Source: an optimization exercise on an open RTL-to-GDS flow (aim: small area). Production flows keep margins and buffers that such runs may drop. Where RTL was checked, it was by simulation tests only, not by an equivalence proof against the original. The series may have gaps, and a smaller design here may also do less where the tests do not look. No functional check of the RTL was part of runs 2 and 3. Power figures rest on the tool's default switching activity, not on a simulated workload.

`constraint.sdc`:
```
create_clock -name core_clock -period 5.0 [get_ports {clk}]
set_input_delay 1.0000 -clock core_clock [delete_from_list [all_inputs] [get_ports {clk}]]
set_output_delay 1.0000 -clock core_clock [all_outputs]
set_load 0.01 [all_outputs]
```
`run.sh`:
```
#!/bin/bash
# synth_recipe.tcl (not shown) runs the flow's synth.tcl, then flattens the netlist and writes it again
# the make line also repeats each setting of config.mk as NAME=value (left out here)
make -C /OpenROAD-flow-scripts/flow DESIGN_CONFIG=/design/flow/config.mk WORK_HOME=/design/flow/orfs CLKGATE_MAP_FILE= SYNTH_SCRIPT=/design/flow/synth_recipe.tcl finish
```
`config.mk`:
```
export PLATFORM = sky130hd
export DESIGN_NAME = tcam_pmt
export DESIGN_NICKNAME = tcam_pmt
export VERILOG_FILES = /design/flow/design.v
export SDC_FILE = /design/flow/constraint.sdc
export NUM_CORES = 4
export LEC_CHECK = 0
export CAP_MARGIN = 20
export CORE_MARGIN = 2
export CORE_UTILIZATION = 35
export SLEW_MARGIN = 20
```
`design.v`:
```
`timescale 1 ns/1 ps
module tcam_pmt #(
    parameter DATA_WIDTH = 32,       
    parameter ADDR_WIDTH = 5,        
    parameter DEPTH = 32             
) (
    input  wire                      clk,
    input  wire                      rst_n,
    input  wire                      wr_en,
    input  wire [ADDR_WIDTH-1:0]     wr_addr,
    input  wire [DATA_WIDTH-1:0]     wr_data,       
    input  wire [DATA_WIDTH-1:0]     wr_mask,       
    input  wire                      search_en,
    input  wire [DATA_WIDTH-1:0]     search_key,
    output reg  [DEPTH-1:0]          matchlines,    
    output reg                       match_found,
    output reg  [ADDR_WIDTH-1:0]     match_addr,    
    output wire [DEPTH-1:0]          entry_valid    
);
    reg [DATA_WIDTH-1:0] tcam_data [0:DEPTH-1];
    reg [DATA_WIDTH-1:0] tcam_mask [0:DEPTH-1];
    reg [DEPTH-1:0] valid_bits;
    wire [DEPTH-1:0] match_vector;
    integer i, j;
    always @(posedge clk or negedge rst_n) begin
        if (!rst_n) begin
            valid_bits <= {DEPTH{1'b0}};
            for (i = 0; i < DEPTH; i = i + 1) begin
                tcam_data[i] <= {DATA_WIDTH{1'b0}};
                tcam_mask[i] <= {DATA_WIDTH{1'b0}};
            end
        end else begin
            if (wr_en) begin
                tcam_data[wr_addr] <= wr_data;
                tcam_mask[wr_addr] <= wr_mask;
                valid_bits[wr_addr] <= 1'b1;
            end
        end
    end
    genvar k;
    generate
        for (k = 0; k < DEPTH; k = k + 1) begin : gen_match
            wire [DATA_WIDTH-1:0] xor_result;
            wire [DATA_WIDTH-1:0] masked_xor;
            wire entry_match;
            assign xor_result = search_key ^ tcam_data[k];
            assign masked_xor = xor_result & tcam_mask[k];
            assign entry_match = (masked_xor == {DATA_WIDTH{1'b0}}) && valid_bits[k];
            assign match_vector[k] = entry_match;
        end
    endgenerate
    always @(posedge clk or negedge rst_n) begin
        if (!rst_n) begin
            matchlines <= {DEPTH{1'b0}};
        end else begin
            if (search_en) begin
                matchlines <= match_vector;
            end else begin
                matchlines <= {DEPTH{1'b0}};
            end
        end
    end
    always @(posedge clk or negedge rst_n) begin
        if (!rst_n) begin
            match_found <= 1'b0;
            match_addr  <= {ADDR_WIDTH{1'b0}};
        end else begin
            match_found <= |matchlines;   
            match_addr <= {ADDR_WIDTH{1'b0}};
            for (j = DEPTH-1; j >= 0; j = j - 1) begin
                if (matchlines[j]) begin
                    match_addr <= j[ADDR_WIDTH-1:0];
                end
            end
        end
    end
    assign entry_valid = valid_bits;
endmodule
module priority_encoder #(
    parameter WIDTH = 32,
    parameter ADDR_WIDTH = 5
) (
    input  wire [WIDTH-1:0]      matchlines,
    output reg  [ADDR_WIDTH-1:0] match_addr,
    output wire                  match_found
);
    integer i;
    assign match_found = |matchlines;
    always @(*) begin
        match_addr = {ADDR_WIDTH{1'b0}};
        for (i = WIDTH-1; i >= 0; i = i - 1) begin
            if (matchlines[i]) begin
                match_addr = i[ADDR_WIDTH-1:0];
            end
        end
    end
endmodule
```
Figure 1. Static IR drop (run 1).
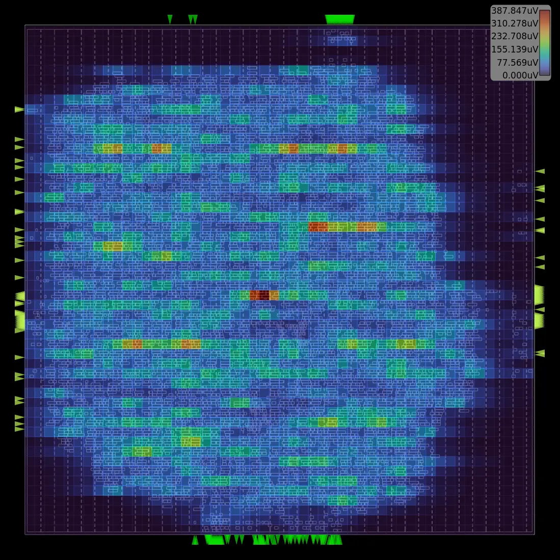
pwr/cell area: 448.0 nW/µm²
sw power: 13.34 mW
Internal: 34.59 mW
Power, Total: 47.93 mW

Figure 2. Placed standard cells (run 1).
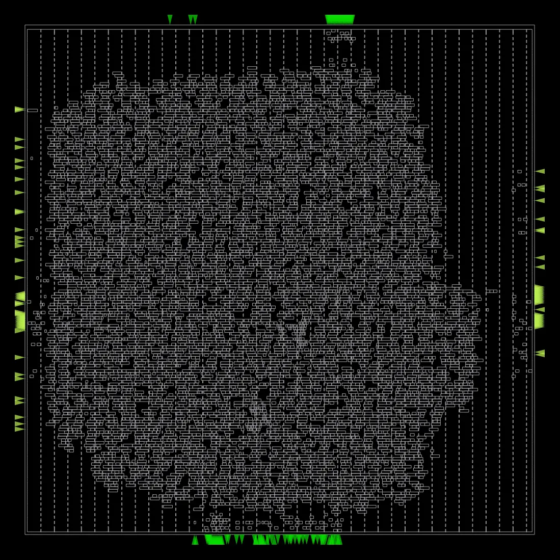
post-route non-filler standard cell count: 10370
Placeable Area: 265600 µm²
fraction of area in registers: 49.53%

==> run summary, run 1 <==
- CTS resizes: 0
- Max-cap viol count: 0
- Clock Path Buffers: 3
- Starting density of the core: 35.27%
- Post-DP HPWL: 184200 µm
- Initial DRC count: roughly 4000
- Synth warnings: 3
- R2R Setup Slk: 2.39 ns
- Met2 usage: a little over a third
- CTS root buf: clkbuf_16
- End of the critical path: tcam_mask[12][2]
- Post-synthesis compound-gate area fraction: 4.879%
- Seq pwr share: 47.4%
- Area grow syn2layout: 14.25%
- R2r endpoint: matchlines[14]
- Slew HR: 20.63%
- Yosys reg bits: 2118
- Synth Flop Type: dfrtp_1
- Met3 Resource Use GR: 2.847%
- First-pass GRT wire length: roughly 420000 µm
- Worst skew pair latency: 0.89 ns
- R2r startpoint: tcam_data[14][23]
- Clk_skew: approximately 0.040 ns
- CTS sink count: ~2100
- Post-route ant nets: 0
- Crit path max-delay cell type: nor2_1
- DIE AREA: ~270000 µm²
- Max incr delay on CP: 0.80 ns
- Vias per cell: 5.354
- Most frequent cells in the layout: 2118 x dfrtp_1, 2020 x mux2_2, 1027 x xor2_1, 225 x clkbuf_16, 194 x a221oi_1
- Net Sw Frac: 27.84%
- Total CTS buffers: 224
- Worst-path clk slew: 0.06 ns
- Yosys top cell by area: dfrtp_1
- Worst path cell trace: clkdlybuf4s50_1 -> nand2_1 -> nor2_1 -> nand2_4 -> mux2_2
- Reg2Reg Depth: 5
- Top cell type's share of synthesized area: 56.59%
- Crit path launch type: primary input
- Worst slew pin tran: 1.180 ns
- Crit end category: flop
- Buffers inserted by post-CTS timing repair: 0
- Htree depth: 4
- Nets: 6745
- Largest delay share family, worst path: simple AND/OR/NAND/NOR gates
- TritonCTS clock tree: built
- Port Buffer Count: around 170
- Row count: 189
- Fmax: 286.0 MHz
- Mapped Area: 93660 µm²
- Crit path time final: around 3.5 ns
- Post-synth EDFFs: 0
- Routability cong.: about 0.84
- Mux contribution to synthesized area: 24.62%
- First-pass DRT Iterations: 6
- RSZ-0062 raised after global routing: false
- Outcome: complete, no violations
- Yosys cell types: 46
- GR Util met1: 29.36%
- CP Depth: 5
- CP Launch Point: wr_addr[3]
- Syn_area_per_cell: 14.32 µm²
- Maximum vdd ir drop: 323.3 µV
- WP data required: 5.72 ns
- Simple-gate share of the synthesized area: 1.556%
- Residual DRC: 0
- Io pins: ~180
- Largest net degree at the start of global routing: 138
- Top post-synthesis cells by area: dfrtp_1 57%, mux2_2 24%, xor2_1 9.6%
- Adder-cell share of the synthesized area: less than 1%
- Share of cells above drive strength 1: 39.30%
- Largest Pwr Group: sequential cells
- Async set or reset register ratio after synthesis: 100.0%
- Final Hold Fails: 0
- Sequential power: 22.7 mW
- Setup TNS: 0 ns
- Arrival time worst endpoint: 4.22 ns
- Critical path buffers and inverters: 1
- Comb pwr: 8.45 mW
- Path type of the worst setup path: primary input to flop
- Hold Buf Count CTS: 0
- Initial antenna violation count: between 60 and 70
- Vias in the first global route: 57680
- Grt total ovfl: 0
- Lkg Pwr: 49.63 nW
- Final slew viol count: 0
- Commonest non-fill, non-tap cell in the layout: dfrtp_1
- Busiest layer in global routing: met2
- Largest family of logic cells by synthesized area: multiplexers
- Die width: 521.3 µm
- Sequential share of the synthesized area: 56.59%
- Placed Cells: 9940
- Combinational share of power: 17.6%
- Final setup fails: 0
- Die H: approximately 520 µm
- Syn Inst Count: around 6500
- Final Cycle Share: 69.94%
- Worst min-delay path class: primary input to asynchronous set/reset pin
- Crit path max fanout: 64
- Post-synthesis xor/xnor area fraction: 9.623%
- Clock power frac: 35.0%
- Syn_nets: 6651
- Clk. pwr: ~17 mW
Figure 3. Routed metal, one colour a layer (run 1).
Bar = 200 µm.
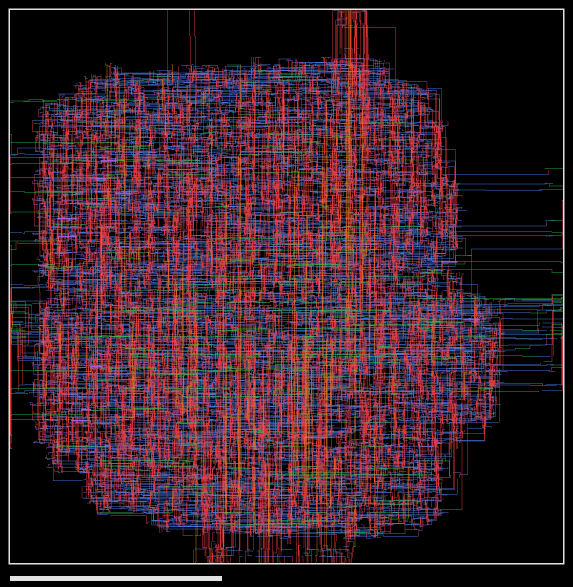
| layer | colour | wire length |
|---|---|---|
| met4 | orange | 9390 µm |
| met3 | green | 13500 µm |
| met1 | blue | 131 mm |
| met5 | purple | 135 µm |
| met2 | red | 139 mm |
average wire per standard cell: 28.24 µm
gr usage total: 21.35%
via count: 55510
routed wire length: 292800 µm

-- run 1: routing by layer --
metal	up-vias	wire length [µm]	part of all wire, %
met1	30280	131100	45
met2	1334	138700	47
met4	22	9388	3.2
met5	-	135	0.046
met3	396	13550	4.6
li1	23480	-	-
-- run 1: cell families after synthesis --
group                    Yosys count
multiplexers                    2048
buffers and inverters            533
XOR/XNOR                        1029
flip-flops                      2118
AND/OR/NAND/NOR                  270
AO/OA/AOI/OAI                    536
adder cells (fa/ha/maj)            6
-- run 1: flip-flops by register name, indices dropped and copies added (netlist names) --
register and count:
tcam_mask 1024, match_addr 5, tcam_data 1024, valid_bits 32, matchlines 32, match_found 1
-- run 1: cells in the mapped netlist, types with 2 or more instances --
cell type and instances:
dfrtp_1 2118, mux2_2 2020, xor2_1 1027, clkbuf_1 199
a221oi_1 194, a22o_1 192, buf_2 185, nand4_1 97
buf_1 86, a22oi_1 64, nand2_1 58, buf_4 42
nor3_1 42, a222oi_1 32, mux2_1 28, nor2_1 24
o21bai_1 20, a21o_1 12, buf_6 12, nor2_2 12
inv_1 9, nand2_2 8, a21oi_1 6, ha_1 6
nand3_1 6, nor4_1 6, o21ai_0 5, nand2_4 4
nand2b_1 3, nor2b_1 3, nor3b_1 2, o21a_1 2
or4_1 2, xnor2_1 2
-- run 1: cell type report --
type,instances,area (µm²)
clock inverters,60,740.7
inverters,9,33.78
repair buffers,392,3691
multi-input cells,3889,38360
well taps,3533,4420
clock buffers,344,6698
fillers,24400,158600
diodes,23,57.56
flip-flops and latches,2118,53000
-- run 1: worst register-to-register path, stage by stage, from the launching register on --
cell and delay (ns):
dfrtp_1 0.39, xor2_1 0.14, a22o_1 0.25, a221oi_1 0.39, nand4_1 0.52, nor3_1 0.74
-- run 1: metrics by stage --
step / setup WS [ns] / util (%) / hold slack (ns) / power [mW] / instance area, µm²
after global routing: 1.454 / 40.28 / 0.1207 / 50.01 / 107000
after floorplan: 2.128 / - / 0.4581 / 27.92 / 93660
after CTS: 1.633 / 40.26 / 0.09531 / 48.29 / 106900
final: 1.503 / 40.29 / 0.1143 / 47.93 / 107000
after global placement: 0.7221 / 37.46 / 0.4706 / 31.05 / 99480
after detailed placement: 0.7090 / 37.46 / 0.4760 / 31.46 / 99470
==> run 2, diff against run 1 <==
==> design.v (replaced) <==
`timescale 1 ns/1 ps
module tcam_pmt #(
    parameter DATA_WIDTH = 32,
    parameter ADDR_WIDTH = 5,
    parameter DEPTH = 32
) (
    input  wire                      clk,
    input  wire                      rst_n,
    input  wire                      wr_en,
    input  wire [ADDR_WIDTH-1:0]     wr_addr,
    input  wire [DATA_WIDTH-1:0]     wr_data,
    input  wire [DATA_WIDTH-1:0]     wr_mask,
    input  wire                      search_en,
    input  wire [DATA_WIDTH-1:0]     search_key,
    output reg  [DEPTH-1:0]          matchlines,
    output reg                       match_found,
    output reg  [ADDR_WIDTH-1:0]     match_addr,
    output wire [DEPTH-1:0]          entry_valid
);
    reg [DATA_WIDTH-1:0] no1 [0:DEPTH-1];
    reg [DATA_WIDTH-1:0] no0 [0:DEPTH-1];
    reg [DEPTH-1:0]      valid_bits;
    wire [DATA_WIDTH-1:0] wr_no1 = ~(wr_mask &  wr_data);
    wire [DATA_WIDTH-1:0] wr_no0 = ~(wr_mask & ~wr_data);
    integer i, j;
    always @(posedge clk) begin
        if (wr_en) begin
            no1[wr_addr] <= wr_no1;
            no0[wr_addr] <= wr_no0;
        end
    end
    always @(posedge clk or negedge rst_n) begin
        if (!rst_n)
            valid_bits <= {DEPTH{1'b0}};
        else if (wr_en)
            valid_bits[wr_addr] <= 1'b1;
    end
    wire [DEPTH-1:0] match_vector;
    wire [DATA_WIDTH-1:0] key_n = ~search_key;
    genvar k;
    generate
        for (k = 0; k < DEPTH; k = k + 1) begin : gen_match
            tcam_entry_cmp #(.W(DATA_WIDTH)) u_cmp (
                .no1(no1[k]), .no0(no0[k]), .key(search_key), .key_n(key_n),
                .valid(valid_bits[k]), .match(match_vector[k]));
        end
    endgenerate
    always @(posedge clk or negedge rst_n) begin
        if (!rst_n)
            matchlines <= {DEPTH{1'b0}};
        else
            matchlines <= search_en ? match_vector : {DEPTH{1'b0}};
    end
    always @(posedge clk or negedge rst_n) begin
        if (!rst_n) begin
            match_found <= 1'b0;
            match_addr  <= {ADDR_WIDTH{1'b0}};
        end else begin
            match_found <= |matchlines;
            match_addr <= {ADDR_WIDTH{1'b0}};
            for (j = DEPTH-1; j >= 0; j = j - 1)
                if (matchlines[j])
                    match_addr <= j[ADDR_WIDTH-1:0];
        end
    end
    assign entry_valid = valid_bits;
endmodule
module tcam_entry_cmp #(
    parameter W = 32
) (
    input  wire [W-1:0] no1,
    input  wire [W-1:0] no0,
    input  wire [W-1:0] key,
    input  wire [W-1:0] key_n,
    input  wire         valid,
    output wire         match
);
    wire [W-1:0]    miss;
    wire [W/16-1:0] miss16;
    genvar b;
    generate
        for (b = 0; b < W; b = b + 1) begin : gen_bit
            tcam_bit_miss u_bit (
                .no1(no1[b]), .no0(no0[b]), .key(key[b]), .key_n(key_n[b]),
                .miss(miss[b]));
        end
        for (b = 0; b < W/16; b = b + 1) begin : gen_blk
            tcam_any16 u_blk (.miss(miss[16*b+:16]), .any(miss16[b]));
        end
    endgenerate
    assign match = valid & ~|miss16;
endmodule
module tcam_bit_miss (
    input  wire no1,
    input  wire no0,
    input  wire key,
    input  wire key_n,
    output wire miss
);
    assign miss = ~((no1 | key) & (no0 | key_n));
endmodule
module tcam_any16 (
    input  wire [15:0] miss,
    output wire        any
);
    assign any = |miss;
endmodule
--- a/config.mk
+++ b/config.mk
@@ -7,5 +7,8 @@
 export LEC_CHECK = 0
 export CAP_MARGIN = 20
 export CORE_MARGIN = 2
-export CORE_UTILIZATION = 35
+export CORE_UTILIZATION = 60
+export CTS_BUF_LIST = sky130_fd_sc_hd__clkbuf_8
+export CTS_CLUSTER_SIZE = 20
 export SLEW_MARGIN = 20
+export SYNTH_HIERARCHICAL = 1
==> run 2 against run 1 <==
  * Largest cell class unchanged
  * Critical path depth is 4 lower
  * Via count is 20% lower
  * Still clean
  * Highest routed layer unchanged
  * Worst hold slack better by 0.31 ns
  * Critical endpoint is now matchlines[14]
  * Cell count is 37% lower
  * Critical path type is now flop to output pin
==> run summary, run 2 <==
- Initial DRC count: 6271 (+58%)
- Final Hold Fails: 0 (unchanged)
- Arrival time worst endpoint: 2.50 ns (-1.72 ns)
- Syn_area_per_cell: 19.36 µm² (+35%)
- Htree depth: 5 (+1)
- Starting density of the core: 60.58% (+25 points)
- Path type of the worst setup path: flop to output pin
- Die width: 354.8 µm (-32%)
- First-pass GRT wire length: 309500 µm (-27%)
- Async set or reset register ratio after synthesis: 3.305% (-97 points)
- Worst skew pair latency: 1.02 ns (+0.13 ns)
- Seq pwr share: 57.7% (+10 points)
- Worst path cell trace: clkdlybuf4s50_1
- Vias per cell: 6.803 (+27%)
- DIE AREA: 125900 µm² (-54%)
- Synth warnings: 7 (+4)
- Crit path launch type: flop
- Syn_nets: 3923 (-41%)
- Top cell type's share of synthesized area: 83.29% (+27 points)
- Final Cycle Share: 70.06% (+0.12 points)
- WP data required: 4.00 ns (-1.72 ns)
- Slew HR: 10.62% (-10 points)
- Nets: 4761 (-29%)
- Final slew viol count: 0 (unchanged)
- Via count: 44320 (-20%)
- Routed wire length: 224500 µm (-23%)
- Crit path time final: 3.503 ns (+0.006210 ns)
- Commonest cells post-synth: 2048 x edfxtp_1, 1024 x o22ai_1, 263 x nor4_1, 70 x dfrtp_1, 65 x nand4_1
- Routability cong.: 0.9758 (+16%)
- Yosys reg bits: 2118 (unchanged)
- Final setup fails: 0 (unchanged)
- Total CTS buffers: 337 (+50%)
- Placed Cells: 5936 (-40%)
- Maximum vdd ir drop: 321.8 µV (-0.48%)
- Vias in the first global route: 42480 (-26%)
- Lkg Pwr: 30.16 nW (-39%)
- Residual DRC: 0 (unchanged)
- CP Launch Point: matchlines[14]
- Buffers inserted by post-CTS timing repair: 0 (unchanged)
- Pwr/cell area: 402.2 nW/µm² (-10%)
- Count leader, synth: edfxtp_1
- Post-DP HPWL: 135300 µm (-27%)
- Io pins: 175 (unchanged)
- RSZ-0062 raised after global routing: false
- Commonest non-fill, non-tap cell in the layout: edfxtp_1
- Reg2Reg Depth: 3 (-2)
- CP Depth: 1 (-4)
- Hold Buf Count CTS: 0 (unchanged)
- Row count: 128 (-32%)
- Crit end category: output pin
- Die H: 354.8 µm (-32%)
- Share of cells above drive strength 1: 17.25% (-22 points)
- TritonCTS clock tree: built
- Max-cap viol count: 0 (unchanged)
- Top flop regs: no0 x1024, no1 x1024
- Syn Inst Count: 3814 (-42%)
- R2R Setup Slk: 2.68 ns (+0.29 ns)
- First-pass DRT Iterations: 6 (unchanged)
- Net Sw Frac: 22.68% (-5.2 points)
- CTS sink count: 2118 (unchanged)
- Initial antenna violation count: 12 (-80%)
- Clk_skew: 0.03953 ns (-0.0008415 ns)
- Outcome: complete, no violations
- Average wire per standard cell: 34.45 µm (+22%)
- Sequential share of the synthesized area: 85.66% (+29 points)
- Setup TNS: 0 ns (unchanged)
- Yosys top cell by area: edfxtp_1
- Worst min-delay path class: primary input to asynchronous set/reset pin
- Crit path max-delay cell type: dfrtp_1
- Worst-path clk slew: 0.06 ns (about the same)
- CTS root buf: clkbuf_8
- Mapped Area: 73840 µm² (-21%)
- Internal: 26.89 mW (-22%)
- Gr usage total: 35.51% (+14 points)
- Top post-synthesis cells by area: edfxtp_1 83%, o22ai_1 8.7%, dfrtp_1 2.4%
- Largest delay share family, worst path: flip-flops
- Clock power frac: 37.0% (+2.0 points)
- Synth Flop Type: edfxtp_1
- Port Buffer Count: 174 (unchanged)
- Worst slew pin tran: 1.328 ns (+0.1485 ns)
- R2r startpoint: matchlines[11]
- Largest net degree at the start of global routing: 71 (-49%)
- Combinational share of power: 5.3% (-12 points)
- Max incr delay on CP: 0.80 ns (about the same)
- Critical path buffers and inverters: 1 (unchanged)
- Sw power: 7.890 mW (-41%)
- Post-route ant nets: 0 (unchanged)
- Fmax: 285.5 MHz (-0.18%)
- Grt total ovfl: 0 (unchanged)
- CTS resizes: 0 (unchanged)
- Yosys cell types: 47 (+2.2%)
- Area grow syn2layout: 17.14%
- Most frequent cells in the layout: 2048 x edfxtp_1, 1024 x o22ai_1, 352 x clkbuf_8, 311 x buf_4, 254 x nor4_1
- Post-synth EDFFs: 2048 (+2048)
- Clock Path Buffers: 4 (+1)
- Crit path max fanout: 6 (-91%)
## run 2: cell count changes in the layout (fill, tap and decap cells not counted), moves of 225 or more
cell	change
clkbuf_16	-225
clkbuf_8	+290
dfrtp_1	-2048
edfxtp_1	+2048
mux2_2	-2020
nor4_1	+248
o22ai_1	+1024
xor2_1	-1027
## run 2: logic make-up (layout without fill, tap and decap cells)
group,Yosys count,count (layout),synth area share (%)
DFF,2118,2118,85.66
and+or+nand+nor,555,555,4.697
other,0,4,0
buffers and inverters,53,1125,0.2931
xor gates and xnor gates,1,1,0.01186
adders and majority gates,4,4,0.06778
AOI/OAI and AO/OA,1083,1083,9.269
## run 2: worst paths after layout
check | end
max in group asynchronous | valid_bits[13]
setup reg to reg | match_addr[4]
setup / recovery | matchlines[14]
hold reg to reg | valid_bits[23]
hold / removal | valid_bits[21]
min in group core_clock | matchlines[21]
## run 2: layer usage
metal | share of wire, % | GRT usage [%] | wire (µm)
met1 | 37 | 48.85 | 82790
met2 | 45 | 52.84 | 102000
met3 | 13 | 11.10 | 28810
met4 | 4.8 | 16.19 | 10790
met5 | 0.033 | 0 | 75
## run 2: final cells by class
class / count / area, µm²
clock inverters: 221 / 909.6
fillers: 7661 / 35390
well taps: 1625 / 2033
multi-input cells: 1643 / 10720
flip-flops and latches: 2118 / 63250
inverters: 43 / 161.4
clock buffers: 352 / 4845
repair buffers: 509 / 4559
diodes: 4 / 10.01
## run 2: power by group through the flow
stage,registers [mW],logic (mW),clock network (mW)
final,20.1,1.85,12.9
after global routing,20.1,1.92,13.7
after CTS,20.0,1.82,13.0
after detailed placement,20.4,1.82,0
after global placement,20.4,1.79,0
after floorplan,20.2,0.710,0
## run 2: worst register-to-register path: cells and delay by family, from the launching register on
kind | cells | cell delay (ns)
simple gates | 3 | 1.67
flops | 1 | 0.57
## run 2: stage by stage
step | utilization, % | cell area [µm²] | hold slack, ns | setup slack (ns) | power [mW]
final | 70.97 | 86490 | 0.4209 | 1.497 | 34.78
after global routing | 70.96 | 86480 | 0.4065 | 1.418 | 35.73
after CTS | 70.92 | 86440 | 0.1124 | 1.533 | 34.83
after detailed placement | 66.20 | 80680 | 0.6292 | 0.8002 | 22.22
after global placement | 66.18 | 80660 | 0.6360 | 0.7936 | 22.18
after floorplan | - | 73840 | 0.5027 | 0.1680 | 20.96
Figure 4. Routed metal, one colour a layer (run 2).
Bar = 100 µm.
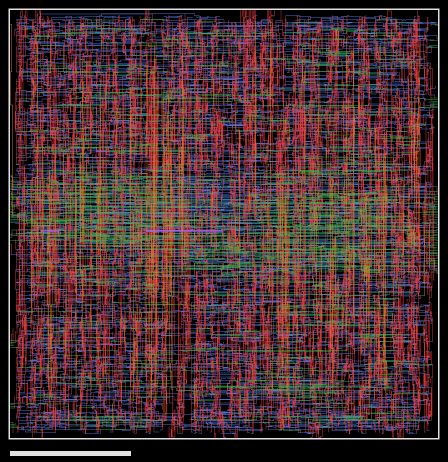
| layer | colour | wire length |
|---|---|---|
| met1 | blue | 82.8 mm |
| met4 | orange | 10800 µm |
| met5 | purple | 75.4 µm |
| met3 | green | 28.8 mm |
| met2 | red | 102 mm |

Figure 5. Placed standard cells (run 2).
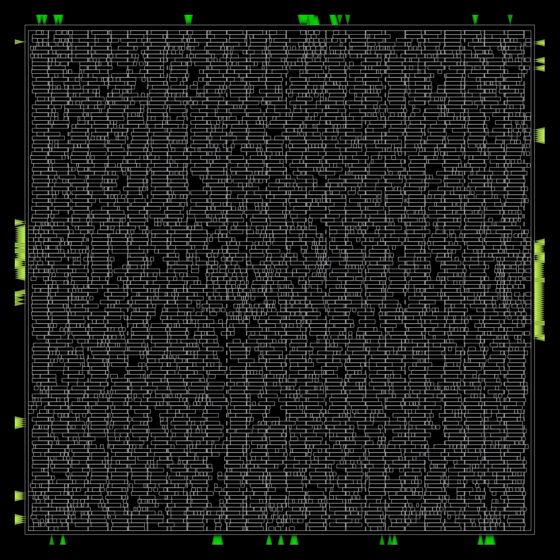
Well-Tap Cells: 1625
post-route non-filler standard cell count: 6515
Placeable Area: 121900 µm²
fraction of area in registers: 73.13%

Figure 6. Cell density map (run 2).
35 x 35 tiles, from white (low) to dark blue (high), 0 to 100% covered.
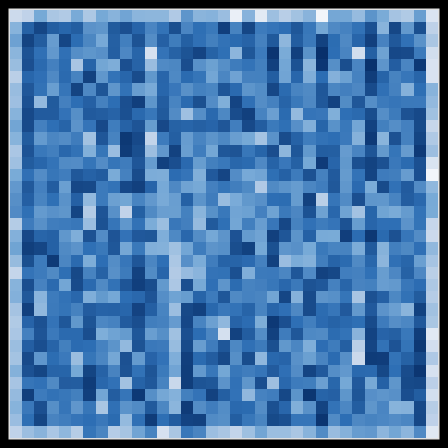
tiles over 75% full: 35%
mean over tiles: 67%
fullest tile: 100%

==> run 3, diff against run 2 <==
--- a/config.mk
+++ b/config.mk
@@ -7,8 +7,9 @@
 export LEC_CHECK = 0
 export CAP_MARGIN = 20
 export CORE_MARGIN = 2
-export CORE_UTILIZATION = 60
-export CTS_BUF_LIST = sky130_fd_sc_hd__clkbuf_8
-export CTS_CLUSTER_SIZE = 20
+export CORE_UTILIZATION = 70
+export CTS_BUF_LIST = sky130_fd_sc_hd__clkbuf_4
+export CTS_CLUSTER_SIZE = 16
+export PLACE_DENSITY = 0.8
 export SLEW_MARGIN = 20
 export SYNTH_HIERARCHICAL = 1
Figure 7. Routed clock nets over the placement (run 3).
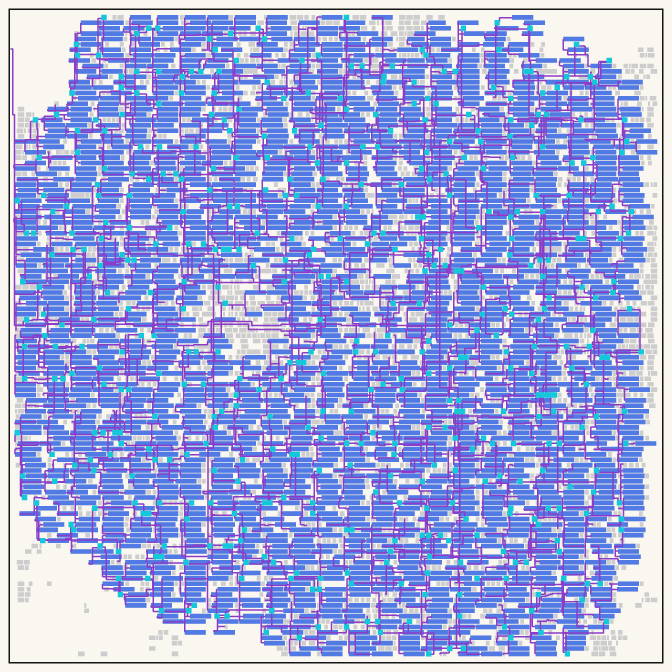
[flip-flops] blue | count: 2118
[cells driving clock nets] cyan | count: 484
[clock wires] purple | length: 22.8 mm
routed clock nets: 485
flops lie: all over the die

Figure 8. Static IR drop (run 3).
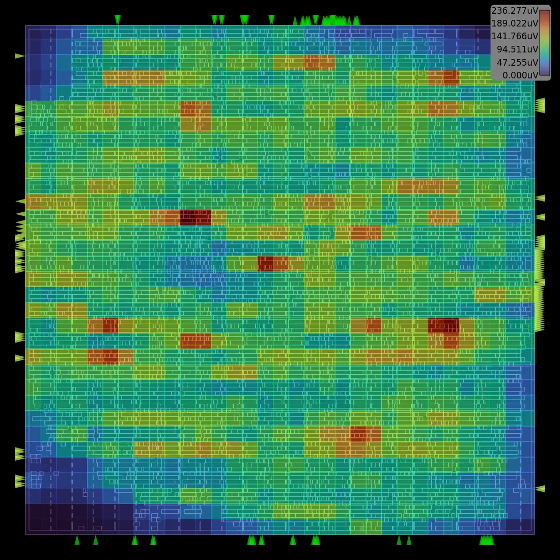
sw power: 8.014 mW
Power, Total: 34.99 mW
Internal: 26.98 mW
pwr/cell area: 407.5 nW/µm²

==> run 3 against run 2 <==
  * Critical endpoint is now matchlines[4]
  * Area after synthesis stayed put
  * Largest cell class unchanged
  * Flip-flop and latch count is the same
  * Via count grew 5.6%
  * Design area decreased by 0.72%
  * Total power up 0.61%
  * Register-to-register slack worse by 0.43 ns
  * Non-clock buffer count shrank 48
  * Clock-buffer cell count grew 357
  * Setup slack got worse by 0.17 ns
  * Still clean on timing, DRC and antenna
  * Combinational power hardly changed
  * Die area fell by 14%
  * Sequential share of layout area rose by 0.53 points
==> run summary, run 3 <==
- Largest net degree at the start of global routing: 71 (unchanged)
- Clock power frac: 37.5% (+0.5 points)
- Min Hold Slack: 0.1991 ns (-0.2219 ns)
- RSZ-0062 raised after global routing: false
- Die width: 328.8 µm (-7.3%)
- Synth warnings: 7 (unchanged)
- Syn Inst Count: 3814 (unchanged)
- Met3 Resource Use GR: 13.76% (+2.7 points)
- Final Hold Fails: 0 (unchanged)
- TritonCTS clock tree: built
- Die H: 328.8 µm (-7.3%)
- Htree depth: 5 (unchanged)
- Final setup fails: 0 (unchanged)
- Share of cells above drive strength 1: 22.06% (+4.8 points)
- Worst skew pair latency: 1.28 ns (+0.26 ns)
- Max-cap viol count: 0 (unchanged)
- Maximum vdd ir drop: 298.2 µV (-7.3%)
- Area grow syn2layout: 16.30%
- Total CTS buffers: 484 (+44%)
- Yosys reg bits: 2118 (unchanged)
- DIE AREA: 108100 µm² (-14%)
- Combinational share of power: 5.2% (about the same)
- Final Cycle Share: 73.41% (+3.3 points)
- Starting density of the core: 70.34% (+9.8 points)
- Fmax: 272.5 MHz (-4.6%)
- Syn_area_per_cell: 19.36 µm² (unchanged)
- Io pins: 175 (unchanged)
- Placeable Area: 105000 µm² (-14%)
- Top cell type's share of synthesized area: 83.29% (unchanged)
- Top post-synthesis cells by area: edfxtp_1 83%, o22ai_1 8.7%, dfrtp_1 2.4%
- Setup TNS: 0 ns (unchanged)
- Outcome: complete, no violations
- Initial antenna violation count: 11 (-1)
- Count leader, synth: edfxtp_1
- Worst min-delay path class: primary input to flop
- Final slew viol count: 0 (unchanged)
- Clk_skew: 0.1159 ns (+0.07635 ns)
- Clock Path Buffers: 4 (unchanged)
- Vias in the first global route: 45670 (+7.5%)
- Crit path max fanout: 5 (-1)
- Lkg Pwr: 30.04 nW (-0.39%)
- Vias per cell: 7.178 (+5.5%)
- Top flop regs: no0 x1024, no1 x1024
- Slew HR: 13.19% (+2.6 points)
- CTS sink count: 2118 (unchanged)
- Worst-path clk slew: 0.07 ns (about the same)
- GR Util met1: 52.33% (+3.5 points)
- Critical path buffers and inverters: 1 (unchanged)
- Crit end category: output pin
- Routability cong.: 0.9762 (about the same)
- Max incr delay on CP: 0.69 ns (-0.11 ns)
- Most frequent cells in the layout: 2048 x edfxtp_1, 1024 x o22ai_1, 709 x clkbuf_4, 273 x buf_4, 262 x nor4_1
- Post-synth EDFFs: 2048 (unchanged)
- Crit path time final: 3.670 ns (+0.1671 ns)
- Synth Flop Type: edfxtp_1
- Residual DRC: 0 (unchanged)
- Gr usage total: 40.58% (+5.1 points)
- Grt total ovfl: 0 (unchanged)
- Busiest layer in global routing: met2
- Post-DP HPWL: 126000 µm (-6.9%)
- First-pass GRT wire length: 307200 µm (-0.76%)
- Net Sw Frac: 22.90% (+0.22 points)
Figure 9. The metal 2 layer (run 3).
Cells faint in the background.
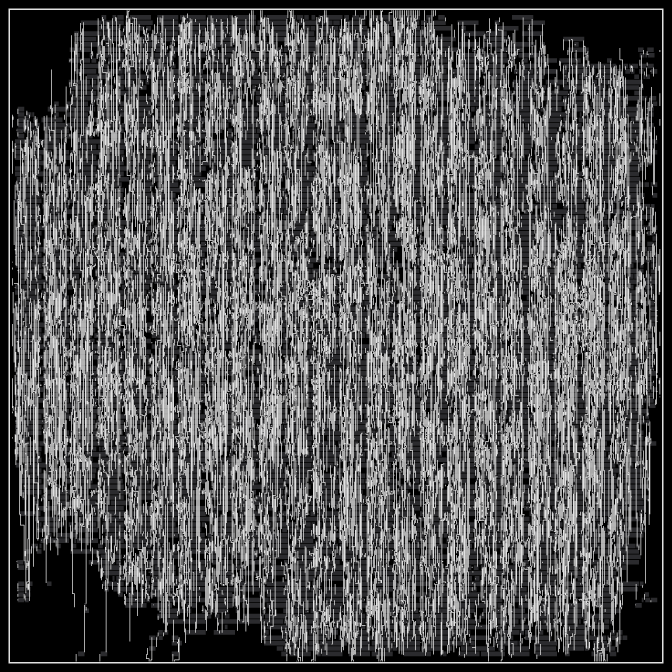
nets with wire on the layer: 4302
longest straight run: 121 µm
main direction: vertical
share of all routed wire: 45%
wire length on this layer: 97.4 mm
routed wire length: 217000 µm
met2 usage: 59.01%
via count: 46790

run 3: cell counts after synthesis:
No cell type changed its count.
run 3: worst paths after layout:
| path | start | to | slack, ns | depth (start not counted) |
|---|---|---|---|---|
| worst max-delay path | matchlines[4] | matchlines[4] | 1.33 | 1 |
| worst min-delay path | search_en | matchlines[4] | 0.20 | 3 |
| worst max register to register | matchlines[31] | match_addr[0] | 2.25 | 5 |
| worst min register to register | valid_bits[1] | valid_bits[1] | 0.62 | 1 |
| max in group asynchronous | rst_n | matchlines[25] | 4.07 | 2 |
| min in group asynchronous | rst_n | match_addr[4] | 0.32 | 2 |
run 3: Yosys stat by module (local to each module, per instance), excerpt:
module         flops+latches  area [µm²]  cells  times used
tcam_any16                 0       31.28      5          64
tcam_bit_miss              0       6.256      1        1024
tcam_pmt                2118       65030   2438           1
run 3: final cells by class:
cell class | count | area [µm²]
fillers | 4718 | 19100
inverters | 43 | 161.4
diodes | 5 | 12.51
multi-input cells | 1643 | 10660
flip-flops and latches | 2118 | 63250
well taps | 1391 | 1740
repair buffers | 461 | 4043
clock buffers | 709 | 5323
clock inverters | 148 | 680.7
run 3: cell families (layout without fill, tap and decap cells):
logic type	Yosys count	after routing	synth area share, %
other cells	0	5	0
buf+inv	53	1361	0.2931
xor+xnor	1	1	0.01186
flops	2118	2118	85.66
fa+ha+maj	4	4	0.06778
compound gates	1083	1083	9.269
simple gates	555	555	4.697
run 3: metal layers:
metal  routed length [µm]  up-vias
met5                  225        -
met4                17450       14
met3                35100      807
met2                97440     4541
met1                66740    22610
li1                     -    18820
run 3: power by group through the flow:
stage / Clock, mW / Combinational, mW / Sequential (mW)
after floorplan: 0 / 0.710 / 20.2
after global placement: 0 / 1.72 / 20.4
after detailed placement: 0 / 1.77 / 20.4
after CTS: 13.2 / 1.78 / 20.0
after global routing: 14.1 / 1.89 / 20.0
final: 13.1 / 1.84 / 20.0
run 3: repair_timing:
action	in CTS	in global routing
hold buffers	1	0
setup buffers	0	0
endpoints found under the hold margin	70	0
run 3: stage by stage:
step	util, %	std cells	setup WS (ns)	total power, mW	instance area (µm²)
after global placement	76.03	5653	0.7316	22.09	79810
final	81.81	6518	1.330	34.99	85870
after detailed placement	76.05	5655	0.6520	22.14	79830
after floorplan	-	3814	0.1680	20.96	73840
after CTS	81.78	6513	1.336	34.97	85850
after global routing	81.80	6515	1.319	35.99	85860
Figure 10. Placed standard cells (run 3).
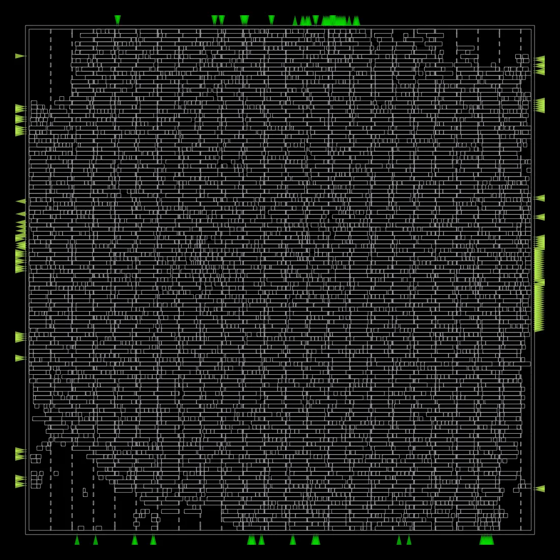

==> run 4, diff against run 3 <==
--- a/design.v
+++ b/design.v
@@ -17,34 +17,35 @@
     output reg  [ADDR_WIDTH-1:0]     match_addr,
     output wire [DEPTH-1:0]          entry_valid
 );
-    reg [DATA_WIDTH-1:0] no1 [0:DEPTH-1];
-    reg [DATA_WIDTH-1:0] no0 [0:DEPTH-1];
-    reg [DEPTH-1:0]      valid_bits;
-    wire [DATA_WIDTH-1:0] wr_no1 = ~(wr_mask &  wr_data);
-    wire [DATA_WIDTH-1:0] wr_no0 = ~(wr_mask & ~wr_data);
-    integer i, j;
-    always @(posedge clk) begin
-        if (wr_en) begin
-            no1[wr_addr] <= wr_no1;
-            no0[wr_addr] <= wr_no0;
+    reg  [DEPTH-1:0]      valid_bits;
+    wire [DEPTH-1:0]      match_vector;
+    wire [2*DATA_WIDTH-1:0] wr_word = {~(wr_mask & ~wr_data), ~(wr_mask & wr_data)};
+    wire [DATA_WIDTH-1:0]   key_n   = ~search_key;
+    integer j;
+    genvar k;
+    generate
+        for (k = 0; k < DEPTH; k = k + 1) begin : gen_ent
+            reg  [2*DATA_WIDTH-1:0] pattern;
+            wire [2*DATA_WIDTH-1:0] pattern_d;
+            wire load = wr_en && (wr_addr == k);
+            tcam_hold #(.W(2*DATA_WIDTH)) u_hold (
+                .q(pattern), .keep(~load), .load(load), .w(wr_word),
+                .d(pattern_d));
+            always @(posedge clk)
+                pattern <= pattern_d;
+            wire [1:0] miss;
+            tcam_entry_cmp #(.W(DATA_WIDTH)) u_cmp (
+                .no1(pattern[DATA_WIDTH-1:0]), .no0(pattern[2*DATA_WIDTH-1:DATA_WIDTH]),
+                .key(search_key), .key_n(key_n), .miss(miss));
+            assign match_vector[k] = valid_bits[k] & ~|miss;
         end
-    end
+    endgenerate
     always @(posedge clk or negedge rst_n) begin
         if (!rst_n)
             valid_bits <= {DEPTH{1'b0}};
         else if (wr_en)
             valid_bits[wr_addr] <= 1'b1;
     end
-    wire [DEPTH-1:0] match_vector;
-    wire [DATA_WIDTH-1:0] key_n = ~search_key;
-    genvar k;
-    generate
-        for (k = 0; k < DEPTH; k = k + 1) begin : gen_match
-            tcam_entry_cmp #(.W(DATA_WIDTH)) u_cmp (
-                .no1(no1[k]), .no0(no0[k]), .key(search_key), .key_n(key_n),
-                .valid(valid_bits[k]), .match(match_vector[k]));
-        end
-    endgenerate
     always @(posedge clk or negedge rst_n) begin
         if (!rst_n)
             matchlines <= {DEPTH{1'b0}};
@@ -65,6 +66,31 @@
     end
     assign entry_valid = valid_bits;
 endmodule
+module tcam_hold #(
+    parameter W = 64
+) (
+    input  wire [W-1:0] q,
+    input  wire         keep,
+    input  wire         load,
+    input  wire [W-1:0] w,
+    output wire [W-1:0] d
+);
+    genvar b;
+    generate
+        for (b = 0; b < W; b = b + 1) begin : gen_bit
+            tcam_hold_bit u_bit (.q(q[b]), .keep(keep), .load(load), .w(w[b]), .d(d[b]));
+        end
+    endgenerate
+endmodule
+module tcam_hold_bit (
+    input  wire q,
+    input  wire keep,
+    input  wire load,
+    input  wire w,
+    output wire d
+);
+    assign d = (q & keep) | (w & load);
+endmodule
 module tcam_entry_cmp #(
     parameter W = 32
 ) (
@@ -72,23 +98,20 @@
     input  wire [W-1:0] no0,
     input  wire [W-1:0] key,
     input  wire [W-1:0] key_n,
-    input  wire         valid,
-    output wire         match
+    output wire [1:0]   miss
 );
-    wire [W-1:0]    miss;
-    wire [W/16-1:0] miss16;
+    wire [W-1:0] bit_miss;
     genvar b;
     generate
         for (b = 0; b < W; b = b + 1) begin : gen_bit
             tcam_bit_miss u_bit (
                 .no1(no1[b]), .no0(no0[b]), .key(key[b]), .key_n(key_n[b]),
-                .miss(miss[b]));
+                .miss(bit_miss[b]));
         end
-        for (b = 0; b < W/16; b = b + 1) begin : gen_blk
-            tcam_any16 u_blk (.miss(miss[16*b+:16]), .any(miss16[b]));
+        for (b = 0; b < 2; b = b + 1) begin : gen_blk
+            tcam_any16 u_blk (.miss(bit_miss[16*b+:16]), .any(miss[b]));
         end
     endgenerate
-    assign match = valid & ~|miss16;
 endmodule
 module tcam_bit_miss (
     input  wire no1,
==> config.mk (replaced) <==
export PLATFORM = sky130hd
export DESIGN_NAME = tcam_pmt
export DESIGN_NICKNAME = tcam_pmt
export VERILOG_FILES = /design/flow/design.v
export SDC_FILE = /design/flow/constraint.sdc
export NUM_CORES = 4
export LEC_CHECK = 0
export CAP_MARGIN = 0
export CORE_MARGIN = 2
export CORE_UTILIZATION = 60
export CTS_BUF_LIST = sky130_fd_sc_hd__clkbuf_16
export CTS_CLUSTER_DIAMETER = 50
export CTS_CLUSTER_SIZE = 20
export SLEW_MARGIN = 0
export SYNTH_HIERARCHICAL = 1
Figure 11. Placed standard cells (run 4).
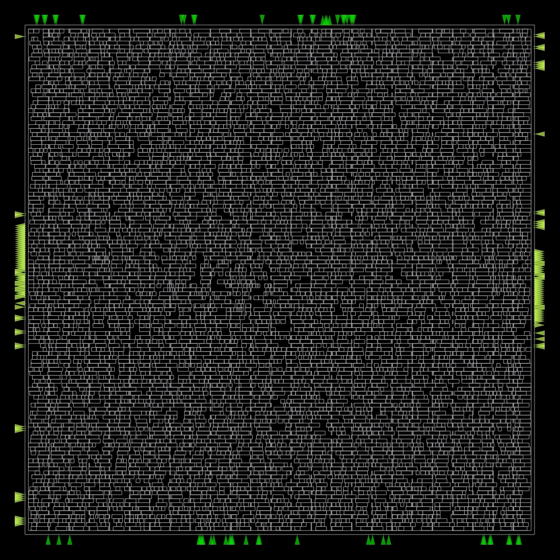
Fill cells: 8736
Well-Tap Cells: 1536
post-route non-filler standard cell count: 8208
fraction of area in registers: 51.37%

Figure 12. Routed clock nets over the placement (run 4).
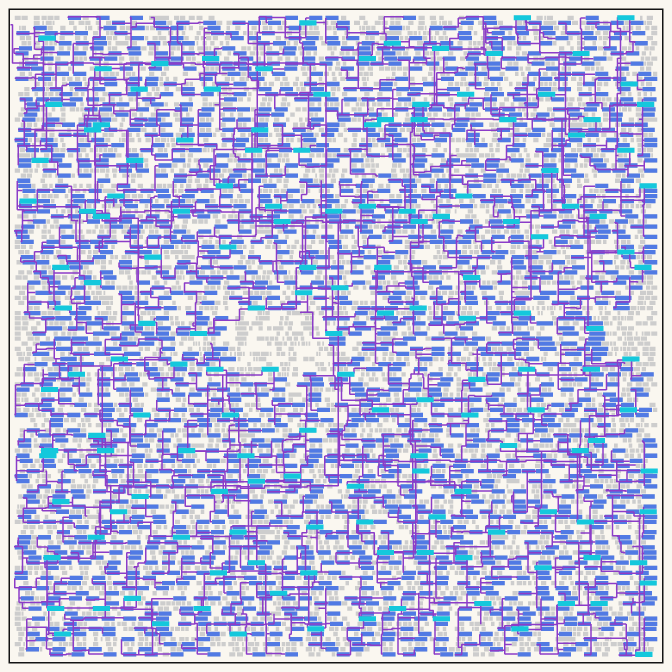
[cells driving clock nets] cyan | count: 155
[flip-flops] blue | count: 2118
[clock wires] purple | length: 21.3 mm
routed clock nets: 156

==> run 4 against run 3 <==
  * The layout now fails its checks (max-capacitance violations)
  * Via count increased by 34%
  * Design area decreased by 3.1%
  * Clock-buffer cell count decreased by 547
  * Setup slack improved by 0.11 ns
  * Clock power about the same
  * First-iteration DRC count increased by 16%
  * Non-clock buffer count increased by 73
  * Sequential power increased by 17%
  * Critical path depth increased by 4
  * Combinational power increased to 3.9 times the previous value
  * Routed wire length increased by 30%
  * Global-route usage increased by 4.4 points
  * Largest cell class unchanged
  * Highest routed layer unchanged
==> run summary, run 4 <==
- Lkg Pwr: 32.59 nW (+8.5%)
- Maximum vdd ir drop: 391.0 µV (+31%)
- Crit path time final: 3.562 ns (-0.1081 ns)
- Post-synth EDFFs: 0 (-100%)
- Largest family of logic cells by synthesized area: compound AO/OA/AOI/OAI gates
- Worst-path clk slew: 0.08 ns (about the same)
- Top flop regs: gen_ent.pattern x2048, matchlines x32, valid_bits x32
- Max-cap viol count: 1 (+1)
- Final Hold Fails: 0 (unchanged)
- TritonCTS clock tree: built
- First-pass GRT wire length: 401400 µm (+31%)
- Worst skew pair latency: 0.81 ns (-0.47 ns)
- Grt total ovfl: 0 (unchanged)
- Routability cong.: 0.9958 (+2.0%)
- Area grow syn2layout: 17.05%
- Die width: 348.2 µm (+5.9%)
- Routed wire length: 282700 µm (+30%)
- Via count: 62760 (+34%)
- Synth warnings: 7 (unchanged)
- Fail Reasons: max-capacitance violations
- Placeable Area: 117800 µm² (+12%)
- Vias per cell: 7.647 (+6.5%)
- Htree depth: 4 (-1)
- Nets: 6654
- Adder-cell share of the synthesized area: 0.1056% (+0.038 points)
- Io pins: 175 (unchanged)
- Largest net degree at the start of global routing: 65 (-8.5%)
- Die H: 348.2 µm (+5.9%)
- Crit end category: flop
- Residual DRC: 0 (unchanged)
- Path type of the worst setup path: flop to flop
- Post-synthesis compound-gate area fraction: 34.79% (+26 points)
- Share of cells above drive strength 1: 10.83% (-11 points)
- Clock Path Buffers: 3 (-1)
- Final slew viol count: 1 (+1)
- Most frequent cells in the layout: 2048 x a22o_1, 2048 x dfxtp_1, 1024 x o22ai_1, 337 x buf_4, 259 x nor4_1
- CTS root buf: clkbuf_16
- Crit path max fanout: 5 (unchanged)
- CTS resizes: 0
- Fmax: 280.7 MHz (+3.0%)
- Outcome: finished with violations
- Vias in the first global route: 58290 (+28%)
- Post-synthesis xor/xnor area fraction: 0.06159% (+0.050 points)
- Row count: 126
- Top cell type's share of synthesized area: 57.66% (-26 points)
- Buffers inserted by post-CTS timing repair: 0 (unchanged)
- Starting density of the core: 60.38% (-10 points)
- Simple-gate share of the synthesized area: 4.452% (-0.25 points)
- Max incr delay on CP: 0.88 ns (+0.19 ns)
- Top post-synthesis cells by area: dfxtp_1 58%, a22o_1 25%, o22ai_1 9.0%
- Syn Inst Count: 5863 (+54%)
- Multi-input gate area: 28320 µm² (+170%)
- Syn_area_per_cell: 12.13 µm² (-37%)
- Register area: 42750 µm² (-32%)
- Gr usage total: 44.98% (+4.4 points)
- Worst min-delay path class: primary input to asynchronous set/reset pin
- RSZ-0062 raised after global routing: false
- Final setup fails: 0 (unchanged)
- Setup TNS: 0 ns (unchanged)
- Post-DP HPWL: 168400 µm (+34%)
- Total CTS buffers: 155 (-68%)
- Mux contribution to synthesized area: 0.01408% (+0.014 points)
- Slew HR: -0.06193% (-13 points)
- DIE AREA: 121300 µm² (+12%)
- Synth Flop Type: dfxtp_1
- Final Cycle Share: 71.24% (-2.2 points)
- Yosys reg bits: 2118 (unchanged)
- Clk_skew: 0.02632 ns (-0.08957 ns)
- Hold Buf Count CTS: 0 (-1)
- CTS sink count: 2118 (unchanged)
- Initial antenna violation count: 13 (+2)
- Finished Core Util: 70.67% (-11 points)
Figure 13. Static IR drop (run 4).
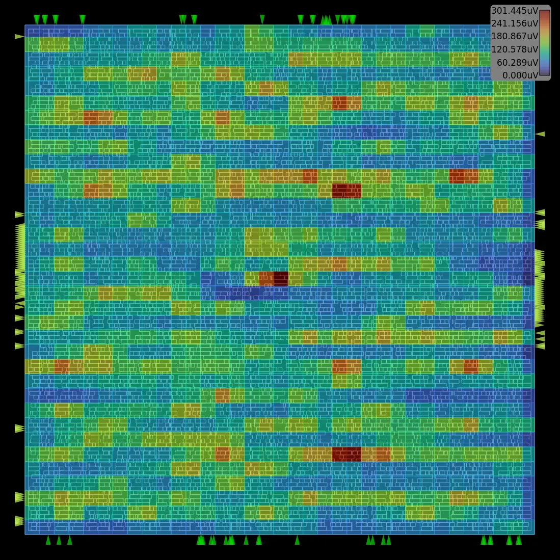
Internal: 32.13 mW
pwr/cell area: 526.3 nW/µm²
Power, Total: 43.80 mW
sw power: 11.67 mW

-- run 4: cell count changes after synthesis, sizes merged, moves of 31 or more --
| cell | delta |
|---|---|
| dfxtp | +2048 |
| and2 | -32 |
| edfxtp | -2048 |
| nor3b | -31 |
| a22o | +2048 |
-- run 4: metrics by stage --
stage                     std cells  power [mW]  hold slack [ns]  worst slack, ns  area [µm²]
final                          8208       43.80          0.08448            1.438       83220
after global routing           8203       45.28          0.09487            1.454       83210
after CTS                      8195       43.51          0.06327            1.729       83180
after detailed placement       7922       30.59           0.4712           0.8565       77970
after global placement         7922       30.24           0.4662           0.8976       77970
after floorplan                5863       28.16           0.4565           0.6154       71100
-- run 4: power breakdown --
part	internal (mW)	switching, mW
Combinational	4.40	2.84
Clock	6.74	6.49
Sequential	21.0	2.34
-- run 4: worst max-delay path: cells and delay by family, from the launching register on --
family	cells	cell delay, ns
flip-flops	1	0.69
AO/OA/AOI/OAI	3	2.18
AND/OR/NAND/NOR	1	0.27
buffers and inverters	1	0.24
-- run 4: Yosys stat by module (local to each module, per instance), excerpt --
module	cells	area, µm²	flip-flops and latches	times used
tcam_pmt	2471	44760	2118	1
tcam_any16	5	31.28	0	64
tcam_hold_bit	1	8.758	0	2048
tcam_bit_miss	1	6.256	0	1024
-- run 4: metal layers --
metal / up-vias / GRT usage (%) / part of all wire (%)
met3: 778 / 17.49 / 16
met1: 31160 / 60.88 / 39
met4: 6 / 20.34 / 4.8
met2: 4524 / 63.11 / 41
met5: - / 1.561 / 0.087
li1: 26290 / - / -
-- run 4: path summary, 6_finish.rpt --
check,cells past startpoint,slack [ns],endpoint,from
setup reg to reg,5,1.44,match_addr[0],matchlines[8]
hold / removal,1,0.08,matchlines[0],rst_n
hold reg to reg,1,0.49,gen_ent[29].pattern[10],gen_ent[29].pattern[10]
setup / recovery,5,1.44,match_addr[0],matchlines[8]
min in group core_clock,1,0.49,gen_ent[29].pattern[10],gen_ent[29].pattern[10]
max in group asynchronous,2,3.87,matchlines[27],rst_n
-- run 4: layout make-up --
cell class / count / area share, %
clock buffer: 162 / 4.871
antenna: 13 / 0.03909
tap: 1536 / 2.309
timing repair buffer: 534 / 5.662
multi-input combinational: 3661 / 34.03
clock inverter: 111 / 1.395
sequential: 2118 / 51.37
inverter: 73 / 0.3292
Figure 14. Cell density map (run 4).
35 x 35 tiles, from white (low) to dark blue (high), 0 to 100% covered.
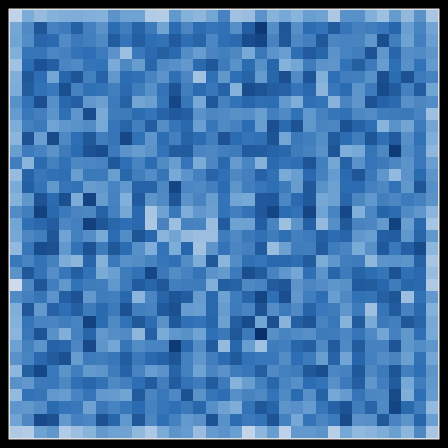

==> run 5, diff against run 4 <==
==> config.mk (replaced) <==
export PLATFORM = sky130hd
export DESIGN_NAME = tcam_pmt
export DESIGN_NICKNAME = tcam_pmt
export VERILOG_FILES = /design/flow/design.v
export SDC_FILE = /design/flow/constraint.sdc
export NUM_CORES = 4
export LEC_CHECK = 0
export CAP_MARGIN = 20
export CORE_MARGIN = 2
export CORE_UTILIZATION = 60
export CTS_BUF_LIST = sky130_fd_sc_hd__clkbuf_16
export CTS_CLUSTER_DIAMETER = 60
export CTS_CLUSTER_SIZE = 30
export SLEW_MARGIN = 20
export SYNTH_HIERARCHICAL = 1
Figure 15. Cell density map (run 5).
35 x 35 tiles, from white (low) to dark blue (high), 0 to 100% covered.
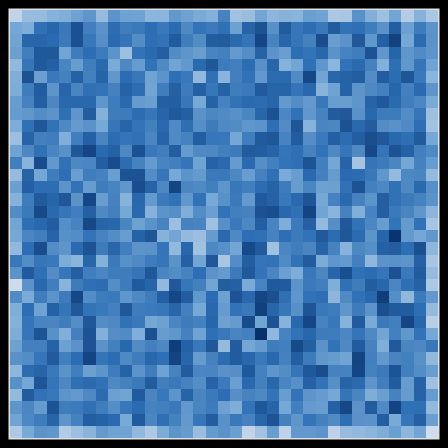
fullest tile: 100%
mean over tiles: 67%
tiles over 75% full: 28%
Placeable Area: 117800 µm²
Finished Core Util: 70.40%
starting density of the core: 60.38%

Figure 16. The metal 2 layer (run 5).
Cells faint in the background.
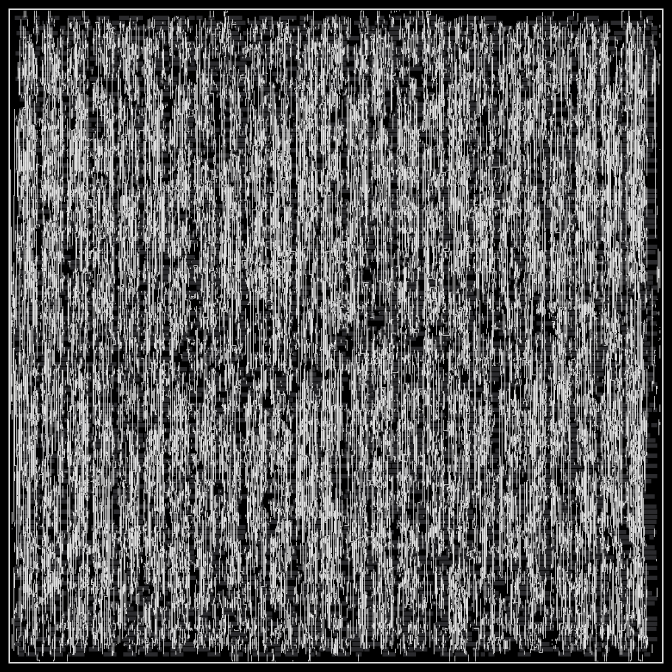
longest straight run: 135 µm
main direction: vertical
nets with wire on the layer: 5943
wire length on this layer: 114 mm
share of all routed wire: 40%

Figure 17. Placed standard cells (run 5).
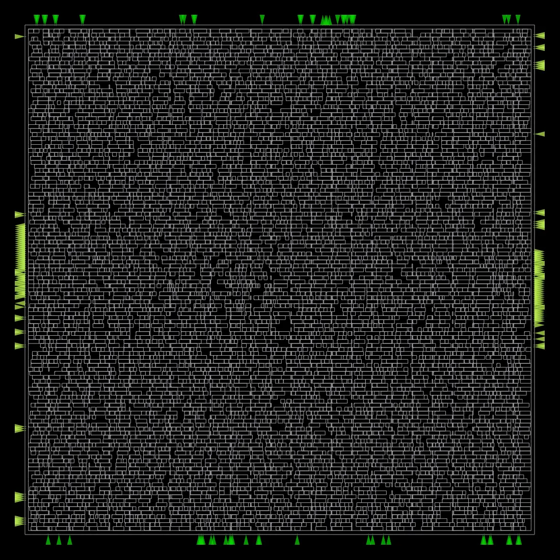
FFs & Latches: 2118
fraction of area in registers: 51.56%
Fill cells: 8789

==> run 5 against run 4 <==
  * Now clean on timing, DRC and antenna
  * Sequential share of layout area rose by 0.19 points
  * Global-route usage barely moved
  * Register-to-register slack improved by 0.33 ns
  * Setup slack got worse by 0.044 ns
  * Non-clock buffer count rose by 1
  * Flip-flop and latch count did not move
  * Total power fell by 1.3%
  * Combinational power barely moved
  * Core utilization fell by 0.27 points
  * Highest routed layer unchanged
==> run summary, run 5 <==
- Arrival time worst endpoint: 4.37 ns
- Clock Path Buffers: 3 (unchanged)
- Top cell type's share of synthesized area: 57.66% (unchanged)
- Grt total ovfl: 0 (unchanged)
- Maximum vdd ir drop: 406.0 µV (+3.8%)
- Initial antenna violation count: 17 (+4)
- Syn_nets: 5974
- Crit path time final: 3.606 ns (+0.04415 ns)
- Commonest cells post-synth: 2048 x a22o_1, 2048 x dfxtp_1, 1024 x o22ai_1, 263 x nor4_1, 73 x inv_1
- Die width: 348.2 µm (unchanged)
- Worst slew pin tran: 1.251 ns
- Post-synth EDFFs: 0 (unchanged)
- Clk_skew: 0.02430 ns (-0.002025 ns)
- Final slew viol count: 0 (-1)
- Placed inst area: 77970 µm² (unchanged)
- Reg with most FFs: gen_ent.pattern
- Worst skew pair latency: 0.81 ns (about the same)
- Outcome: complete, no violations
- Lkg Pwr: 32.43 nW (-0.51%)
- Via count: 62630 (-0.21%)
- Fmax: 277.3 MHz (-1.2%)
- Syn Inst Count: 5863 (unchanged)
- Flip-flop count of the largest register after layout: 2048
- Residual DRC: 0 (unchanged)
- Post-route ant nets: 0
- Row count: 126 (unchanged)
- Mapped Area: 71100 µm²
- Htree depth: 4 (unchanged)
- Setup TNS: 0 ns (unchanged)
- Largest net degree at the start of global routing: 65 (unchanged)
- Io pins: 175 (unchanged)
- Synth Flop Type: dfxtp_1
- Busiest layer in global routing: met2
- Hold Buf Count CTS: 0 (unchanged)
- Top post-synthesis cells by area: dfxtp_1 58%, a22o_1 25%, o22ai_1 9.0%
- DIE AREA: 121300 µm² (unchanged)
- Reg2Reg Depth: 5 (unchanged)
- Met3 Resource Use GR: 19.27% (+1.8 points)
- CTS sink count: 2118 (unchanged)
- Initial DRC count: roughly 8700
- CTS resizes: 0 (unchanged)
- Total CTS buffers: 139 (-10%)
- Average wire per standard cell: 34.50 µm
- Gr usage total: 44.93% (about the same)
- Pwr/cell area: 521.2 nW/µm² (-0.97%)
- Max-cap viol count: 0 (-1)
- Worst min-delay path class: primary input to asynchronous set/reset pin
- RSZ-0062 raised after global routing: false
- Routability cong.: 0.9958 (unchanged)
- Routed wire length: 282100 µm (-0.18%)
- Crit path max fanout: 33 (+28)
- Synth warnings: 7 (unchanged)
- Crit path launch type: primary input
- Yosys top cell by area: dfxtp_1
- TritonCTS clock tree: built
- Async set or reset register ratio after synthesis: 3.305%
- Vias per cell: 7.659 (+0.16%)
- Share of cells above drive strength 1: 10.69% (-0.14 points)
- Die H: 348.2 µm (unchanged)
- Final Cycle Share: 72.13% (+0.88 points)
- Post-DP HPWL: 168400 µm (unchanged)
- Port Buffer Count: 174
- Nets: 6639 (-0.23%)
- R2r startpoint: matchlines[8]
- Top flop regs: gen_ent.pattern x2048, matchlines x32, valid_bits x32
- Buffers inserted by post-CTS timing repair: 0 (unchanged)
- Post-route design area: 82910 µm² (-0.38%)
- Worst-path clk slew: 0.10 ns (+0.02 ns)
- Yosys reg bits: 2118 (unchanged)
- Final Hold Fails: 0 (unchanged)
- R2R Setup Slk: 1.77 ns (+0.33 ns)
- GR Util met1: 59.89% (-0.99 points)
- First-pass DRT Iterations: 10
- WP data required: ~5.8 ns
- Slew HR: 15.86% (+16 points)
- First-pass GRT wire length: 400300 µm (-0.27%)
- Syn_area_per_cell: 12.13 µm² (unchanged)
- Yosys cell types: just over 40
- Crit end category: flop
- Sequential share of the synthesized area: between 60% and 70%
- Most frequent cells in the layout: 2048 x a22o_1, 2048 x dfxtp_1, 1024 x o22ai_1, 337 x buf_4, 255 x nor4_1
- Vias in the first global route: 58080 (-0.37%)
- Met2 usage: 63.03% (-0.085 points)
- R2r endpoint: match_addr[0]
- Final setup fails: 0 (unchanged)
- CTS root buf: clkbuf_16
- Area grow syn2layout: 16.61%
- Path type of the worst setup path: primary input to flop
-- run 5: area by class of cell --
cell class,count,area [µm²]
Tap cell,1536,1922
Clock inverter,102,1244
Fill cell,8789,34850
Antenna cell,9,22.52
Clock buffer,144,3603
Sequential cell,2118,42750
Timing Repair Buffer,535,4723
Inverter,73,274.0
Multi-Input combinational cell,3661,28370
-- run 5: through the flow --
step	utilization (%)	hold WS (ns)	std cells	power (mW)	setup WS, ns
final	70.40	0.07362	8178	43.21	1.394
after global routing	70.39	0.06668	8170	44.67	1.548
after CTS	70.32	0.05322	8168	42.91	1.704
after detailed placement	66.21	0.4712	7922	30.59	0.8565
after global placement	66.21	0.4662	7922	30.24	0.8976
after floorplan	-	0.4565	5863	28.16	0.6154
-- run 5: worst max-delay path by stage --
| stage | from | end | slack [ns] |
|---|---|---|---|
| floorplan | wr_en | gen_ent[2].pattern[0] | 0.62 |
| global placement | search_key[4] | matchlines[18] | 0.90 |
| detailed placement | search_key[20] | matchlines[24] | 0.86 |
| CTS | search_key[20] | matchlines[24] | 1.70 |
| global route | search_key[20] | matchlines[24] | 1.55 |
| finish | search_key[20] | matchlines[24] | 1.39 |
-- run 5: per-module statistics from Yosys, one instance, submodules excluded, excerpt --
module | cells | area [µm²] | flops+latches
tcam_any16 | 5 | 31.28 | 0
tcam_bit_miss | 1 | 6.256 | 0
tcam_pmt | 2471 | 44760 | 2118
tcam_hold_bit | 1 | 8.758 | 0
-- run 5: cell families (layout without fill, tap and decap cells) --
kind of cell	count (synthesis)	in the layout	share of synthesized area [%]
compound gates	3126	3126	34.79
flops	2118	2118	60.13
simple gates	523	523	4.452
buf+inv	84	854	0.4540
fa+ha+maj	6	6	0.1056
xor+xnor	5	5	0.06160
mux	1	1	0.01408
other cells	0	9	0
-- run 5: worst max-delay path: stages --
cell and delay [ns]:
buf_2 0.43, inv_1 0.20, buf_4 0.50, o22ai_1 0.16, nor4_1 1.06, nand4_1 0.37, nor4bb_1 0.43, buf_4 0.17
-- run 5: report_power, final --
group          switching (mW)  internal, mW
clock network            6.42          6.22
registers                2.33          21.0
logic                    2.84          4.41
total                    11.6          31.6
-- run 5: routing by layer --
layer  part of all wire, %  vias up
met5                 0.060        -
met4                   5.0        8
met3                    16      827
met2                    40     4465
met1                    38    31070
li1                      -    26260
==> run 6, diff against run 5 <==
--- a/design.v
+++ b/design.v
@@ -33,7 +33,7 @@
                 .d(pattern_d));
             always @(posedge clk)
                 pattern <= pattern_d;
-            wire [1:0] miss;
+            wire [3:0] miss;
             tcam_entry_cmp #(.W(DATA_WIDTH)) u_cmp (
                 .no1(pattern[DATA_WIDTH-1:0]), .no0(pattern[2*DATA_WIDTH-1:DATA_WIDTH]),
                 .key(search_key), .key_n(key_n), .miss(miss));
@@ -98,9 +98,10 @@
     input  wire [W-1:0] no0,
     input  wire [W-1:0] key,
     input  wire [W-1:0] key_n,
-    output wire [1:0]   miss
+    output wire [3:0]   miss
 );
-    wire [W-1:0] bit_miss;
+    wire [W-1:0]   bit_miss;
+    wire [W/2-1:0] none2;
     genvar b;
     generate
         for (b = 0; b < W; b = b + 1) begin : gen_bit
@@ -108,8 +109,11 @@
                 .no1(no1[b]), .no0(no0[b]), .key(key[b]), .key_n(key_n[b]),
                 .miss(bit_miss[b]));
         end
-        for (b = 0; b < 2; b = b + 1) begin : gen_blk
-            tcam_any16 u_blk (.miss(bit_miss[16*b+:16]), .any(miss[b]));
+        for (b = 0; b < W/2; b = b + 1) begin : gen_pair
+            tcam_none2 u_pair (.miss(bit_miss[2*b+:2]), .none(none2[b]));
+        end
+        for (b = 0; b < 4; b = b + 1) begin : gen_blk
+            tcam_any8 u_blk (.none2(none2[4*b+:4]), .any(miss[b]));
         end
     endgenerate
 endmodule
@@ -122,9 +126,15 @@
 );
     assign miss = ~((no1 | key) & (no0 | key_n));
 endmodule
-module tcam_any16 (
-    input  wire [15:0] miss,
-    output wire        any
+module tcam_none2 (
+    input  wire [1:0] miss,
+    output wire       none
 );
-    assign any = |miss;
+    assign none = ~|miss;
 endmodule
+module tcam_any8 (
+    input  wire [3:0] none2,
+    output wire       any
+);
+    assign any = ~&none2;
+endmodule
Figure 18. The metal 2 layer (run 6).
Cells faint in the background.
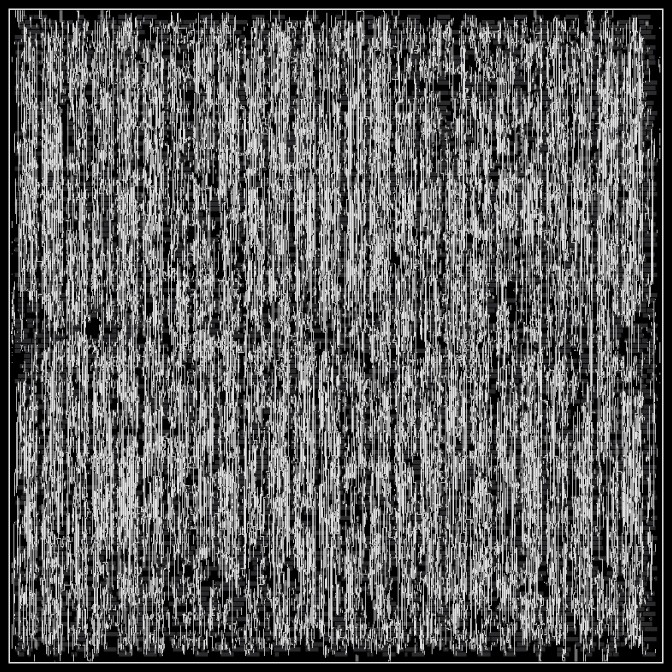
main direction: vertical
longest straight run: 121 µm

Figure 19. Placed standard cells (run 6).
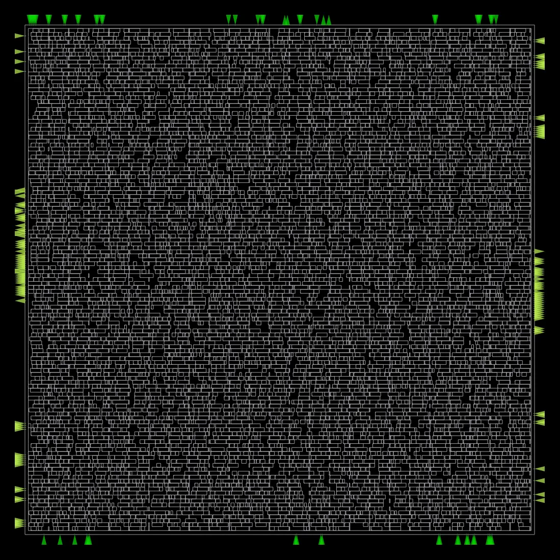
fraction of area in registers: 51.69%
Fill cells: 9108
Placeable Area: 119500 µm²
Well-Tap Cells: 1612
row count: 127

Figure 20. Routed clock nets over the placement (run 6).
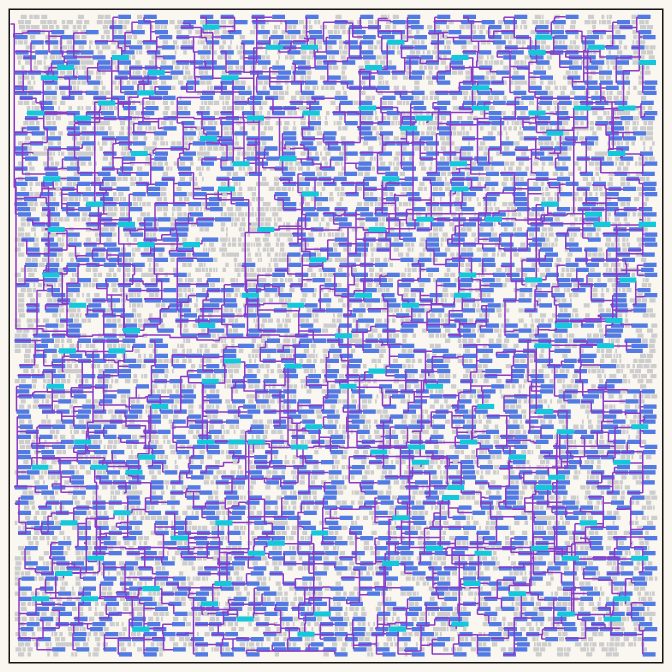
[cells driving clock nets] cyan | count: 139
[flip-flops] blue | count: 2118
[clock wires] purple | length: 21.0 mm
routed clock nets: 140
Clock power frac: 29.4%
worst skew pair latency: 0.83 ns
Clk. pwr: 12.8 mW
clk_skew: 0.04765 ns

==> run 6 against run 5 <==
  * Die area rose by 1.3%
  * Routed wire length rose by 0.52%
  * Largest power group unchanged
  * Combinational power barely moved
  * Clock power barely moved
  * Worst hold slack improved by 0.11 ns
  * Cell count rose by 3.4%
  * Synthesized cell count rose by 6.0%
  * Still clean
==> run summary, run 6 <==
- Internal: 31.65 mW (+0.14%)
- Synth warnings: 7 (unchanged)
- Starting density of the core: 60.30% (-0.076 points)
- Path type of the worst setup path: primary input to flop
- Largest net degree at the start of global routing: 71 (+9.2%)
- CTS sink count: 2118 (unchanged)
- Yosys reg bits: 2118 (unchanged)
- Arrival time worst endpoint: 4.37 ns (about the same)
- WP data required: 5.68 ns (-0.08 ns)
- Nets: 6831 (+2.9%)
- Min Hold Slack: 0.1846 ns (+0.1110 ns)
- Setup TNS: 0 ns (unchanged)
- Post-DP HPWL: 164100 µm (-2.6%)
- Pwr/cell area: 525.2 nW/µm² (+0.77%)
- Via count: 63090 (+0.72%)
- Worst slew pin tran: 1.248 ns (-0.003099 ns)
- Flip-flop count of the largest register after layout: 2048 (unchanged)
- Average wire per standard cell: 33.55 µm (-2.8%)
- First-pass DRT Iterations: 5 (-5)
- Worst min-delay path class: primary input to asynchronous set/reset pin
- Port Buffer Count: 174 (unchanged)
- Io pins: 175 (unchanged)
- Final Hold Fails: 0 (unchanged)
- Syn Inst Count: 6213 (+6.0%)
- Maximum vdd ir drop: 425.0 µV (+4.7%)
- Final Cycle Share: 73.75% (+1.6 points)
- CTS resizes: 0 (unchanged)
- Routed wire length: 283600 µm (+0.52%)
- Combinational share of power: 16.7% (about the same)
- Routability cong.: 0.9596 (-3.6%)
- Yosys cell types: 41 (unchanged)
- Initial antenna violation count: 26 (+9)
- Hold Buf Count CTS: 0 (unchanged)
- Die width: 350.5 µm (+0.66%)
- Crit path time final: 3.687 ns (+0.08098 ns)
- Residual DRC: 0 (unchanged)
- Crit path launch type: primary input
- Power, Total: 43.44 mW (+0.53%)
- Crit path max fanout: 65 (+97%)
- Initial DRC count: 8382 (-3.9%)
- Max-cap viol count: 0 (unchanged)
- Outcome: complete, no violations
- Sequential share of the synthesized area: 59.33% (-0.80 points)
- Largest Pwr Group: sequential cells
- Syn_nets: 6324 (+5.9%)
- Synth Flop Type: dfxtp_1
- Sw power: 11.78 mW (+1.6%)
- Die H: 350.5 µm (+0.66%)
- Buffers inserted by post-CTS timing repair: 0 (unchanged)
- Reg with most FFs: gen_ent.pattern
- TritonCTS clock tree: built
- Fmax: 271.2 MHz (-2.2%)
- CTS root buf: clkbuf_16
- Vias per cell: 7.462 (-2.6%)
- Mapped Area: 72060 µm² (+1.3%)
- Most frequent cells in the layout: 2048 x a22o_1, 2048 x dfxtp_1, 1024 x o22ai_1, 533 x nor2_1, 174 x buf_4
- Top flop regs: gen_ent.pattern x2048, matchlines x32, valid_bits x32
- First-pass GRT wire length: 401100 µm (+0.20%)
- Vias in the first global route: 58420 (+0.58%)
- Htree depth: 4 (unchanged)
- Seq pwr share: 54.0% (about the same)
- Clock Path Buffers: 3 (unchanged)
- Grt total ovfl: 0 (unchanged)
- Comb pwr: 7.24 mW (about the same)
- Share of cells above drive strength 1: 9.235% (-1.5 points)
- Top cell type's share of synthesized area: 56.90% (-0.76 points)
- Syn_area_per_cell: 11.60 µm² (-4.4%)
- Commonest cells post-synth: 2048 x a22o_1, 2048 x dfxtp_1, 1024 x o22ai_1, 533 x nor2_1, 129 x nand4_1
- Worst-path clk slew: 0.09 ns (about the same)
- Net Sw Frac: 27.13% (+0.28 points)
- Final slew viol count: 0 (unchanged)
-- run 6: cells by family (layout without fill, tap and decap cells) --
family	count (synthesis)	after routing	share of synthesized area [%]
simple gates	873	873	5.716
flops	2118	2118	59.33
other cells	0	9	0
buf+inv	84	704	0.4480
fa+ha+maj	6	6	0.1042
compound gates	3126	3126	34.33
mux	1	1	0.01389
xor+xnor	5	5	0.06079
-- run 6: final timing paths --
check / from / end / slack, ns / depth (start not counted)
max in group asynchronous: rst_n / match_found / 4.16 / 1
min reg2reg: gen_ent[10].pattern[14] / gen_ent[10].pattern[14] / 0.49 / 1
min in group core_clock: gen_ent[10].pattern[14] / gen_ent[10].pattern[14] / 0.49 / 1
max: wr_addr[1] / gen_ent[28].pattern[44] / 1.31 / 7
min: rst_n / match_addr[0] / 0.18 / 1
max reg2reg: matchlines[8] / match_addr[0] / 1.76 / 4
-- run 6: area by class of cell --
cell class              count  area (µm²)  area share (%)
clock buffers             150        3754           4.538
diodes                      9       22.52         0.02723
clock inverters           104        1165           1.408
multi-input cells        4011       29250           35.37
well taps                1612        2017           2.438
inverters                  73       275.3          0.3328
flip-flops and latches   2118       42750           51.69
repair buffers            377        3477           4.204
-- run 6: worst max-delay path, stage by stage --
cell	delay (ns)
clkdlybuf4s50_1	0.70
inv_1	0.12
ha_1	0.38
nand2_2	0.11
buf_4	0.60
clkinv_2	0.97
a22o_1	0.45
-- run 6: metal layers --
metal / part of all wire, % / up-vias / track usage [%] / wire [µm]
li1: - / 26650 / - / -
met1: 38 / 31230 / 59.48 / 109000
met2: 41 / 4358 / 63.81 / 116000
met3: 15 / 816 / 16.39 / 42620
met4: 5.5 / 28 / 22.06 / 15670
met5: 0.12 / - / 0 / 335
-- run 6: stage by stage --
step	std cells	instance area, µm²	utilization, %	worst slack (ns)
finish	8454	82710	69.22	1.313
global route	8447	82700	69.21	1.237
CTS	8443	82630	69.15	1.704
detailed placement	8189	77710	65.03	0.9820
global placement	8189	77710	65.03	0.9559
floorplan	6213	72060	-	0.6154
-- run 6: Yosys stat by module (local to each module, per instance), excerpt --
| module | cell area, µm² | cells |
|---|---|---|
| tcam_any8 | 6.256 | 1 |
| tcam_bit_miss | 6.256 | 1 |
| tcam_hold_bit | 8.758 | 1 |
| tcam_none2 | 3.754 | 1 |
| tcam_pmt | 44990 | 2501 |
==> run 7, diff against run 6 <==
==> flow/run.sh (new file) <==
#!/bin/bash
# Layout flow: the standard ORFS flow (standard.sh, with the standard
# synthesis unchanged), with two changes passed to ORFS as its own variables:
#  - port buffers use a small buffer cell (buffer_ports -buffer_cell); every
#    input and output port still gets its buffer;
#  - clock tree synthesis runs without dummy loads, with the sink clustering
#    given here.
# make's full output goes to flow_make.log in the work folder; ORFS writes each
# step's own log under orfs/logs/.
set -euo pipefail
export BUFFER_PORTS_ARGS="-buffer_cell sky130_fd_sc_hd__buf_2"
export CTS_ARGS="-sink_clustering_enable -repair_clock_nets -sink_clustering_size 30 -sink_clustering_max_diameter 60 -buf_list sky130_fd_sc_hd__clkbuf_16 -dont_use_dummy_load"
bash standard.sh > flow_make.log 2>&1
==> standard.sh (new file) <==
#!/bin/bash
# synth_recipe.tcl (not shown) runs the flow's synth.tcl, then flattens the netlist and writes it again
# the make line also repeats each setting of config.mk as NAME=value (left out here)
make -C /OpenROAD-flow-scripts/flow DESIGN_CONFIG=/design/flow/config.mk WORK_HOME=/design/flow/orfs CLKGATE_MAP_FILE= SYNTH_SCRIPT=/design/flow/synth_recipe.tcl "${@:-finish}"
removed: run.sh
Figure 21. Static IR drop (run 7).
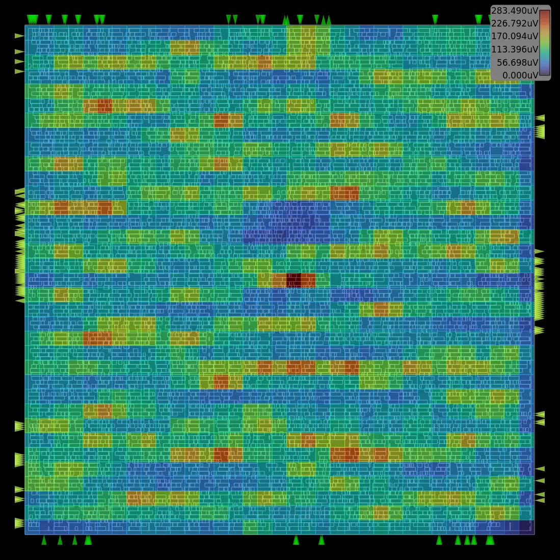
Internal: 30.22 mW
pwr/cell area: 512.7 nW/µm²
Power, Total: 41.10 mW

Figure 22. Placed standard cells (run 7).
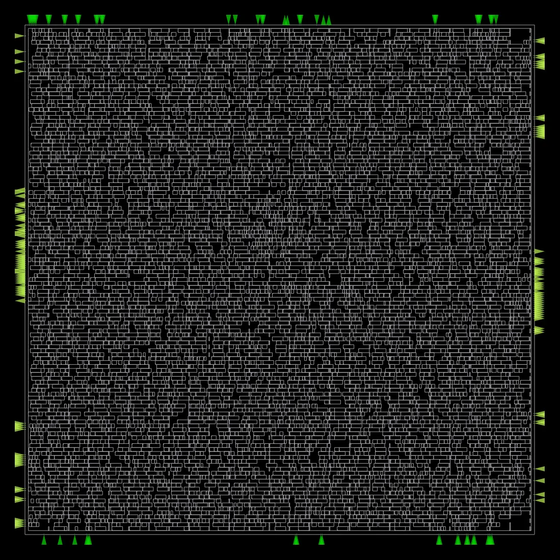
fraction of area in registers: 53.32%
Fill cells: 9490
post-route non-filler standard cell count: 8321

==> run 7 against run 6 <==
  * Still clean on timing, DRC and antenna
  * Die area is the same
  * Clock power shrank 18%
  * Clock-buffer cell count shrank 10
  * Total power shrank 5.4%
  * Routed wire length shrank 1.7%
  * Setup slack gained 0.064 ns
  * First-iteration DRC count grew 1.2%
  * Critical path depth grew 2
  * Sequential power is essentially flat
  * Largest power group unchanged
  * Highest routed layer unchanged
==> run summary, run 7 <==
- Yosys top cell by area: dfxtp_1
- Path type of the worst setup path: primary input to flop
- Sequential share of the synthesized area: 59.33% (unchanged)
- Worst slew pin tran: 1.212 ns (-0.03511 ns)
- Initial antenna violation count: 34 (+31%)
- Nets: 6809 (-0.32%)
- Grt total ovfl: 0 (unchanged)
- Crit path launch type: primary input
- Flip-flop count of the largest register after layout: 2048 (unchanged)
- Max-cap viol count: 0 (unchanged)
- R2R Setup Slk: 2.28 ns (+0.52 ns)
- Commonest cells post-synth: 2048 x a22o_1, 2048 x dfxtp_1, 1024 x o22ai_1, 533 x nor2_1, 129 x nand4_1
- Clock Path Buffers: 3 (unchanged)
- Post-DP HPWL: 165900 µm (+1.1%)
- TritonCTS clock tree: built
- Residual DRC: 0 (unchanged)
- Most frequent cells in the layout: 2048 x a22o_1, 2048 x dfxtp_1, 1024 x o22ai_1, 533 x nor2_1, 173 x buf_2
- Share of cells above drive strength 1: 9.767% (+0.53 points)
- First-pass DRT Iterations: 8 (+3)
- Vias in the first global route: 58160 (-0.44%)
- First-pass GRT wire length: 395800 µm (-1.3%)
- Crit path top cell by count: buf_4
- Routability cong.: 1.025 (+6.8%)
- Setup TNS: 0 ns (unchanged)
- Post-synth EDFFs: 0
- Finished Core Util: 67.10% (-2.1 points)
- Reg2Reg Depth: 5 (+1)
- Vias per cell: 7.526 (+0.86%)
- Largest delay share family, worst path: simple AND/OR/NAND/NOR gates
- Fmax: 276.0 MHz (+1.8%)
- Initial DRC count: 8485 (+1.2%)
- R2r startpoint: gen_ent[1].pattern[1]
- Async set or reset register ratio after synthesis: under 10%
- Top post-synthesis cells by area: dfxtp_1 57%, a22o_1 25%, o22ai_1 8.9%
- Top flop regs: gen_ent.pattern x2048, matchlines x32, valid_bits x32
- Clk_skew: 0.05283 ns (+0.005181 ns)
- Final setup fails: 0
- CTS root buf: clkbuf_16
- Io pins: 175 (unchanged)
- Arrival time worst endpoint: 4.32 ns (-0.05 ns)
- Critical path buffers and inverters: 4 (unchanged)
- Top cell type's share of synthesized area: 56.90% (unchanged)
- Placeable Area: 119500 µm² (unchanged)
- RSZ-0062 raised after global routing: false
- Buffers inserted by post-CTS timing repair: 0 (unchanged)
- Syn Inst Count: 6213 (unchanged)
- Synth warnings: 7 (unchanged)
- WP data required: 5.69 ns (about the same)
- Final slew viol count: 0 (unchanged)
- Syn_nets: 6324 (unchanged)
- Die width: 350.5 µm (unchanged)
- Area grow syn2layout: 11.27%
- Port Buffer Count: 174 (unchanged)
- CTS resizes: 0 (unchanged)
- Yosys cell types: 41 (unchanged)
- Slew HR: between 10% and 20%
- Yosys reg bits: 2118 (unchanged)
- Total CTS buffers: 140
- Final Hold Fails: 0 (unchanged)
- Synth Flop Type: dfxtp_1
- Largest net degree at the start of global routing: 66 (-7.0%)
- Htree depth: 4 (unchanged)
- CTS sink count: 2118 (unchanged)
- Maximum vdd ir drop: 401.4 µV (-5.6%)
- Mapped Area: 72060 µm² (unchanged)
- Syn_area_per_cell: 11.60 µm² (unchanged)
- Worst min-delay path class: primary input to asynchronous set/reset pin
- Hold Buf Count CTS: 0 (unchanged)
- Worst skew pair latency: 0.82 ns (about the same)
- Crit end category: flop
- Worst-path clk slew: 0.09 ns (about the same)
- Outcome: complete, no violations
- DIE AREA: 122900 µm²
- Reg with most FFs: gen_ent.pattern
- Crit path time final: 3.623 ns (-0.06390 ns)
- CP Depth: 9 (+2)
- Lkg Pwr: 31.74 nW
- R2r endpoint: matchlines[1]
- Final Cycle Share: 72.47% (-1.3 points)
- Post-route ant nets: 0
- Crit path max fanout: 19 (-71%)
- Max incr delay on CP: 0.99 ns (+0.02 ns)
- Starting density of the core: 60.30% (unchanged)
- Die H: 350.5 µm (unchanged)
- Crit path max-delay cell type: or4b_2
- Worst path cell trace: buf_2 -> inv_1 -> buf_4 -> buf_4 -> o22ai_1 -> nor2_1 -> nand4_1 -> or4b_2 -> nor3b_1
- Row count: 127 (unchanged)
Figure 23. Routed metal, one colour a layer (run 7).
Bar = 100 µm.
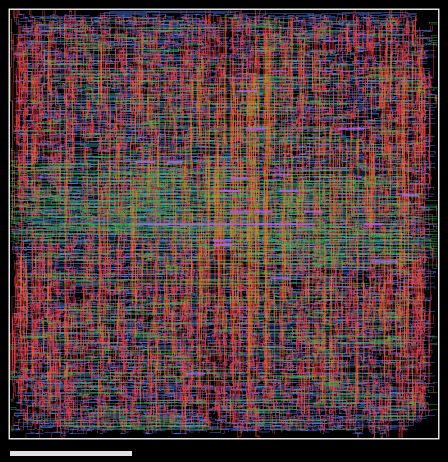
| layer | colour | wire length |
|---|---|---|
| met4 | orange | 15000 µm |
| met5 | purple | 416 µm |
| met2 | red | 113 mm |
| met3 | green | 40.5 mm |
| met1 | blue | 109 mm |
via count: 62630
gr usage total: 43.77%
average wire per standard cell: 33.49 µm
routed wire length: 278700 µm

[run 7: how the worst max path moves through the flow]
| stage | slack (ns) | endpoint | start |
|---|---|---|---|
| after floorplan | 0.62 | gen_ent[2].pattern[0] | wr_en |
| after global placement | 0.86 | matchlines[1] | search_key[4] |
| after detailed placement | 0.80 | matchlines[1] | search_key[4] |
| after CTS | 1.62 | matchlines[1] | search_key[4] |
| after global routing | 1.39 | matchlines[1] | search_key[4] |
| final | 1.38 | matchlines[1] | search_key[4] |
[run 7: kinds of logic after synthesis]
kind of cell    synth area share, %
compound gates                34.33
flops                         59.33
simple gates                  5.716
buf+inv                      0.4480
fa+ha+maj                    0.1042
xor+xnor                    0.06079
mux                         0.01389
[run 7: area by class of cell]
class                           count  area (µm²)
Sequential cell                  2118       42750
Inverter                           73       279.0
Timing Repair Buffer              354        2357
Clock buffer                      140        3503
Antenna cell                       13       32.53
Fill cell                        9490       39320
Tap cell                         1612        2017
Multi-Input combinational cell   4011       29240
[run 7: report_power, final]
part	internal (mW)	switching (mW)	leakage [nW]
clock network	4.96	5.58	1.73
logic	4.27	2.82	11.9
registers	21.0	2.48	18.1
total	30.2	10.9	31.7
[run 7: routing by layer]
layer	wire length (µm)	GRT usage, %	part of all wire [%]
met5	416	0.8242	0.15
met4	15020	20.94	5.4
met3	40550	16.52	15
met2	113300	62.31	41
met1	109400	58.36	39
[run 7: through the flow]
step / setup WS, ns / hold WS, ns / std cells / area [µm²]
after floorplan: 0.6154 / 0.4565 / 6213 / 72060
after global placement: 0.8646 / 0.4661 / 8164 / 76560
after detailed placement: 0.8007 / 0.4712 / 8165 / 76580
after CTS: 1.619 / 0.2105 / 8305 / 80080
after global routing: 1.391 / 0.2529 / 8311 / 80150
final: 1.377 / 0.2188 / 8321 / 80180
[run 7: per-module statistics from Yosys, one instance, submodules excluded, excerpt]
module | copies in the design | area [µm²] | flops+latches | cells
tcam_pmt | 1 | 44990 | 2118 | 2501
tcam_none2 | 512 | 3.754 | 0 | 1
tcam_hold_bit | 2048 | 8.758 | 0 | 1
tcam_bit_miss | 1024 | 6.256 | 0 | 1
tcam_any8 | 128 | 6.256 | 0 | 1
==> run 8, diff against run 7 <==
--- a/config.mk
+++ b/config.mk
@@ -7,7 +7,7 @@
 export LEC_CHECK = 0
 export CAP_MARGIN = 20
 export CORE_MARGIN = 2
-export CORE_UTILIZATION = 60
+export CORE_UTILIZATION = 72
 export CTS_BUF_LIST = sky130_fd_sc_hd__clkbuf_16
 export CTS_CLUSTER_DIAMETER = 60
 export CTS_CLUSTER_SIZE = 30
Figure 24. Routed metal, one colour a layer (run 8).
Bar = 100 µm.
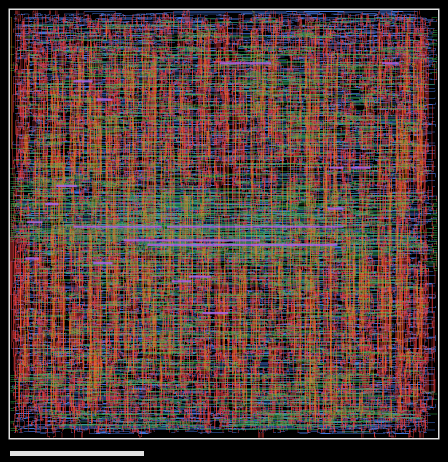
| layer | colour | wire length |
|---|---|---|
| met3 | green | 44.5 mm |
| met2 | red | 108 mm |
| met5 | purple | 638 µm |
| met4 | orange | 21.3 mm |
| met1 | blue | 93.5 mm |

Figure 25. Static IR drop (run 8).
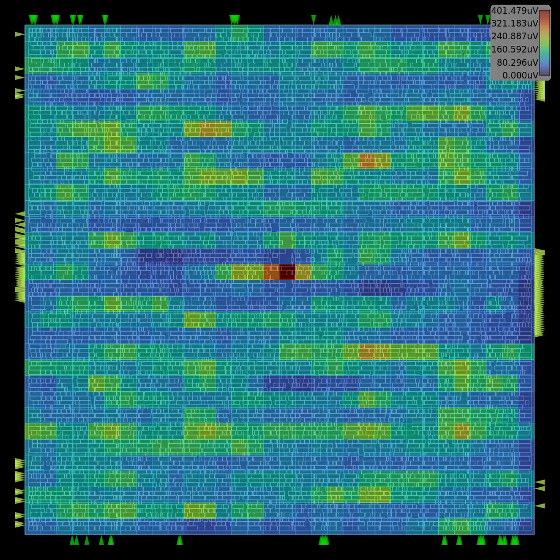
Power, Total: 40.68 mW
Internal: 29.99 mW
pwr/cell area: 511.4 nW/µm²

Figure 26. Routed clock nets over the placement (run 8).
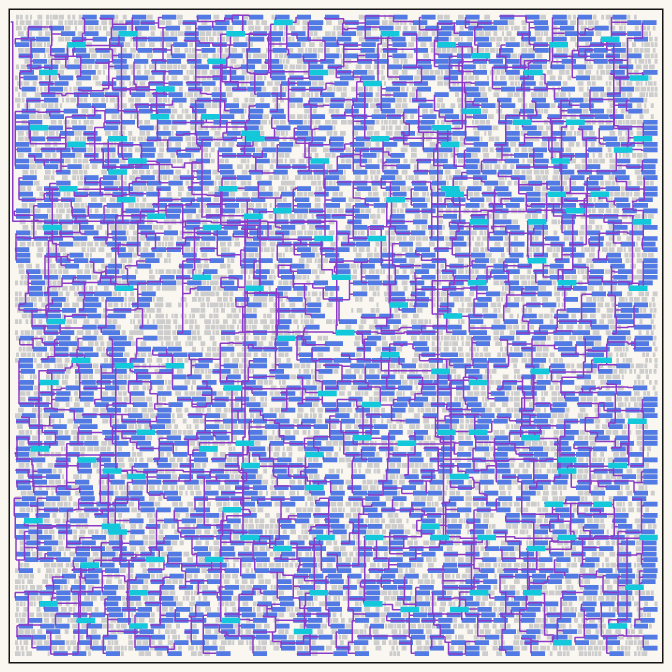
[clock wires] purple | length: 19000 µm
[cells driving clock nets] cyan | count: 133
[flip-flops] blue | count: 2118
flops lie: all over the die
routed clock nets: 134
Clock power frac: 24.9%
clk_skew: 0.04982 ns
worst skew pair latency: 0.78 ns
Clk. pwr: 10.1 mW

==> run 8 against run 7 <==
  * Still clean on timing, DRC and antenna
  * Global-route usage grew 6.7 points
  * Design area shrank 0.80%
  * Clock skew shrank 0.0030 ns
  * Fmax shrank 2.1%
  * Combinational power grew 0.8%
  * Routed wire length shrank 3.7%
  * Sequential power is essentially flat
  * Setup slack lost 0.078 ns
  * Register-to-register slack gained 0.10 ns
==> run summary, run 8 <==
- Outcome: complete, no violations
- Vias per cell: 8.024 (+6.6%)
- Grt total ovfl: 0 (unchanged)
- Share of cells above drive strength 1: 9.234% (-0.53 points)
- Net Sw Frac: 26.28% (-0.19 points)
- Worst slew pin tran: 1.237 ns (+0.02434 ns)
- Post-route design area: 79540 µm² (-0.80%)
- Syn_area_per_cell: 11.60 µm² (unchanged)
- Starting density of the core: 72.27% (+12 points)
- Io pins: 175 (unchanged)
- Hold Buf Count CTS: 0 (unchanged)
- Row count: 116 (-8.7%)
- Mux contribution to synthesized area: 0.01389% (unchanged)
- Routability cong.: 0.9809 (-4.3%)
- Syn_nets: 6324 (unchanged)
- Multi-input gate area: 29180 µm² (-0.20%)
- Combinational share of power: 17.6% (+0.3 points)
- Syn Inst Count: 6213 (unchanged)
- Register area: 42750 µm² (unchanged)
- Synth Flop Type: dfxtp_1
- Die width: 320.4 µm (-8.6%)
- Clock Path Buffers: 3 (unchanged)
- Crit end category: flop
- Total CTS buffers: 133 (-5.0%)
- Async set or reset register ratio after synthesis: 3.305% (unchanged)
- Final slew viol count: 0 (unchanged)
- Synth warnings: 7 (unchanged)
- Crit path launch type: primary input
- Buffers inserted by post-CTS timing repair: 0 (unchanged)
- RSZ-0062 raised after global routing: false
- Post-synthesis compound-gate area fraction: 34.33% (unchanged)
- TritonCTS clock tree: built
- Yosys reg bits: 2118 (unchanged)
- Post-route non-filler standard cell count: 7988 (-4.0%)
- First-pass DRT Iterations: 7 (-1)
- Path type of the worst setup path: primary input to flop
- Yosys cell types: 41 (unchanged)
- Worst min-delay path class: primary input to asynchronous set/reset pin
- Max incr delay on CP: 0.83 ns (-0.16 ns)
- Routed wire length: 268200 µm (-3.7%)
- Setup TNS: 0 ns (unchanged)
- Max-cap viol count: 0 (unchanged)
- Slew HR: 17.55% (-1.6 points)
- Setup WS pre-CTS: 0.8136 ns (+0.01289 ns)
- Initial DRC count: 9811 (+16%)
- Mapped Area: 72060 µm² (unchanged)
- Most frequent cells in the layout: 2048 x a22o_1, 2048 x dfxtp_1, 1024 x o22ai_1, 533 x nor2_1, 173 x buf_2
- Post-synthesis xor/xnor area fraction: 0.06077% (unchanged)
- Reg with most FFs: gen_ent.pattern
- Area grow syn2layout: 10.39%
- Die H: 320.4 µm (-8.6%)
- Top flop regs: gen_ent.pattern x2048, matchlines x32, valid_bits x32
- Maximum vdd ir drop: 417.4 µV (+4.0%)
- Placed Cells: 7846 (-3.9%)
- Crit path time final: 3.701 ns (+0.07806 ns)
- Simple-gate share of the synthesized area: 5.716% (unchanged)
- Top cell type's share of synthesized area: 56.90% (unchanged)
- Htree depth: 4 (unchanged)
- Min Hold Slack: 0.2290 ns (+0.01019 ns)
- Average wire per standard cell: 33.58 µm (+0.26%)
- CTS resizes: 0 (unchanged)
- Largest family of logic cells by synthesized area: compound AO/OA/AOI/OAI gates
- Via count: 64100 (+2.4%)
- Lkg Pwr: 31.60 nW (-0.43%)
- Vias in the first global route: 60630 (+4.3%)
- Post-DP HPWL: 153000 µm (-7.8%)
- CTS sink count: 2118 (unchanged)
- Worst path cell trace: buf_2 -> inv_1 -> buf_4 -> o22ai_1 -> nor2_1 -> nand4_1 -> or4b_2 -> nor3b_1
- DIE AREA: 102600 µm² (-16%)
- Final Cycle Share: 74.03% (+1.6 points)
- Nets: 6795 (-0.21%)
- Adder-cell share of the synthesized area: 0.1042% (unchanged)
- Post-synth EDFFs: 0 (unchanged)
- Residual DRC: 0 (unchanged)
- Fmax: 270.2 MHz (-2.1%)
- Yosys top cell by area: dfxtp_1
- Post-route ant nets: 0 (unchanged)
- Worst-path clk slew: 0.11 ns (+0.02 ns)
- Largest net degree at the start of global routing: 66 (unchanged)
- Finished Core Util: 79.77% (+13 points)
- Setup slack after layout: 1.299 ns (-0.07806 ns)
- Final Hold Fails: 0 (unchanged)
- Seq pwr share: 57.5% (+0.4 points)
- Final setup fails: 0 (unchanged)
- Fill cells: 6360 (-33%)
- CTS root buf: clkbuf_16
- Placeable Area: 99710 µm² (-17%)
- Top post-synthesis cells by area: dfxtp_1 57%, a22o_1 25%, o22ai_1 8.9%
- Crit path max-delay cell type: or4b_2
- Initial antenna violation count: 21 (-38%)
- Commonest cells post-synth: 2048 x a22o_1, 2048 x dfxtp_1, 1024 x o22ai_1, 533 x nor2_1, 129 x nand4_1
- Sw power: 10.69 mW (-1.8%)
- WP data required: 5.68 ns (about the same)
- Crit path max fanout: 33 (+14)
- Flip-flop count of the largest register after layout: 2048 (unchanged)
- Port Buffer Count: 174 (unchanged)
- First-pass GRT wire length: 386200 µm (-2.4%)
- Arrival time worst endpoint: 4.38 ns (+0.06 ns)
- Gr usage total: 50.43% (+6.7 points)
- Sequential share of the synthesized area: 59.33% (unchanged)
- Placed inst area: 76160 µm² (-0.55%)
run 8: cell counts after synthesis:
No cell type changed its count.
run 8: final cells by class:
cell class / count / area share (%)
repair buffers: 347 / 2.967
inverters: 73 / 0.3492
clock buffers: 133 / 4.184
multi-input cells: 4011 / 36.68
well taps: 1298 / 2.042
diodes: 8 / 0.02517
flip-flops and latches: 2118 / 53.75
run 8: path summary, 6_finish.rpt:
| kind | end | depth (start not counted) | startpoint | slack (ns) |
|---|---|---|---|---|
| worst max-delay path | matchlines[18] | 8 | search_key[30] | 1.30 |
| worst min-delay path | matchlines[27] | 1 | rst_n | 0.23 |
| worst max register to register | matchlines[3] | 5 | gen_ent[3].pattern[1] | 2.38 |
| worst min register to register | gen_ent[21].pattern[59] | 1 | gen_ent[21].pattern[59] | 0.49 |
| max in group asynchronous | match_addr[0] | 2 | rst_n | 3.53 |
| min in group core_clock | gen_ent[21].pattern[59] | 1 | gen_ent[21].pattern[59] | 0.49 |
run 8: per-layer routing:
layer / wire length (µm) / part of all wire, % / global-route usage [%] / vias up
met5: 637 / 0.24 / 2.648 / -
met4: 21260 / 7.9 / 34.06 / 38
met3: 44470 / 17 / 20.58 / 1289
met2: 108300 / 40 / 71.86 / 5241
met1: 93540 / 35 / 62.38 / 31130
li1: - / - / - / 26400
run 8: per-module statistics from Yosys, one instance, submodules excluded, a selection:
module	cells inside	flops+latches	cell area, µm²	copies in the design
tcam_pmt	2501	2118	44990	1
tcam_none2	1	0	3.754	512
tcam_bit_miss	1	0	6.256	1024
tcam_any8	1	0	6.256	128
tcam_hold_bit	1	0	8.758	2048
run 8: power by group through the flow:
stage / combinational, mW / clock, mW / sequential [mW]
4_1_cts: 6.99 / 10.0 / 23.3
2_1_floorplan: 5.39 / 0 / 22.9
5_1_grt: 7.59 / 10.7 / 23.8
3_5_place_dp: 6.93 / 0 / 23.6
6_report: 7.16 / 10.1 / 23.4
3_3_place_gp: 6.66 / 0 / 23.4
run 8: critical path: cells and delay by family:
| kind | cells | cell delay (ns) |
|---|---|---|
| compound gates | 1 | 0.17 |
| simple gates | 4 | 1.75 |
| buf+inv | 3 | 1.43 |
==> run 9, diff against run 8 <==
--- a/flow/run.sh
+++ b/flow/run.sh
@@ -9,5 +9,5 @@
 # step's own log under orfs/logs/.
 set -euo pipefail
 export BUFFER_PORTS_ARGS="-buffer_cell sky130_fd_sc_hd__buf_2"
-export CTS_ARGS="-sink_clustering_enable -repair_clock_nets -sink_clustering_size 30 -sink_clustering_max_diameter 60 -buf_list sky130_fd_sc_hd__clkbuf_16 -dont_use_dummy_load"
+export CTS_ARGS="-sink_clustering_enable -repair_clock_nets -sink_clustering_size 32 -sink_clustering_max_diameter 66 -buf_list sky130_fd_sc_hd__clkbuf_16 -dont_use_dummy_load"
 bash standard.sh > flow_make.log 2>&1
--- a/config.mk
+++ b/config.mk
@@ -7,7 +7,7 @@
 export LEC_CHECK = 0
 export CAP_MARGIN = 20
 export CORE_MARGIN = 2
-export CORE_UTILIZATION = 72
+export CORE_UTILIZATION = 60
 export CTS_BUF_LIST = sky130_fd_sc_hd__clkbuf_16
 export CTS_CLUSTER_DIAMETER = 60
 export CTS_CLUSTER_SIZE = 30
==> run 9 against run 8 <==
  * First-iteration DRC count is 15% lower
  * Clock skew about the same
  * Largest cell class unchanged
  * Worst hold slack worse by 0.0065 ns
  * Design area rose by 0.53%
  * Still clean on timing, DRC and antenna
  * Sequential power hardly changed
  * Via count is 2.0% lower
  * Setup slack better by 0.086 ns
  * Combinational power decreased by 1%
==> run summary, run 9 <==
- Buffers inserted by post-CTS timing repair: 0 (unchanged)
- Share of cells above drive strength 1: 9.632% (+0.40 points)
- Async set or reset register ratio after synthesis: 3.305% (unchanged)
- Placeable Area: 119500 µm² (+20%)
- Final setup fails: 0 (unchanged)
- Die H: 350.5 µm (+9.4%)
- Top post-synthesis cells by area: dfxtp_1 57%, a22o_1 25%, o22ai_1 8.9%
- Post-synth EDFFs: 0 (unchanged)
- Lkg Pwr: 31.62 nW (about the same)
- Worst min-delay path class: primary input to asynchronous set/reset pin
- Fmax: 276.6 MHz (+2.4%)
- Die width: 350.5 µm (+9.4%)
- Post-DP HPWL: 165900 µm (+8.4%)
- Outcome: complete, no violations
- Sequential share of the synthesized area: 59.33% (unchanged)
- Flip-flop count of the largest register after layout: 2048 (unchanged)
- Yosys top cell by area: dfxtp_1
- Residual DRC: 0 (unchanged)
- Top cell type's share of synthesized area: 56.90% (unchanged)
- CTS resizes: 0 (unchanged)
- Multi-input gate area: 29240 µm² (+0.20%)
- R2R Setup Slk: 2.07 ns (-0.31 ns)
- Commonest cells post-synth: 2048 x a22o_1, 2048 x dfxtp_1, 1024 x o22ai_1, 533 x nor2_1, 129 x nand4_1
- Top flop regs: gen_ent.pattern x2048, matchlines x32, valid_bits x32
- Io pins: 175 (unchanged)
- Crit end category: flop
- Setup TNS: 0 ns (unchanged)
- Crit path max fanout: 19 (-42%)
- Yosys cell types: 41 (unchanged)
- Min Hold Slack: 0.2225 ns (-0.006468 ns)
- Arrival time worst endpoint: 4.29 ns (-0.09 ns)
- Average wire per standard cell: 33.43 µm (-0.44%)
- Crit path time final: 3.616 ns (-0.08552 ns)
- Combinational share of power: 17.4% (-0.2 points)
- Reg2Reg Depth: 5 (unchanged)
- CTS sink count: 2118 (unchanged)
- Final slew viol count: 0 (unchanged)
- Fill cells: 9492 (+49%)
- Row count: 127 (+9.5%)
- CTS root buf: clkbuf_16
- Htree depth: 4 (unchanged)
- WP data required: 5.67 ns (about the same)
- Gr usage total: 43.75% (-6.7 points)
- First-pass GRT wire length: 395400 µm (+2.4%)
- Syn Inst Count: 6213 (unchanged)
- Seq pwr share: 57.6% (about the same)
- Sw power: 10.80 mW (+1.1%)
- Max-cap viol count: 0 (unchanged)
- Nets: 6799 (+0.059%)
- Register area: 42750 µm² (unchanged)
- Final Cycle Share: 72.32% (-1.7 points)
- Worst slew pin tran: 1.364 ns (+0.1273 ns)
- Vias per cell: 7.551 (-5.9%)
- Pwr/cell area: 509.2 nW/µm² (-0.43%)
- Vias in the first global route: 57980 (-4.4%)
- Port Buffer Count: 174 (unchanged)
- Yosys reg bits: 2118 (unchanged)
- Via count: 62810 (-2.0%)
- Synth Flop Type: dfxtp_1
- R2r endpoint: match_addr[0]
- Synth warnings: 7 (unchanged)
- End of the critical path: matchlines[1]
- Worst-path clk slew: 0.08 ns (-0.03 ns)
- Grt total ovfl: 0 (unchanged)
- Clk_skew: 0.04972 ns (-0.0001002 ns)
- Post-route ant nets: 0 (unchanged)
- CP Launch Point: search_key[4]
- Hold Buf Count CTS: 0 (unchanged)
- Initial antenna violation count: 32 (+52%)
- Area grow syn2layout: 10.97%
- Routed wire length: 278100 µm (+3.7%)
- First-pass DRT Iterations: 6 (-1)
- Syn_nets: 6324 (unchanged)
- Final Hold Fails: 0 (unchanged)
- Total CTS buffers: 131 (-1.5%)
- Net Sw Frac: 26.53% (+0.25 points)
- Initial DRC count: 8346 (-15%)
- RSZ-0062 raised after global routing: false
- TritonCTS clock tree: built
- Syn_area_per_cell: 11.60 µm² (unchanged)
- Clock Path Buffers: 3 (unchanged)
- Reg with most FFs: gen_ent.pattern
- DIE AREA: 122900 µm² (+20%)
- Crit path launch type: primary input
- R2r startpoint: matchlines[29]
- Largest net degree at the start of global routing: 66 (unchanged)
- Most frequent cells in the layout: 2048 x a22o_1, 2048 x dfxtp_1, 1024 x o22ai_1, 533 x nor2_1, 173 x buf_2
- Mapped Area: 72060 µm² (unchanged)
- Path type of the worst setup path: primary input to flop
- Routability cong.: 1.025 (+4.5%)
- Starting density of the core: 60.30% (-12 points)
- Slew HR: 9.060% (-8.5 points)
- Maximum vdd ir drop: 405.5 µV (-2.8%)
## run 9: metrics by stage
| step | instances | utilization, % | area (µm²) | setup slack, ns | power (mW) |
|---|---|---|---|---|---|
| floorplan | 6213 | - | 72060 | 0.6154 | 28.34 |
| global placement | 8164 | 64.07 | 76560 | 0.8646 | 30.27 |
| detailed placement | 8165 | 64.09 | 76580 | 0.8007 | 30.59 |
| CTS | 8296 | 66.83 | 79860 | 1.612 | 40.43 |
| global route | 8307 | 66.89 | 79940 | 1.321 | 42.18 |
| finish | 8318 | 66.92 | 79960 | 1.384 | 40.72 |
## run 9: layer usage
layer / GRT usage [%] / share of wire [%] / vias to the layer above
met5: 1.099 / 0.12 / -
met4: 21.06 / 5.2 / 34
met3: 15.51 / 15 / 795
met2: 62.45 / 41 / 4218
met1: 58.79 / 39 / 31320
li1: - / - / 26440
## run 9: area by class of cell
cell class / instances / share of cell area, %
Multi-Input combinational cell: 4011 / 36.56
Inverter: 73 / 0.3489
Timing Repair Buffer: 353 / 2.939
Tap cell: 1612 / 2.522
Clock buffer: 131 / 4.100
Sequential cell: 2118 / 53.46
Antenna cell: 20 / 0.06259
## run 9: power by group through the flow
| stage | Clock (mW) | Combinational (mW) | Sequential [mW] |
|---|---|---|---|
| final | 10.2 | 7.09 | 23.5 |
| after detailed placement | 0 | 6.95 | 23.6 |
| after floorplan | 0 | 5.39 | 22.9 |
| after global routing | 10.7 | 7.59 | 23.8 |
| after global placement | 0 | 6.74 | 23.5 |
| after CTS | 10.1 | 6.97 | 23.3 |
## run 9: Yosys stat by module (local to each module, per instance), a selection
module | cells inside | copies in the design | area, µm² | flip-flops and latches
tcam_bit_miss | 1 | 1024 | 6.256 | 0
tcam_none2 | 1 | 512 | 3.754 | 0
tcam_any8 | 1 | 128 | 6.256 | 0
tcam_hold_bit | 1 | 2048 | 8.758 | 0
tcam_pmt | 2501 | 1 | 44990 | 2118
## run 9: cells by family after synthesis
family / count (synthesis) / synth area share, %
compound gates: 3126 / 34.33
xor+xnor: 5 / 0.06079
fa+ha+maj: 6 / 0.1042
buf+inv: 84 / 0.4480
flops: 2118 / 59.33
mux: 1 / 0.01389
simple gates: 873 / 5.716
## run 9: critical path: stages
cell,delay [ns]
buf_2,0.11
inv_1,0.67
buf_4,0.36
buf_4,0.17
o22ai_1,0.07
nor2_1,0.11
nand4_1,0.53
or4b_2,0.98
nor3b_1,0.26
Figure 27. Routed clock nets over the placement (run 9).
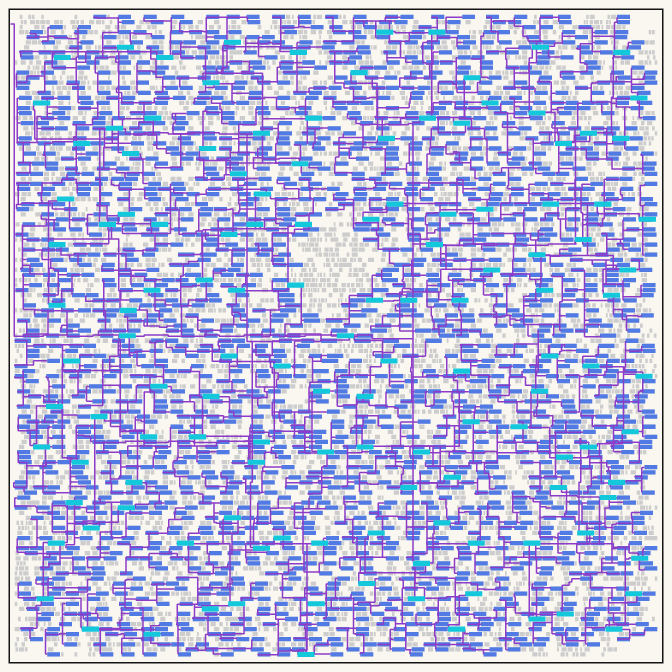
[flip-flops] blue | count: 2118
[clock wires] purple | length: 20.6 mm
[cells driving clock nets] cyan | count: 131
flops lie: all over the die
worst skew pair latency: 0.82 ns
Clk. pwr: 10.2 mW
Clock power frac: 25.0%

Figure 28. Static IR drop (run 9).
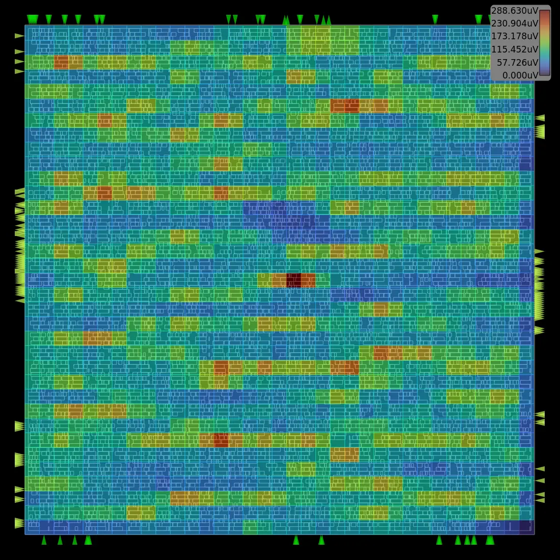
Internal: 29.91 mW
Power, Total: 40.72 mW

Figure 29. The metal 2 layer (run 9).
Cells faint in the background.
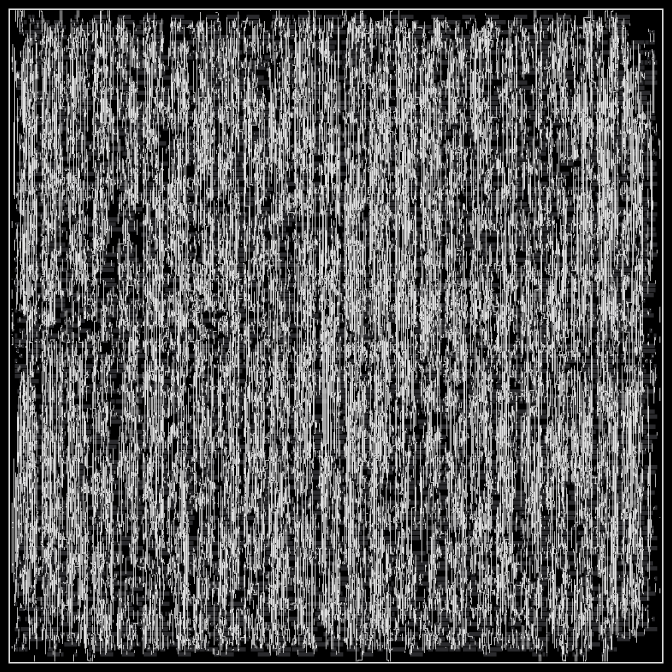
main direction: vertical
wire length on this layer: 114 mm
share of all routed wire: 41%
longest straight run: 164 µm

==> run 10, diff against run 9 <==
--- a/flow/run.sh
+++ b/flow/run.sh
@@ -9,5 +9,5 @@
 # step's own log under orfs/logs/.
 set -euo pipefail
 export BUFFER_PORTS_ARGS="-buffer_cell sky130_fd_sc_hd__buf_2"
-export CTS_ARGS="-sink_clustering_enable -repair_clock_nets -sink_clustering_size 32 -sink_clustering_max_diameter 66 -buf_list sky130_fd_sc_hd__clkbuf_16 -dont_use_dummy_load"
+export CTS_ARGS="-sink_clustering_enable -repair_clock_nets -sink_clustering_size 26 -sink_clustering_max_diameter 80 -buf_list sky130_fd_sc_hd__clkbuf_16 -dont_use_dummy_load"
 bash standard.sh > flow_make.log 2>&1
Figure 30. Placed standard cells (run 10).
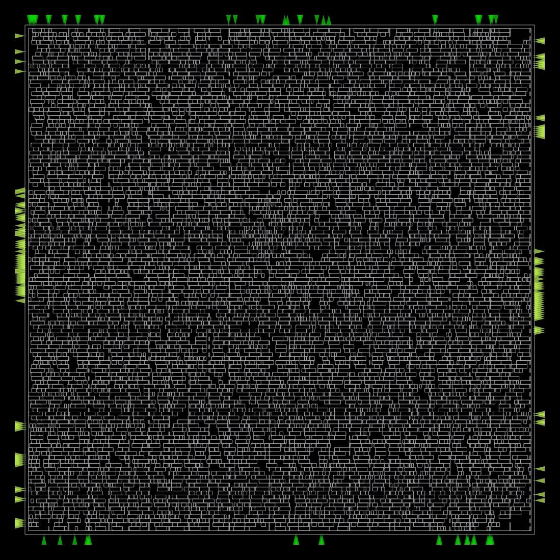
post-route non-filler standard cell count: 8267
Finished Core Util: 66.10%
fraction of area in registers: 54.12%
Fill cells: 9611

Figure 31. Cell density map (run 10).
35 x 35 tiles, from white (low) to dark blue (high), 0 to 100% covered.
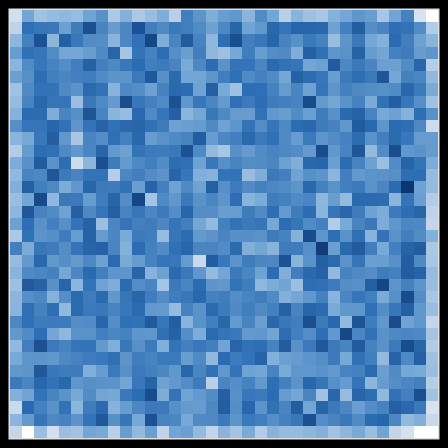
fullest tile: 98%
tiles over 75% full: 17%
mean over tiles: 63%
nearly empty tiles: 0.30%

==> run 10 against run 9 <==
  * Still clean on timing, DRC and antenna
  * Clock-buffer cell count shrank 37
  * Clock power decreased by 15%
  * Cell count fell by 0.61%
  * Sequential power barely moved
  * Core utilization fell by 0.81 points
  * Synthesized cell count did not move
  * Non-clock buffer count is 1 lower
  * Global-route usage decreased by 0.31 points
  * Combinational power hardly changed
  * Worst hold slack better by 0.076 ns
  * Clock skew up 0.0013 ns
  * Largest power group unchanged
==> run summary, run 10 <==
- Top post-synthesis cells by area: dfxtp_1 57%, a22o_1 25%, o22ai_1 8.9%
- Die H: 350.5 µm (unchanged)
- Clock Path Buffers: 3 (unchanged)
- Top flop regs: gen_ent.pattern x2048, matchlines x32, valid_bits x32
- Max-cap viol count: 0 (unchanged)
- Area grow syn2layout: 9.621%
- Total CTS buffers: 94 (-28%)
- Synth Flop Type: dfxtp_1
- R2r startpoint: matchlines[29]
- Async set or reset register ratio after synthesis: 3.305% (unchanged)
- Slew HR: 8.194% (-0.87 points)
- Via count: 62230 (-0.92%)
- Synth warnings: 7 (unchanged)
- Routability cong.: 1.025 (unchanged)
- RSZ-0062 raised after global routing: false
- Initial antenna violation count: 33 (+3.1%)
- Flip-flop count of the largest register after layout: 2048 (unchanged)
- Setup WS pre-CTS: 0.8007 ns (unchanged)
- CTS sink count: 2118 (unchanged)
- R2R Setup Slk: 2.06 ns (about the same)
- WP data required: 5.62 ns (-0.05 ns)
- Mapped Area: 72060 µm² (unchanged)
- Syn_area_per_cell: 11.60 µm² (unchanged)
- Yosys reg bits: 2118 (unchanged)
- CTS root buf: clkbuf_16
- Reg with most FFs: gen_ent.pattern
- Lkg Pwr: 31.16 nW (-1.5%)
- Most frequent cells in the layout: 2048 x a22o_1, 2048 x dfxtp_1, 1024 x o22ai_1, 533 x nor2_1, 173 x buf_2
- Final setup fails: 0 (unchanged)
- Port Buffer Count: 174 (unchanged)
- Syn Inst Count: 6213 (unchanged)
- Buffers inserted by post-CTS timing repair: 0 (unchanged)
- Top cell type's share of synthesized area: 56.90% (unchanged)
- Largest net degree at the start of global routing: 66 (unchanged)
- Die width: 350.5 µm (unchanged)
- Grt total ovfl: 0 (unchanged)
- Arrival time worst endpoint: 4.20 ns (-0.09 ns)
- Crit path max fanout: 19 (unchanged)
- Worst min-delay path class: primary input to asynchronous set/reset pin
- DIE AREA: 122900 µm² (unchanged)
- Maximum vdd ir drop: 338.0 µV (-17%)
- Final slew viol count: 0 (unchanged)
- Crit path time final: 3.580 ns (-0.03608 ns)
- Yosys cell types: 41 (unchanged)
- Hold Buf Count CTS: 0 (unchanged)
- Post-synth EDFFs: 0 (unchanged)
- Max incr delay on CP: 0.88 ns (-0.10 ns)
- Final Hold Fails: 0 (unchanged)
- Worst skew pair latency: 0.74 ns (-0.08 ns)
- Htree depth: 3 (-1)
- Residual DRC: 0 (unchanged)
- Routed wire length: 276700 µm (-0.47%)
- Path type of the worst setup path: primary input to flop
- Largest delay share family, worst path: simple AND/OR/NAND/NOR gates
- Yosys top cell by area: dfxtp_1
- Crit path top cell by count: buf_4
- Vias in the first global route: 57420 (-0.97%)
- TritonCTS clock tree: built
- Setup TNS: 0 ns (unchanged)
- Post-route ant nets: 0 (unchanged)
- First-pass DRT Iterations: 6 (unchanged)
- Worst path cell trace: buf_2 -> inv_1 -> buf_4 -> buf_4 -> o22ai_1 -> nor2_1 -> nand4_1 -> or4b_2 -> nor3b_1
- Commonest cells post-synth: 2048 x a22o_1, 2048 x dfxtp_1, 1024 x o22ai_1, 533 x nor2_1, 129 x nand4_1
- Reg2Reg Depth: 5 (unchanged)
- Share of cells above drive strength 1: 9.116% (-0.52 points)
- Row count: 127 (unchanged)
- CTS resizes: 0 (unchanged)
- First-pass GRT wire length: 394000 µm (-0.34%)
- Clk_skew: 0.05105 ns (+0.001322 ns)
- Nets: 6761 (-0.56%)
- Worst-path clk slew: 0.10 ns (+0.02 ns)
- Worst slew pin tran: 1.377 ns (+0.01299 ns)
- Placeable Area: 119500 µm² (unchanged)
- Final Cycle Share: 71.60% (-0.72 points)
- Syn_nets: 6324 (unchanged)
- Outcome: complete, no violations
- Gr usage total: 43.44% (-0.31 points)
- Crit path launch type: primary input
- Io pins: 175 (unchanged)
- Fmax: 279.3 MHz (+1.0%)
- Vias per cell: 7.528 (-0.31%)
Figure 32. Static IR drop (run 10).
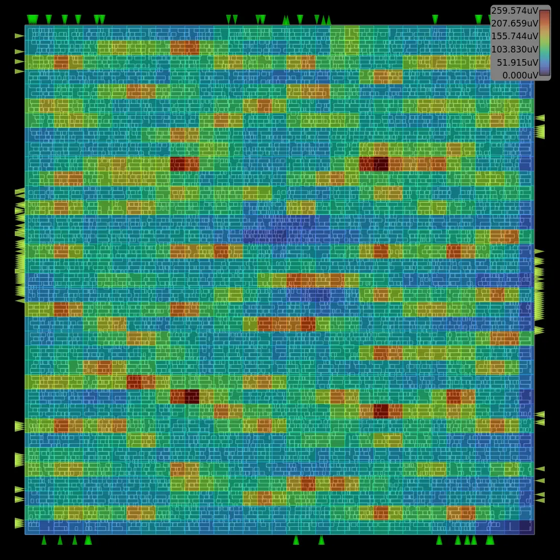
Power, Total: 39.16 mW
pwr/cell area: 495.8 nW/µm²
Internal: 28.62 mW

## run 10: cell types whose count changed in the layout (fill, tap and decap cells not counted)
cell       change
clkbuf_16     -37
diode_2       -13
buf_12         -1
nand2b_2       -1
nand2b_4       +1
## run 10: worst max path at each step
stage | start | to | slack [ns] | cells past startpoint
after detailed placement | search_key[4] | matchlines[1] | 0.80 | 9
after global routing | search_key[4] | matchlines[1] | 1.36 | 9
final | search_key[4] | matchlines[27] | 1.42 | 9
after CTS | search_key[4] | matchlines[1] | 1.57 | 9
after floorplan | wr_en | gen_ent[2].pattern[0] | 0.62 | 6
after global placement | search_key[4] | matchlines[1] | 0.86 | 9
## run 10: cells by family after synthesis
kind of cell / count (synthesis) / synth area share (%)
fa+ha+maj: 6 / 0.1042
simple gates: 873 / 5.716
xor+xnor: 5 / 0.06079
compound gates: 3126 / 34.33
buf+inv: 84 / 0.4480
mux: 1 / 0.01389
flops: 2118 / 59.33
## run 10: per-stage QoR
stage,hold slack (ns),area [µm²],total power [mW],std cells
global placement,0.4661,76560,30.27,8164
finish,0.2983,78990,39.16,8267
floorplan,0.4565,72060,28.34,6213
global route,0.3247,78970,40.58,8261
detailed placement,0.4712,76580,30.59,8165
CTS,0.2888,78930,38.84,8259
## run 10: worst register-to-register path, delay by kind of cell (launching register included)
| family | cells | cell delay, ns |
|---|---|---|
| AND/OR/NAND/NOR | 2 | 0.28 |
| AO/OA/AOI/OAI | 3 | 1.65 |
| flip-flops | 1 | 0.80 |
## run 10: final cells by class
class                   count  area, µm²  share of cell area (%)
diodes                      7      17.52                 0.02218
clock buffers              94       2352                   2.978
inverters                  73      279.0                  0.3532
multi-input cells        4011      29240                   37.02
flip-flops and latches   2118      42750                   54.12
well taps                1612       2017                   2.553
repair buffers            352       2330                   2.949
## run 10: per-layer routing
metal | vias to the layer above | part of all wire (%) | GRT usage (%) | wire length, µm
met4 | 38 | 5.3 | 19.42 | 14730
li1 | 26320 | - | - | -
met3 | 741 | 15 | 16.04 | 40380
met1 | 31030 | 39 | 58.48 | 108300
met5 | - | 0.096 | 0 | 267
met2 | 4101 | 41 | 62.19 | 113000
## run 10: where the power goes
group	switching, mW	total [mW]	internal [mW]
logic	2.81	7.08	4.27
clock network	5.26	8.63	3.37
registers	2.47	23.4	21.0

==> layout pictures side by side <==
The metal 2 layer.
Cells faint in the background.
panel A
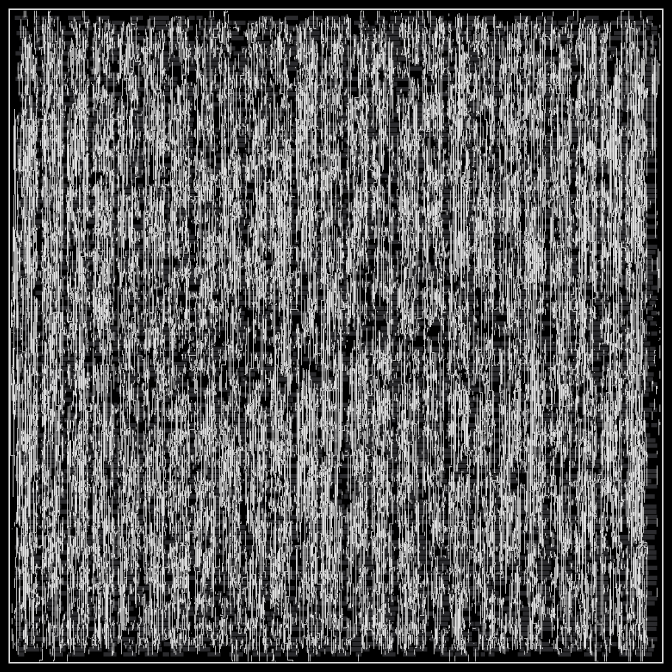
panel B
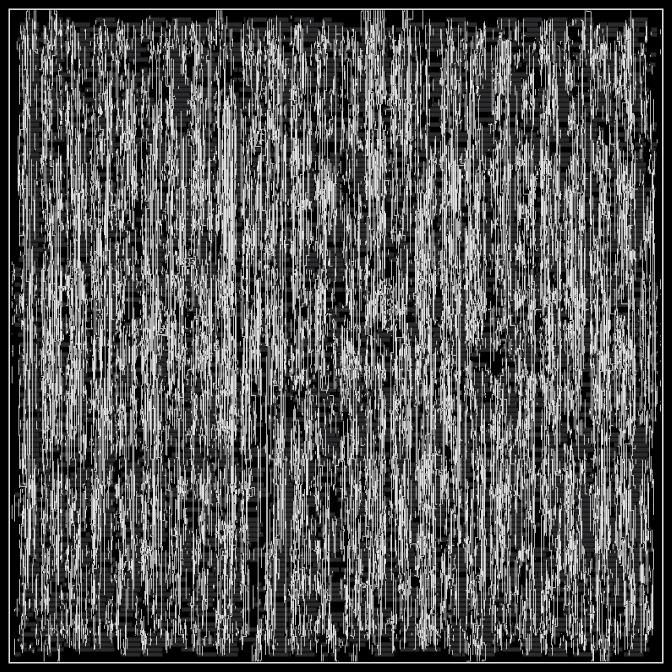
panel C
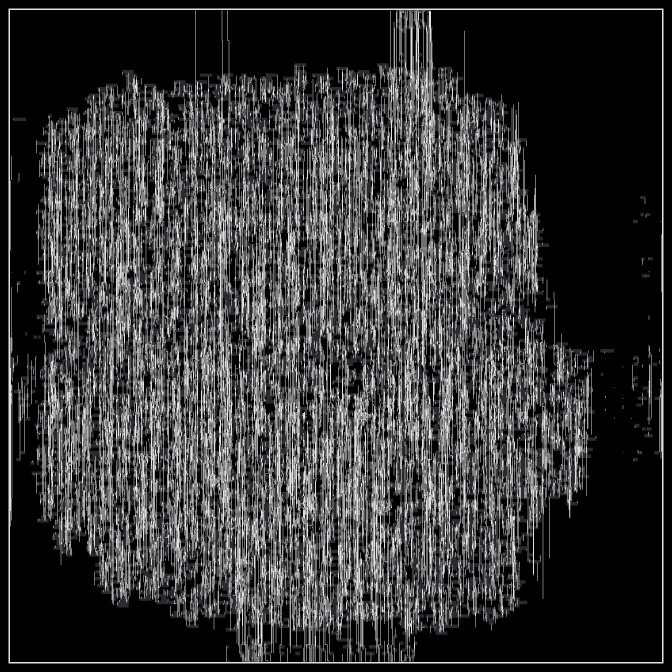
panel D
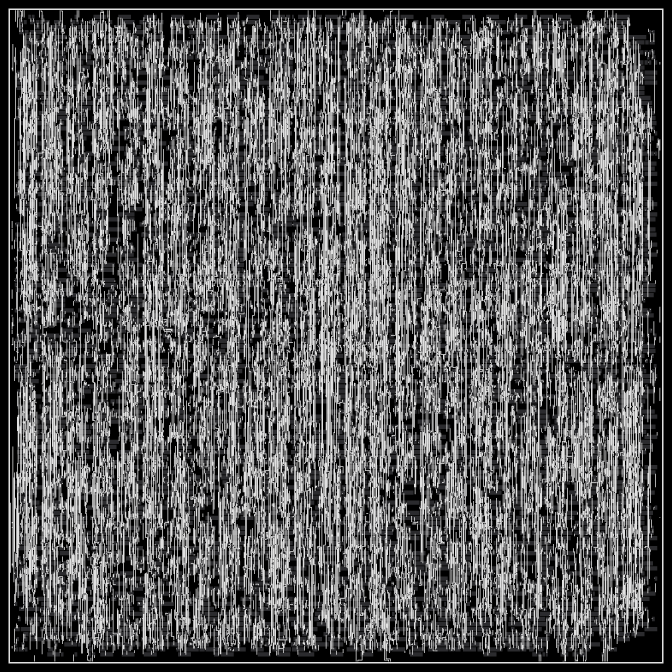
panel E
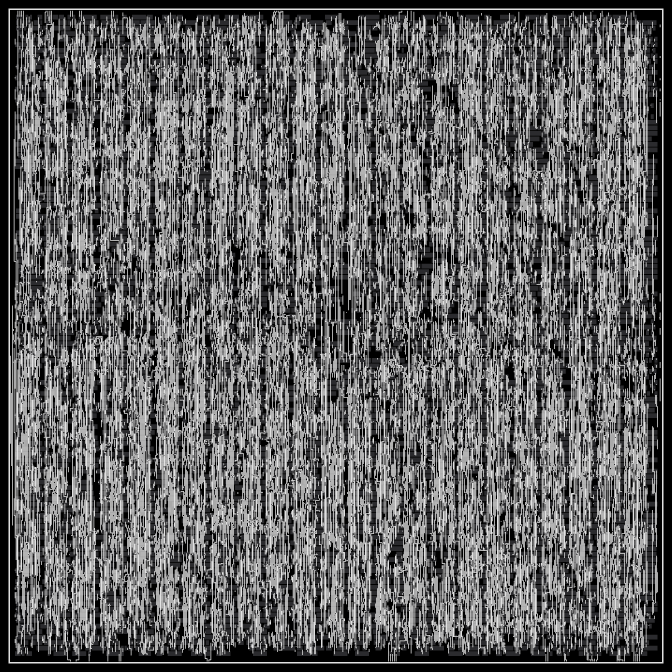
Run 8 is panel E.
Run 2 is panel B.
Run 1 is panel C.
Run 4 is panel A.
Run 7 is panel D.

Key to panel B:
nets with wire on the layer: 4054
wire length on this layer: 102 mm
main direction: vertical
share of all routed wire: 45%
longest straight run: 145 µm


==> layout pictures side by side <==
Routed metal, one colour a layer.
Bar = 100 µm.
picture 1
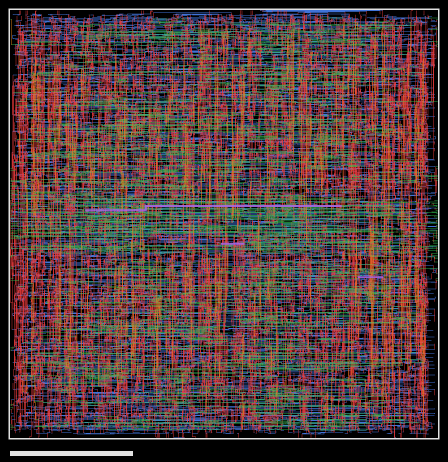
picture 2
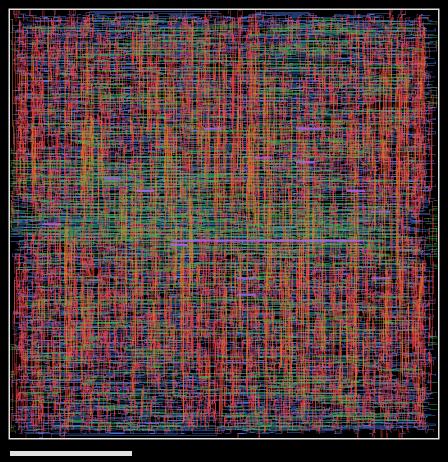
picture 3
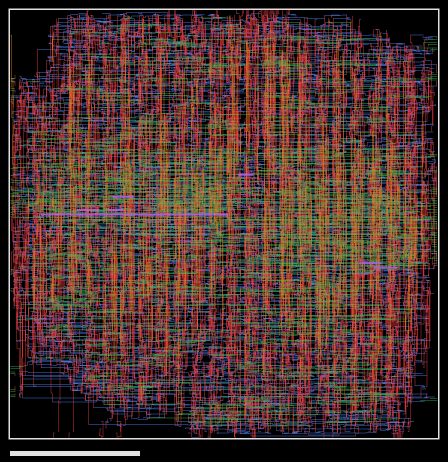
Run 3 is picture 3.
Run 4 is picture 1.
Run 6 is picture 2.
Of these, least wire: picture 3

[re-timing with driven ports]
The results above use ideal ports. As a check the final layouts listed here were re-extracted and re-timed, cells and wires unchanged.
Step 1 sets driving cells, clkbuf_16 on the clock port and buf_2 on the other inputs (assumed; they add their load-dependent delay and slew).
Step 2 times the ports against the registers' clock, not the clock port: input delays grow and output delays shrink by t, the midpoint of the rising clock arrivals with the driver on.
a / b / c = no drivers / after step 1 / after step 2; a / b = the first two.
| run | t, ns | setup slack, ns | worst register clock-pin slew, ns |
|---|---|---|---|
| run 1 | 0.957 | 1.503 / 1.502 / 0.545 | 0.06 / 0.06 |
| run 2 | 1.073 | 1.497 / 1.418 / 0.734 | 0.07 / 0.07 |
| run 3 | 1.329 | 1.330 / 1.256 / 0.418 | 0.09 / 0.09 |
| run 4 | 0.880 | 1.438 / 1.438 / 0.633 | 0.08 / 0.08 |
| run 5 | 0.889 | 1.394 / 1.463 / 0.574 | 0.11 / 0.11 |
| run 6 | 0.895 | 1.313 / 1.298 / 0.402 | 0.11 / 0.11 |
| run 7 | 0.869 | 1.377 / 1.426 / 0.557 | 0.11 / 0.11 |
| run 8 | 0.835 | 1.299 / 1.360 / 0.525 | 0.11 / 0.11 |
| run 9 | 0.871 | 1.384 / 1.436 / 0.565 | 0.11 / 0.11 |
| run 10 | 0.800 | 1.420 / 1.470 / 0.670 | 0.11 / 0.11 |
The setup slack of run 1, which loses most, moves by -0.001 ns with the drivers and by -0.958 ns with both steps.
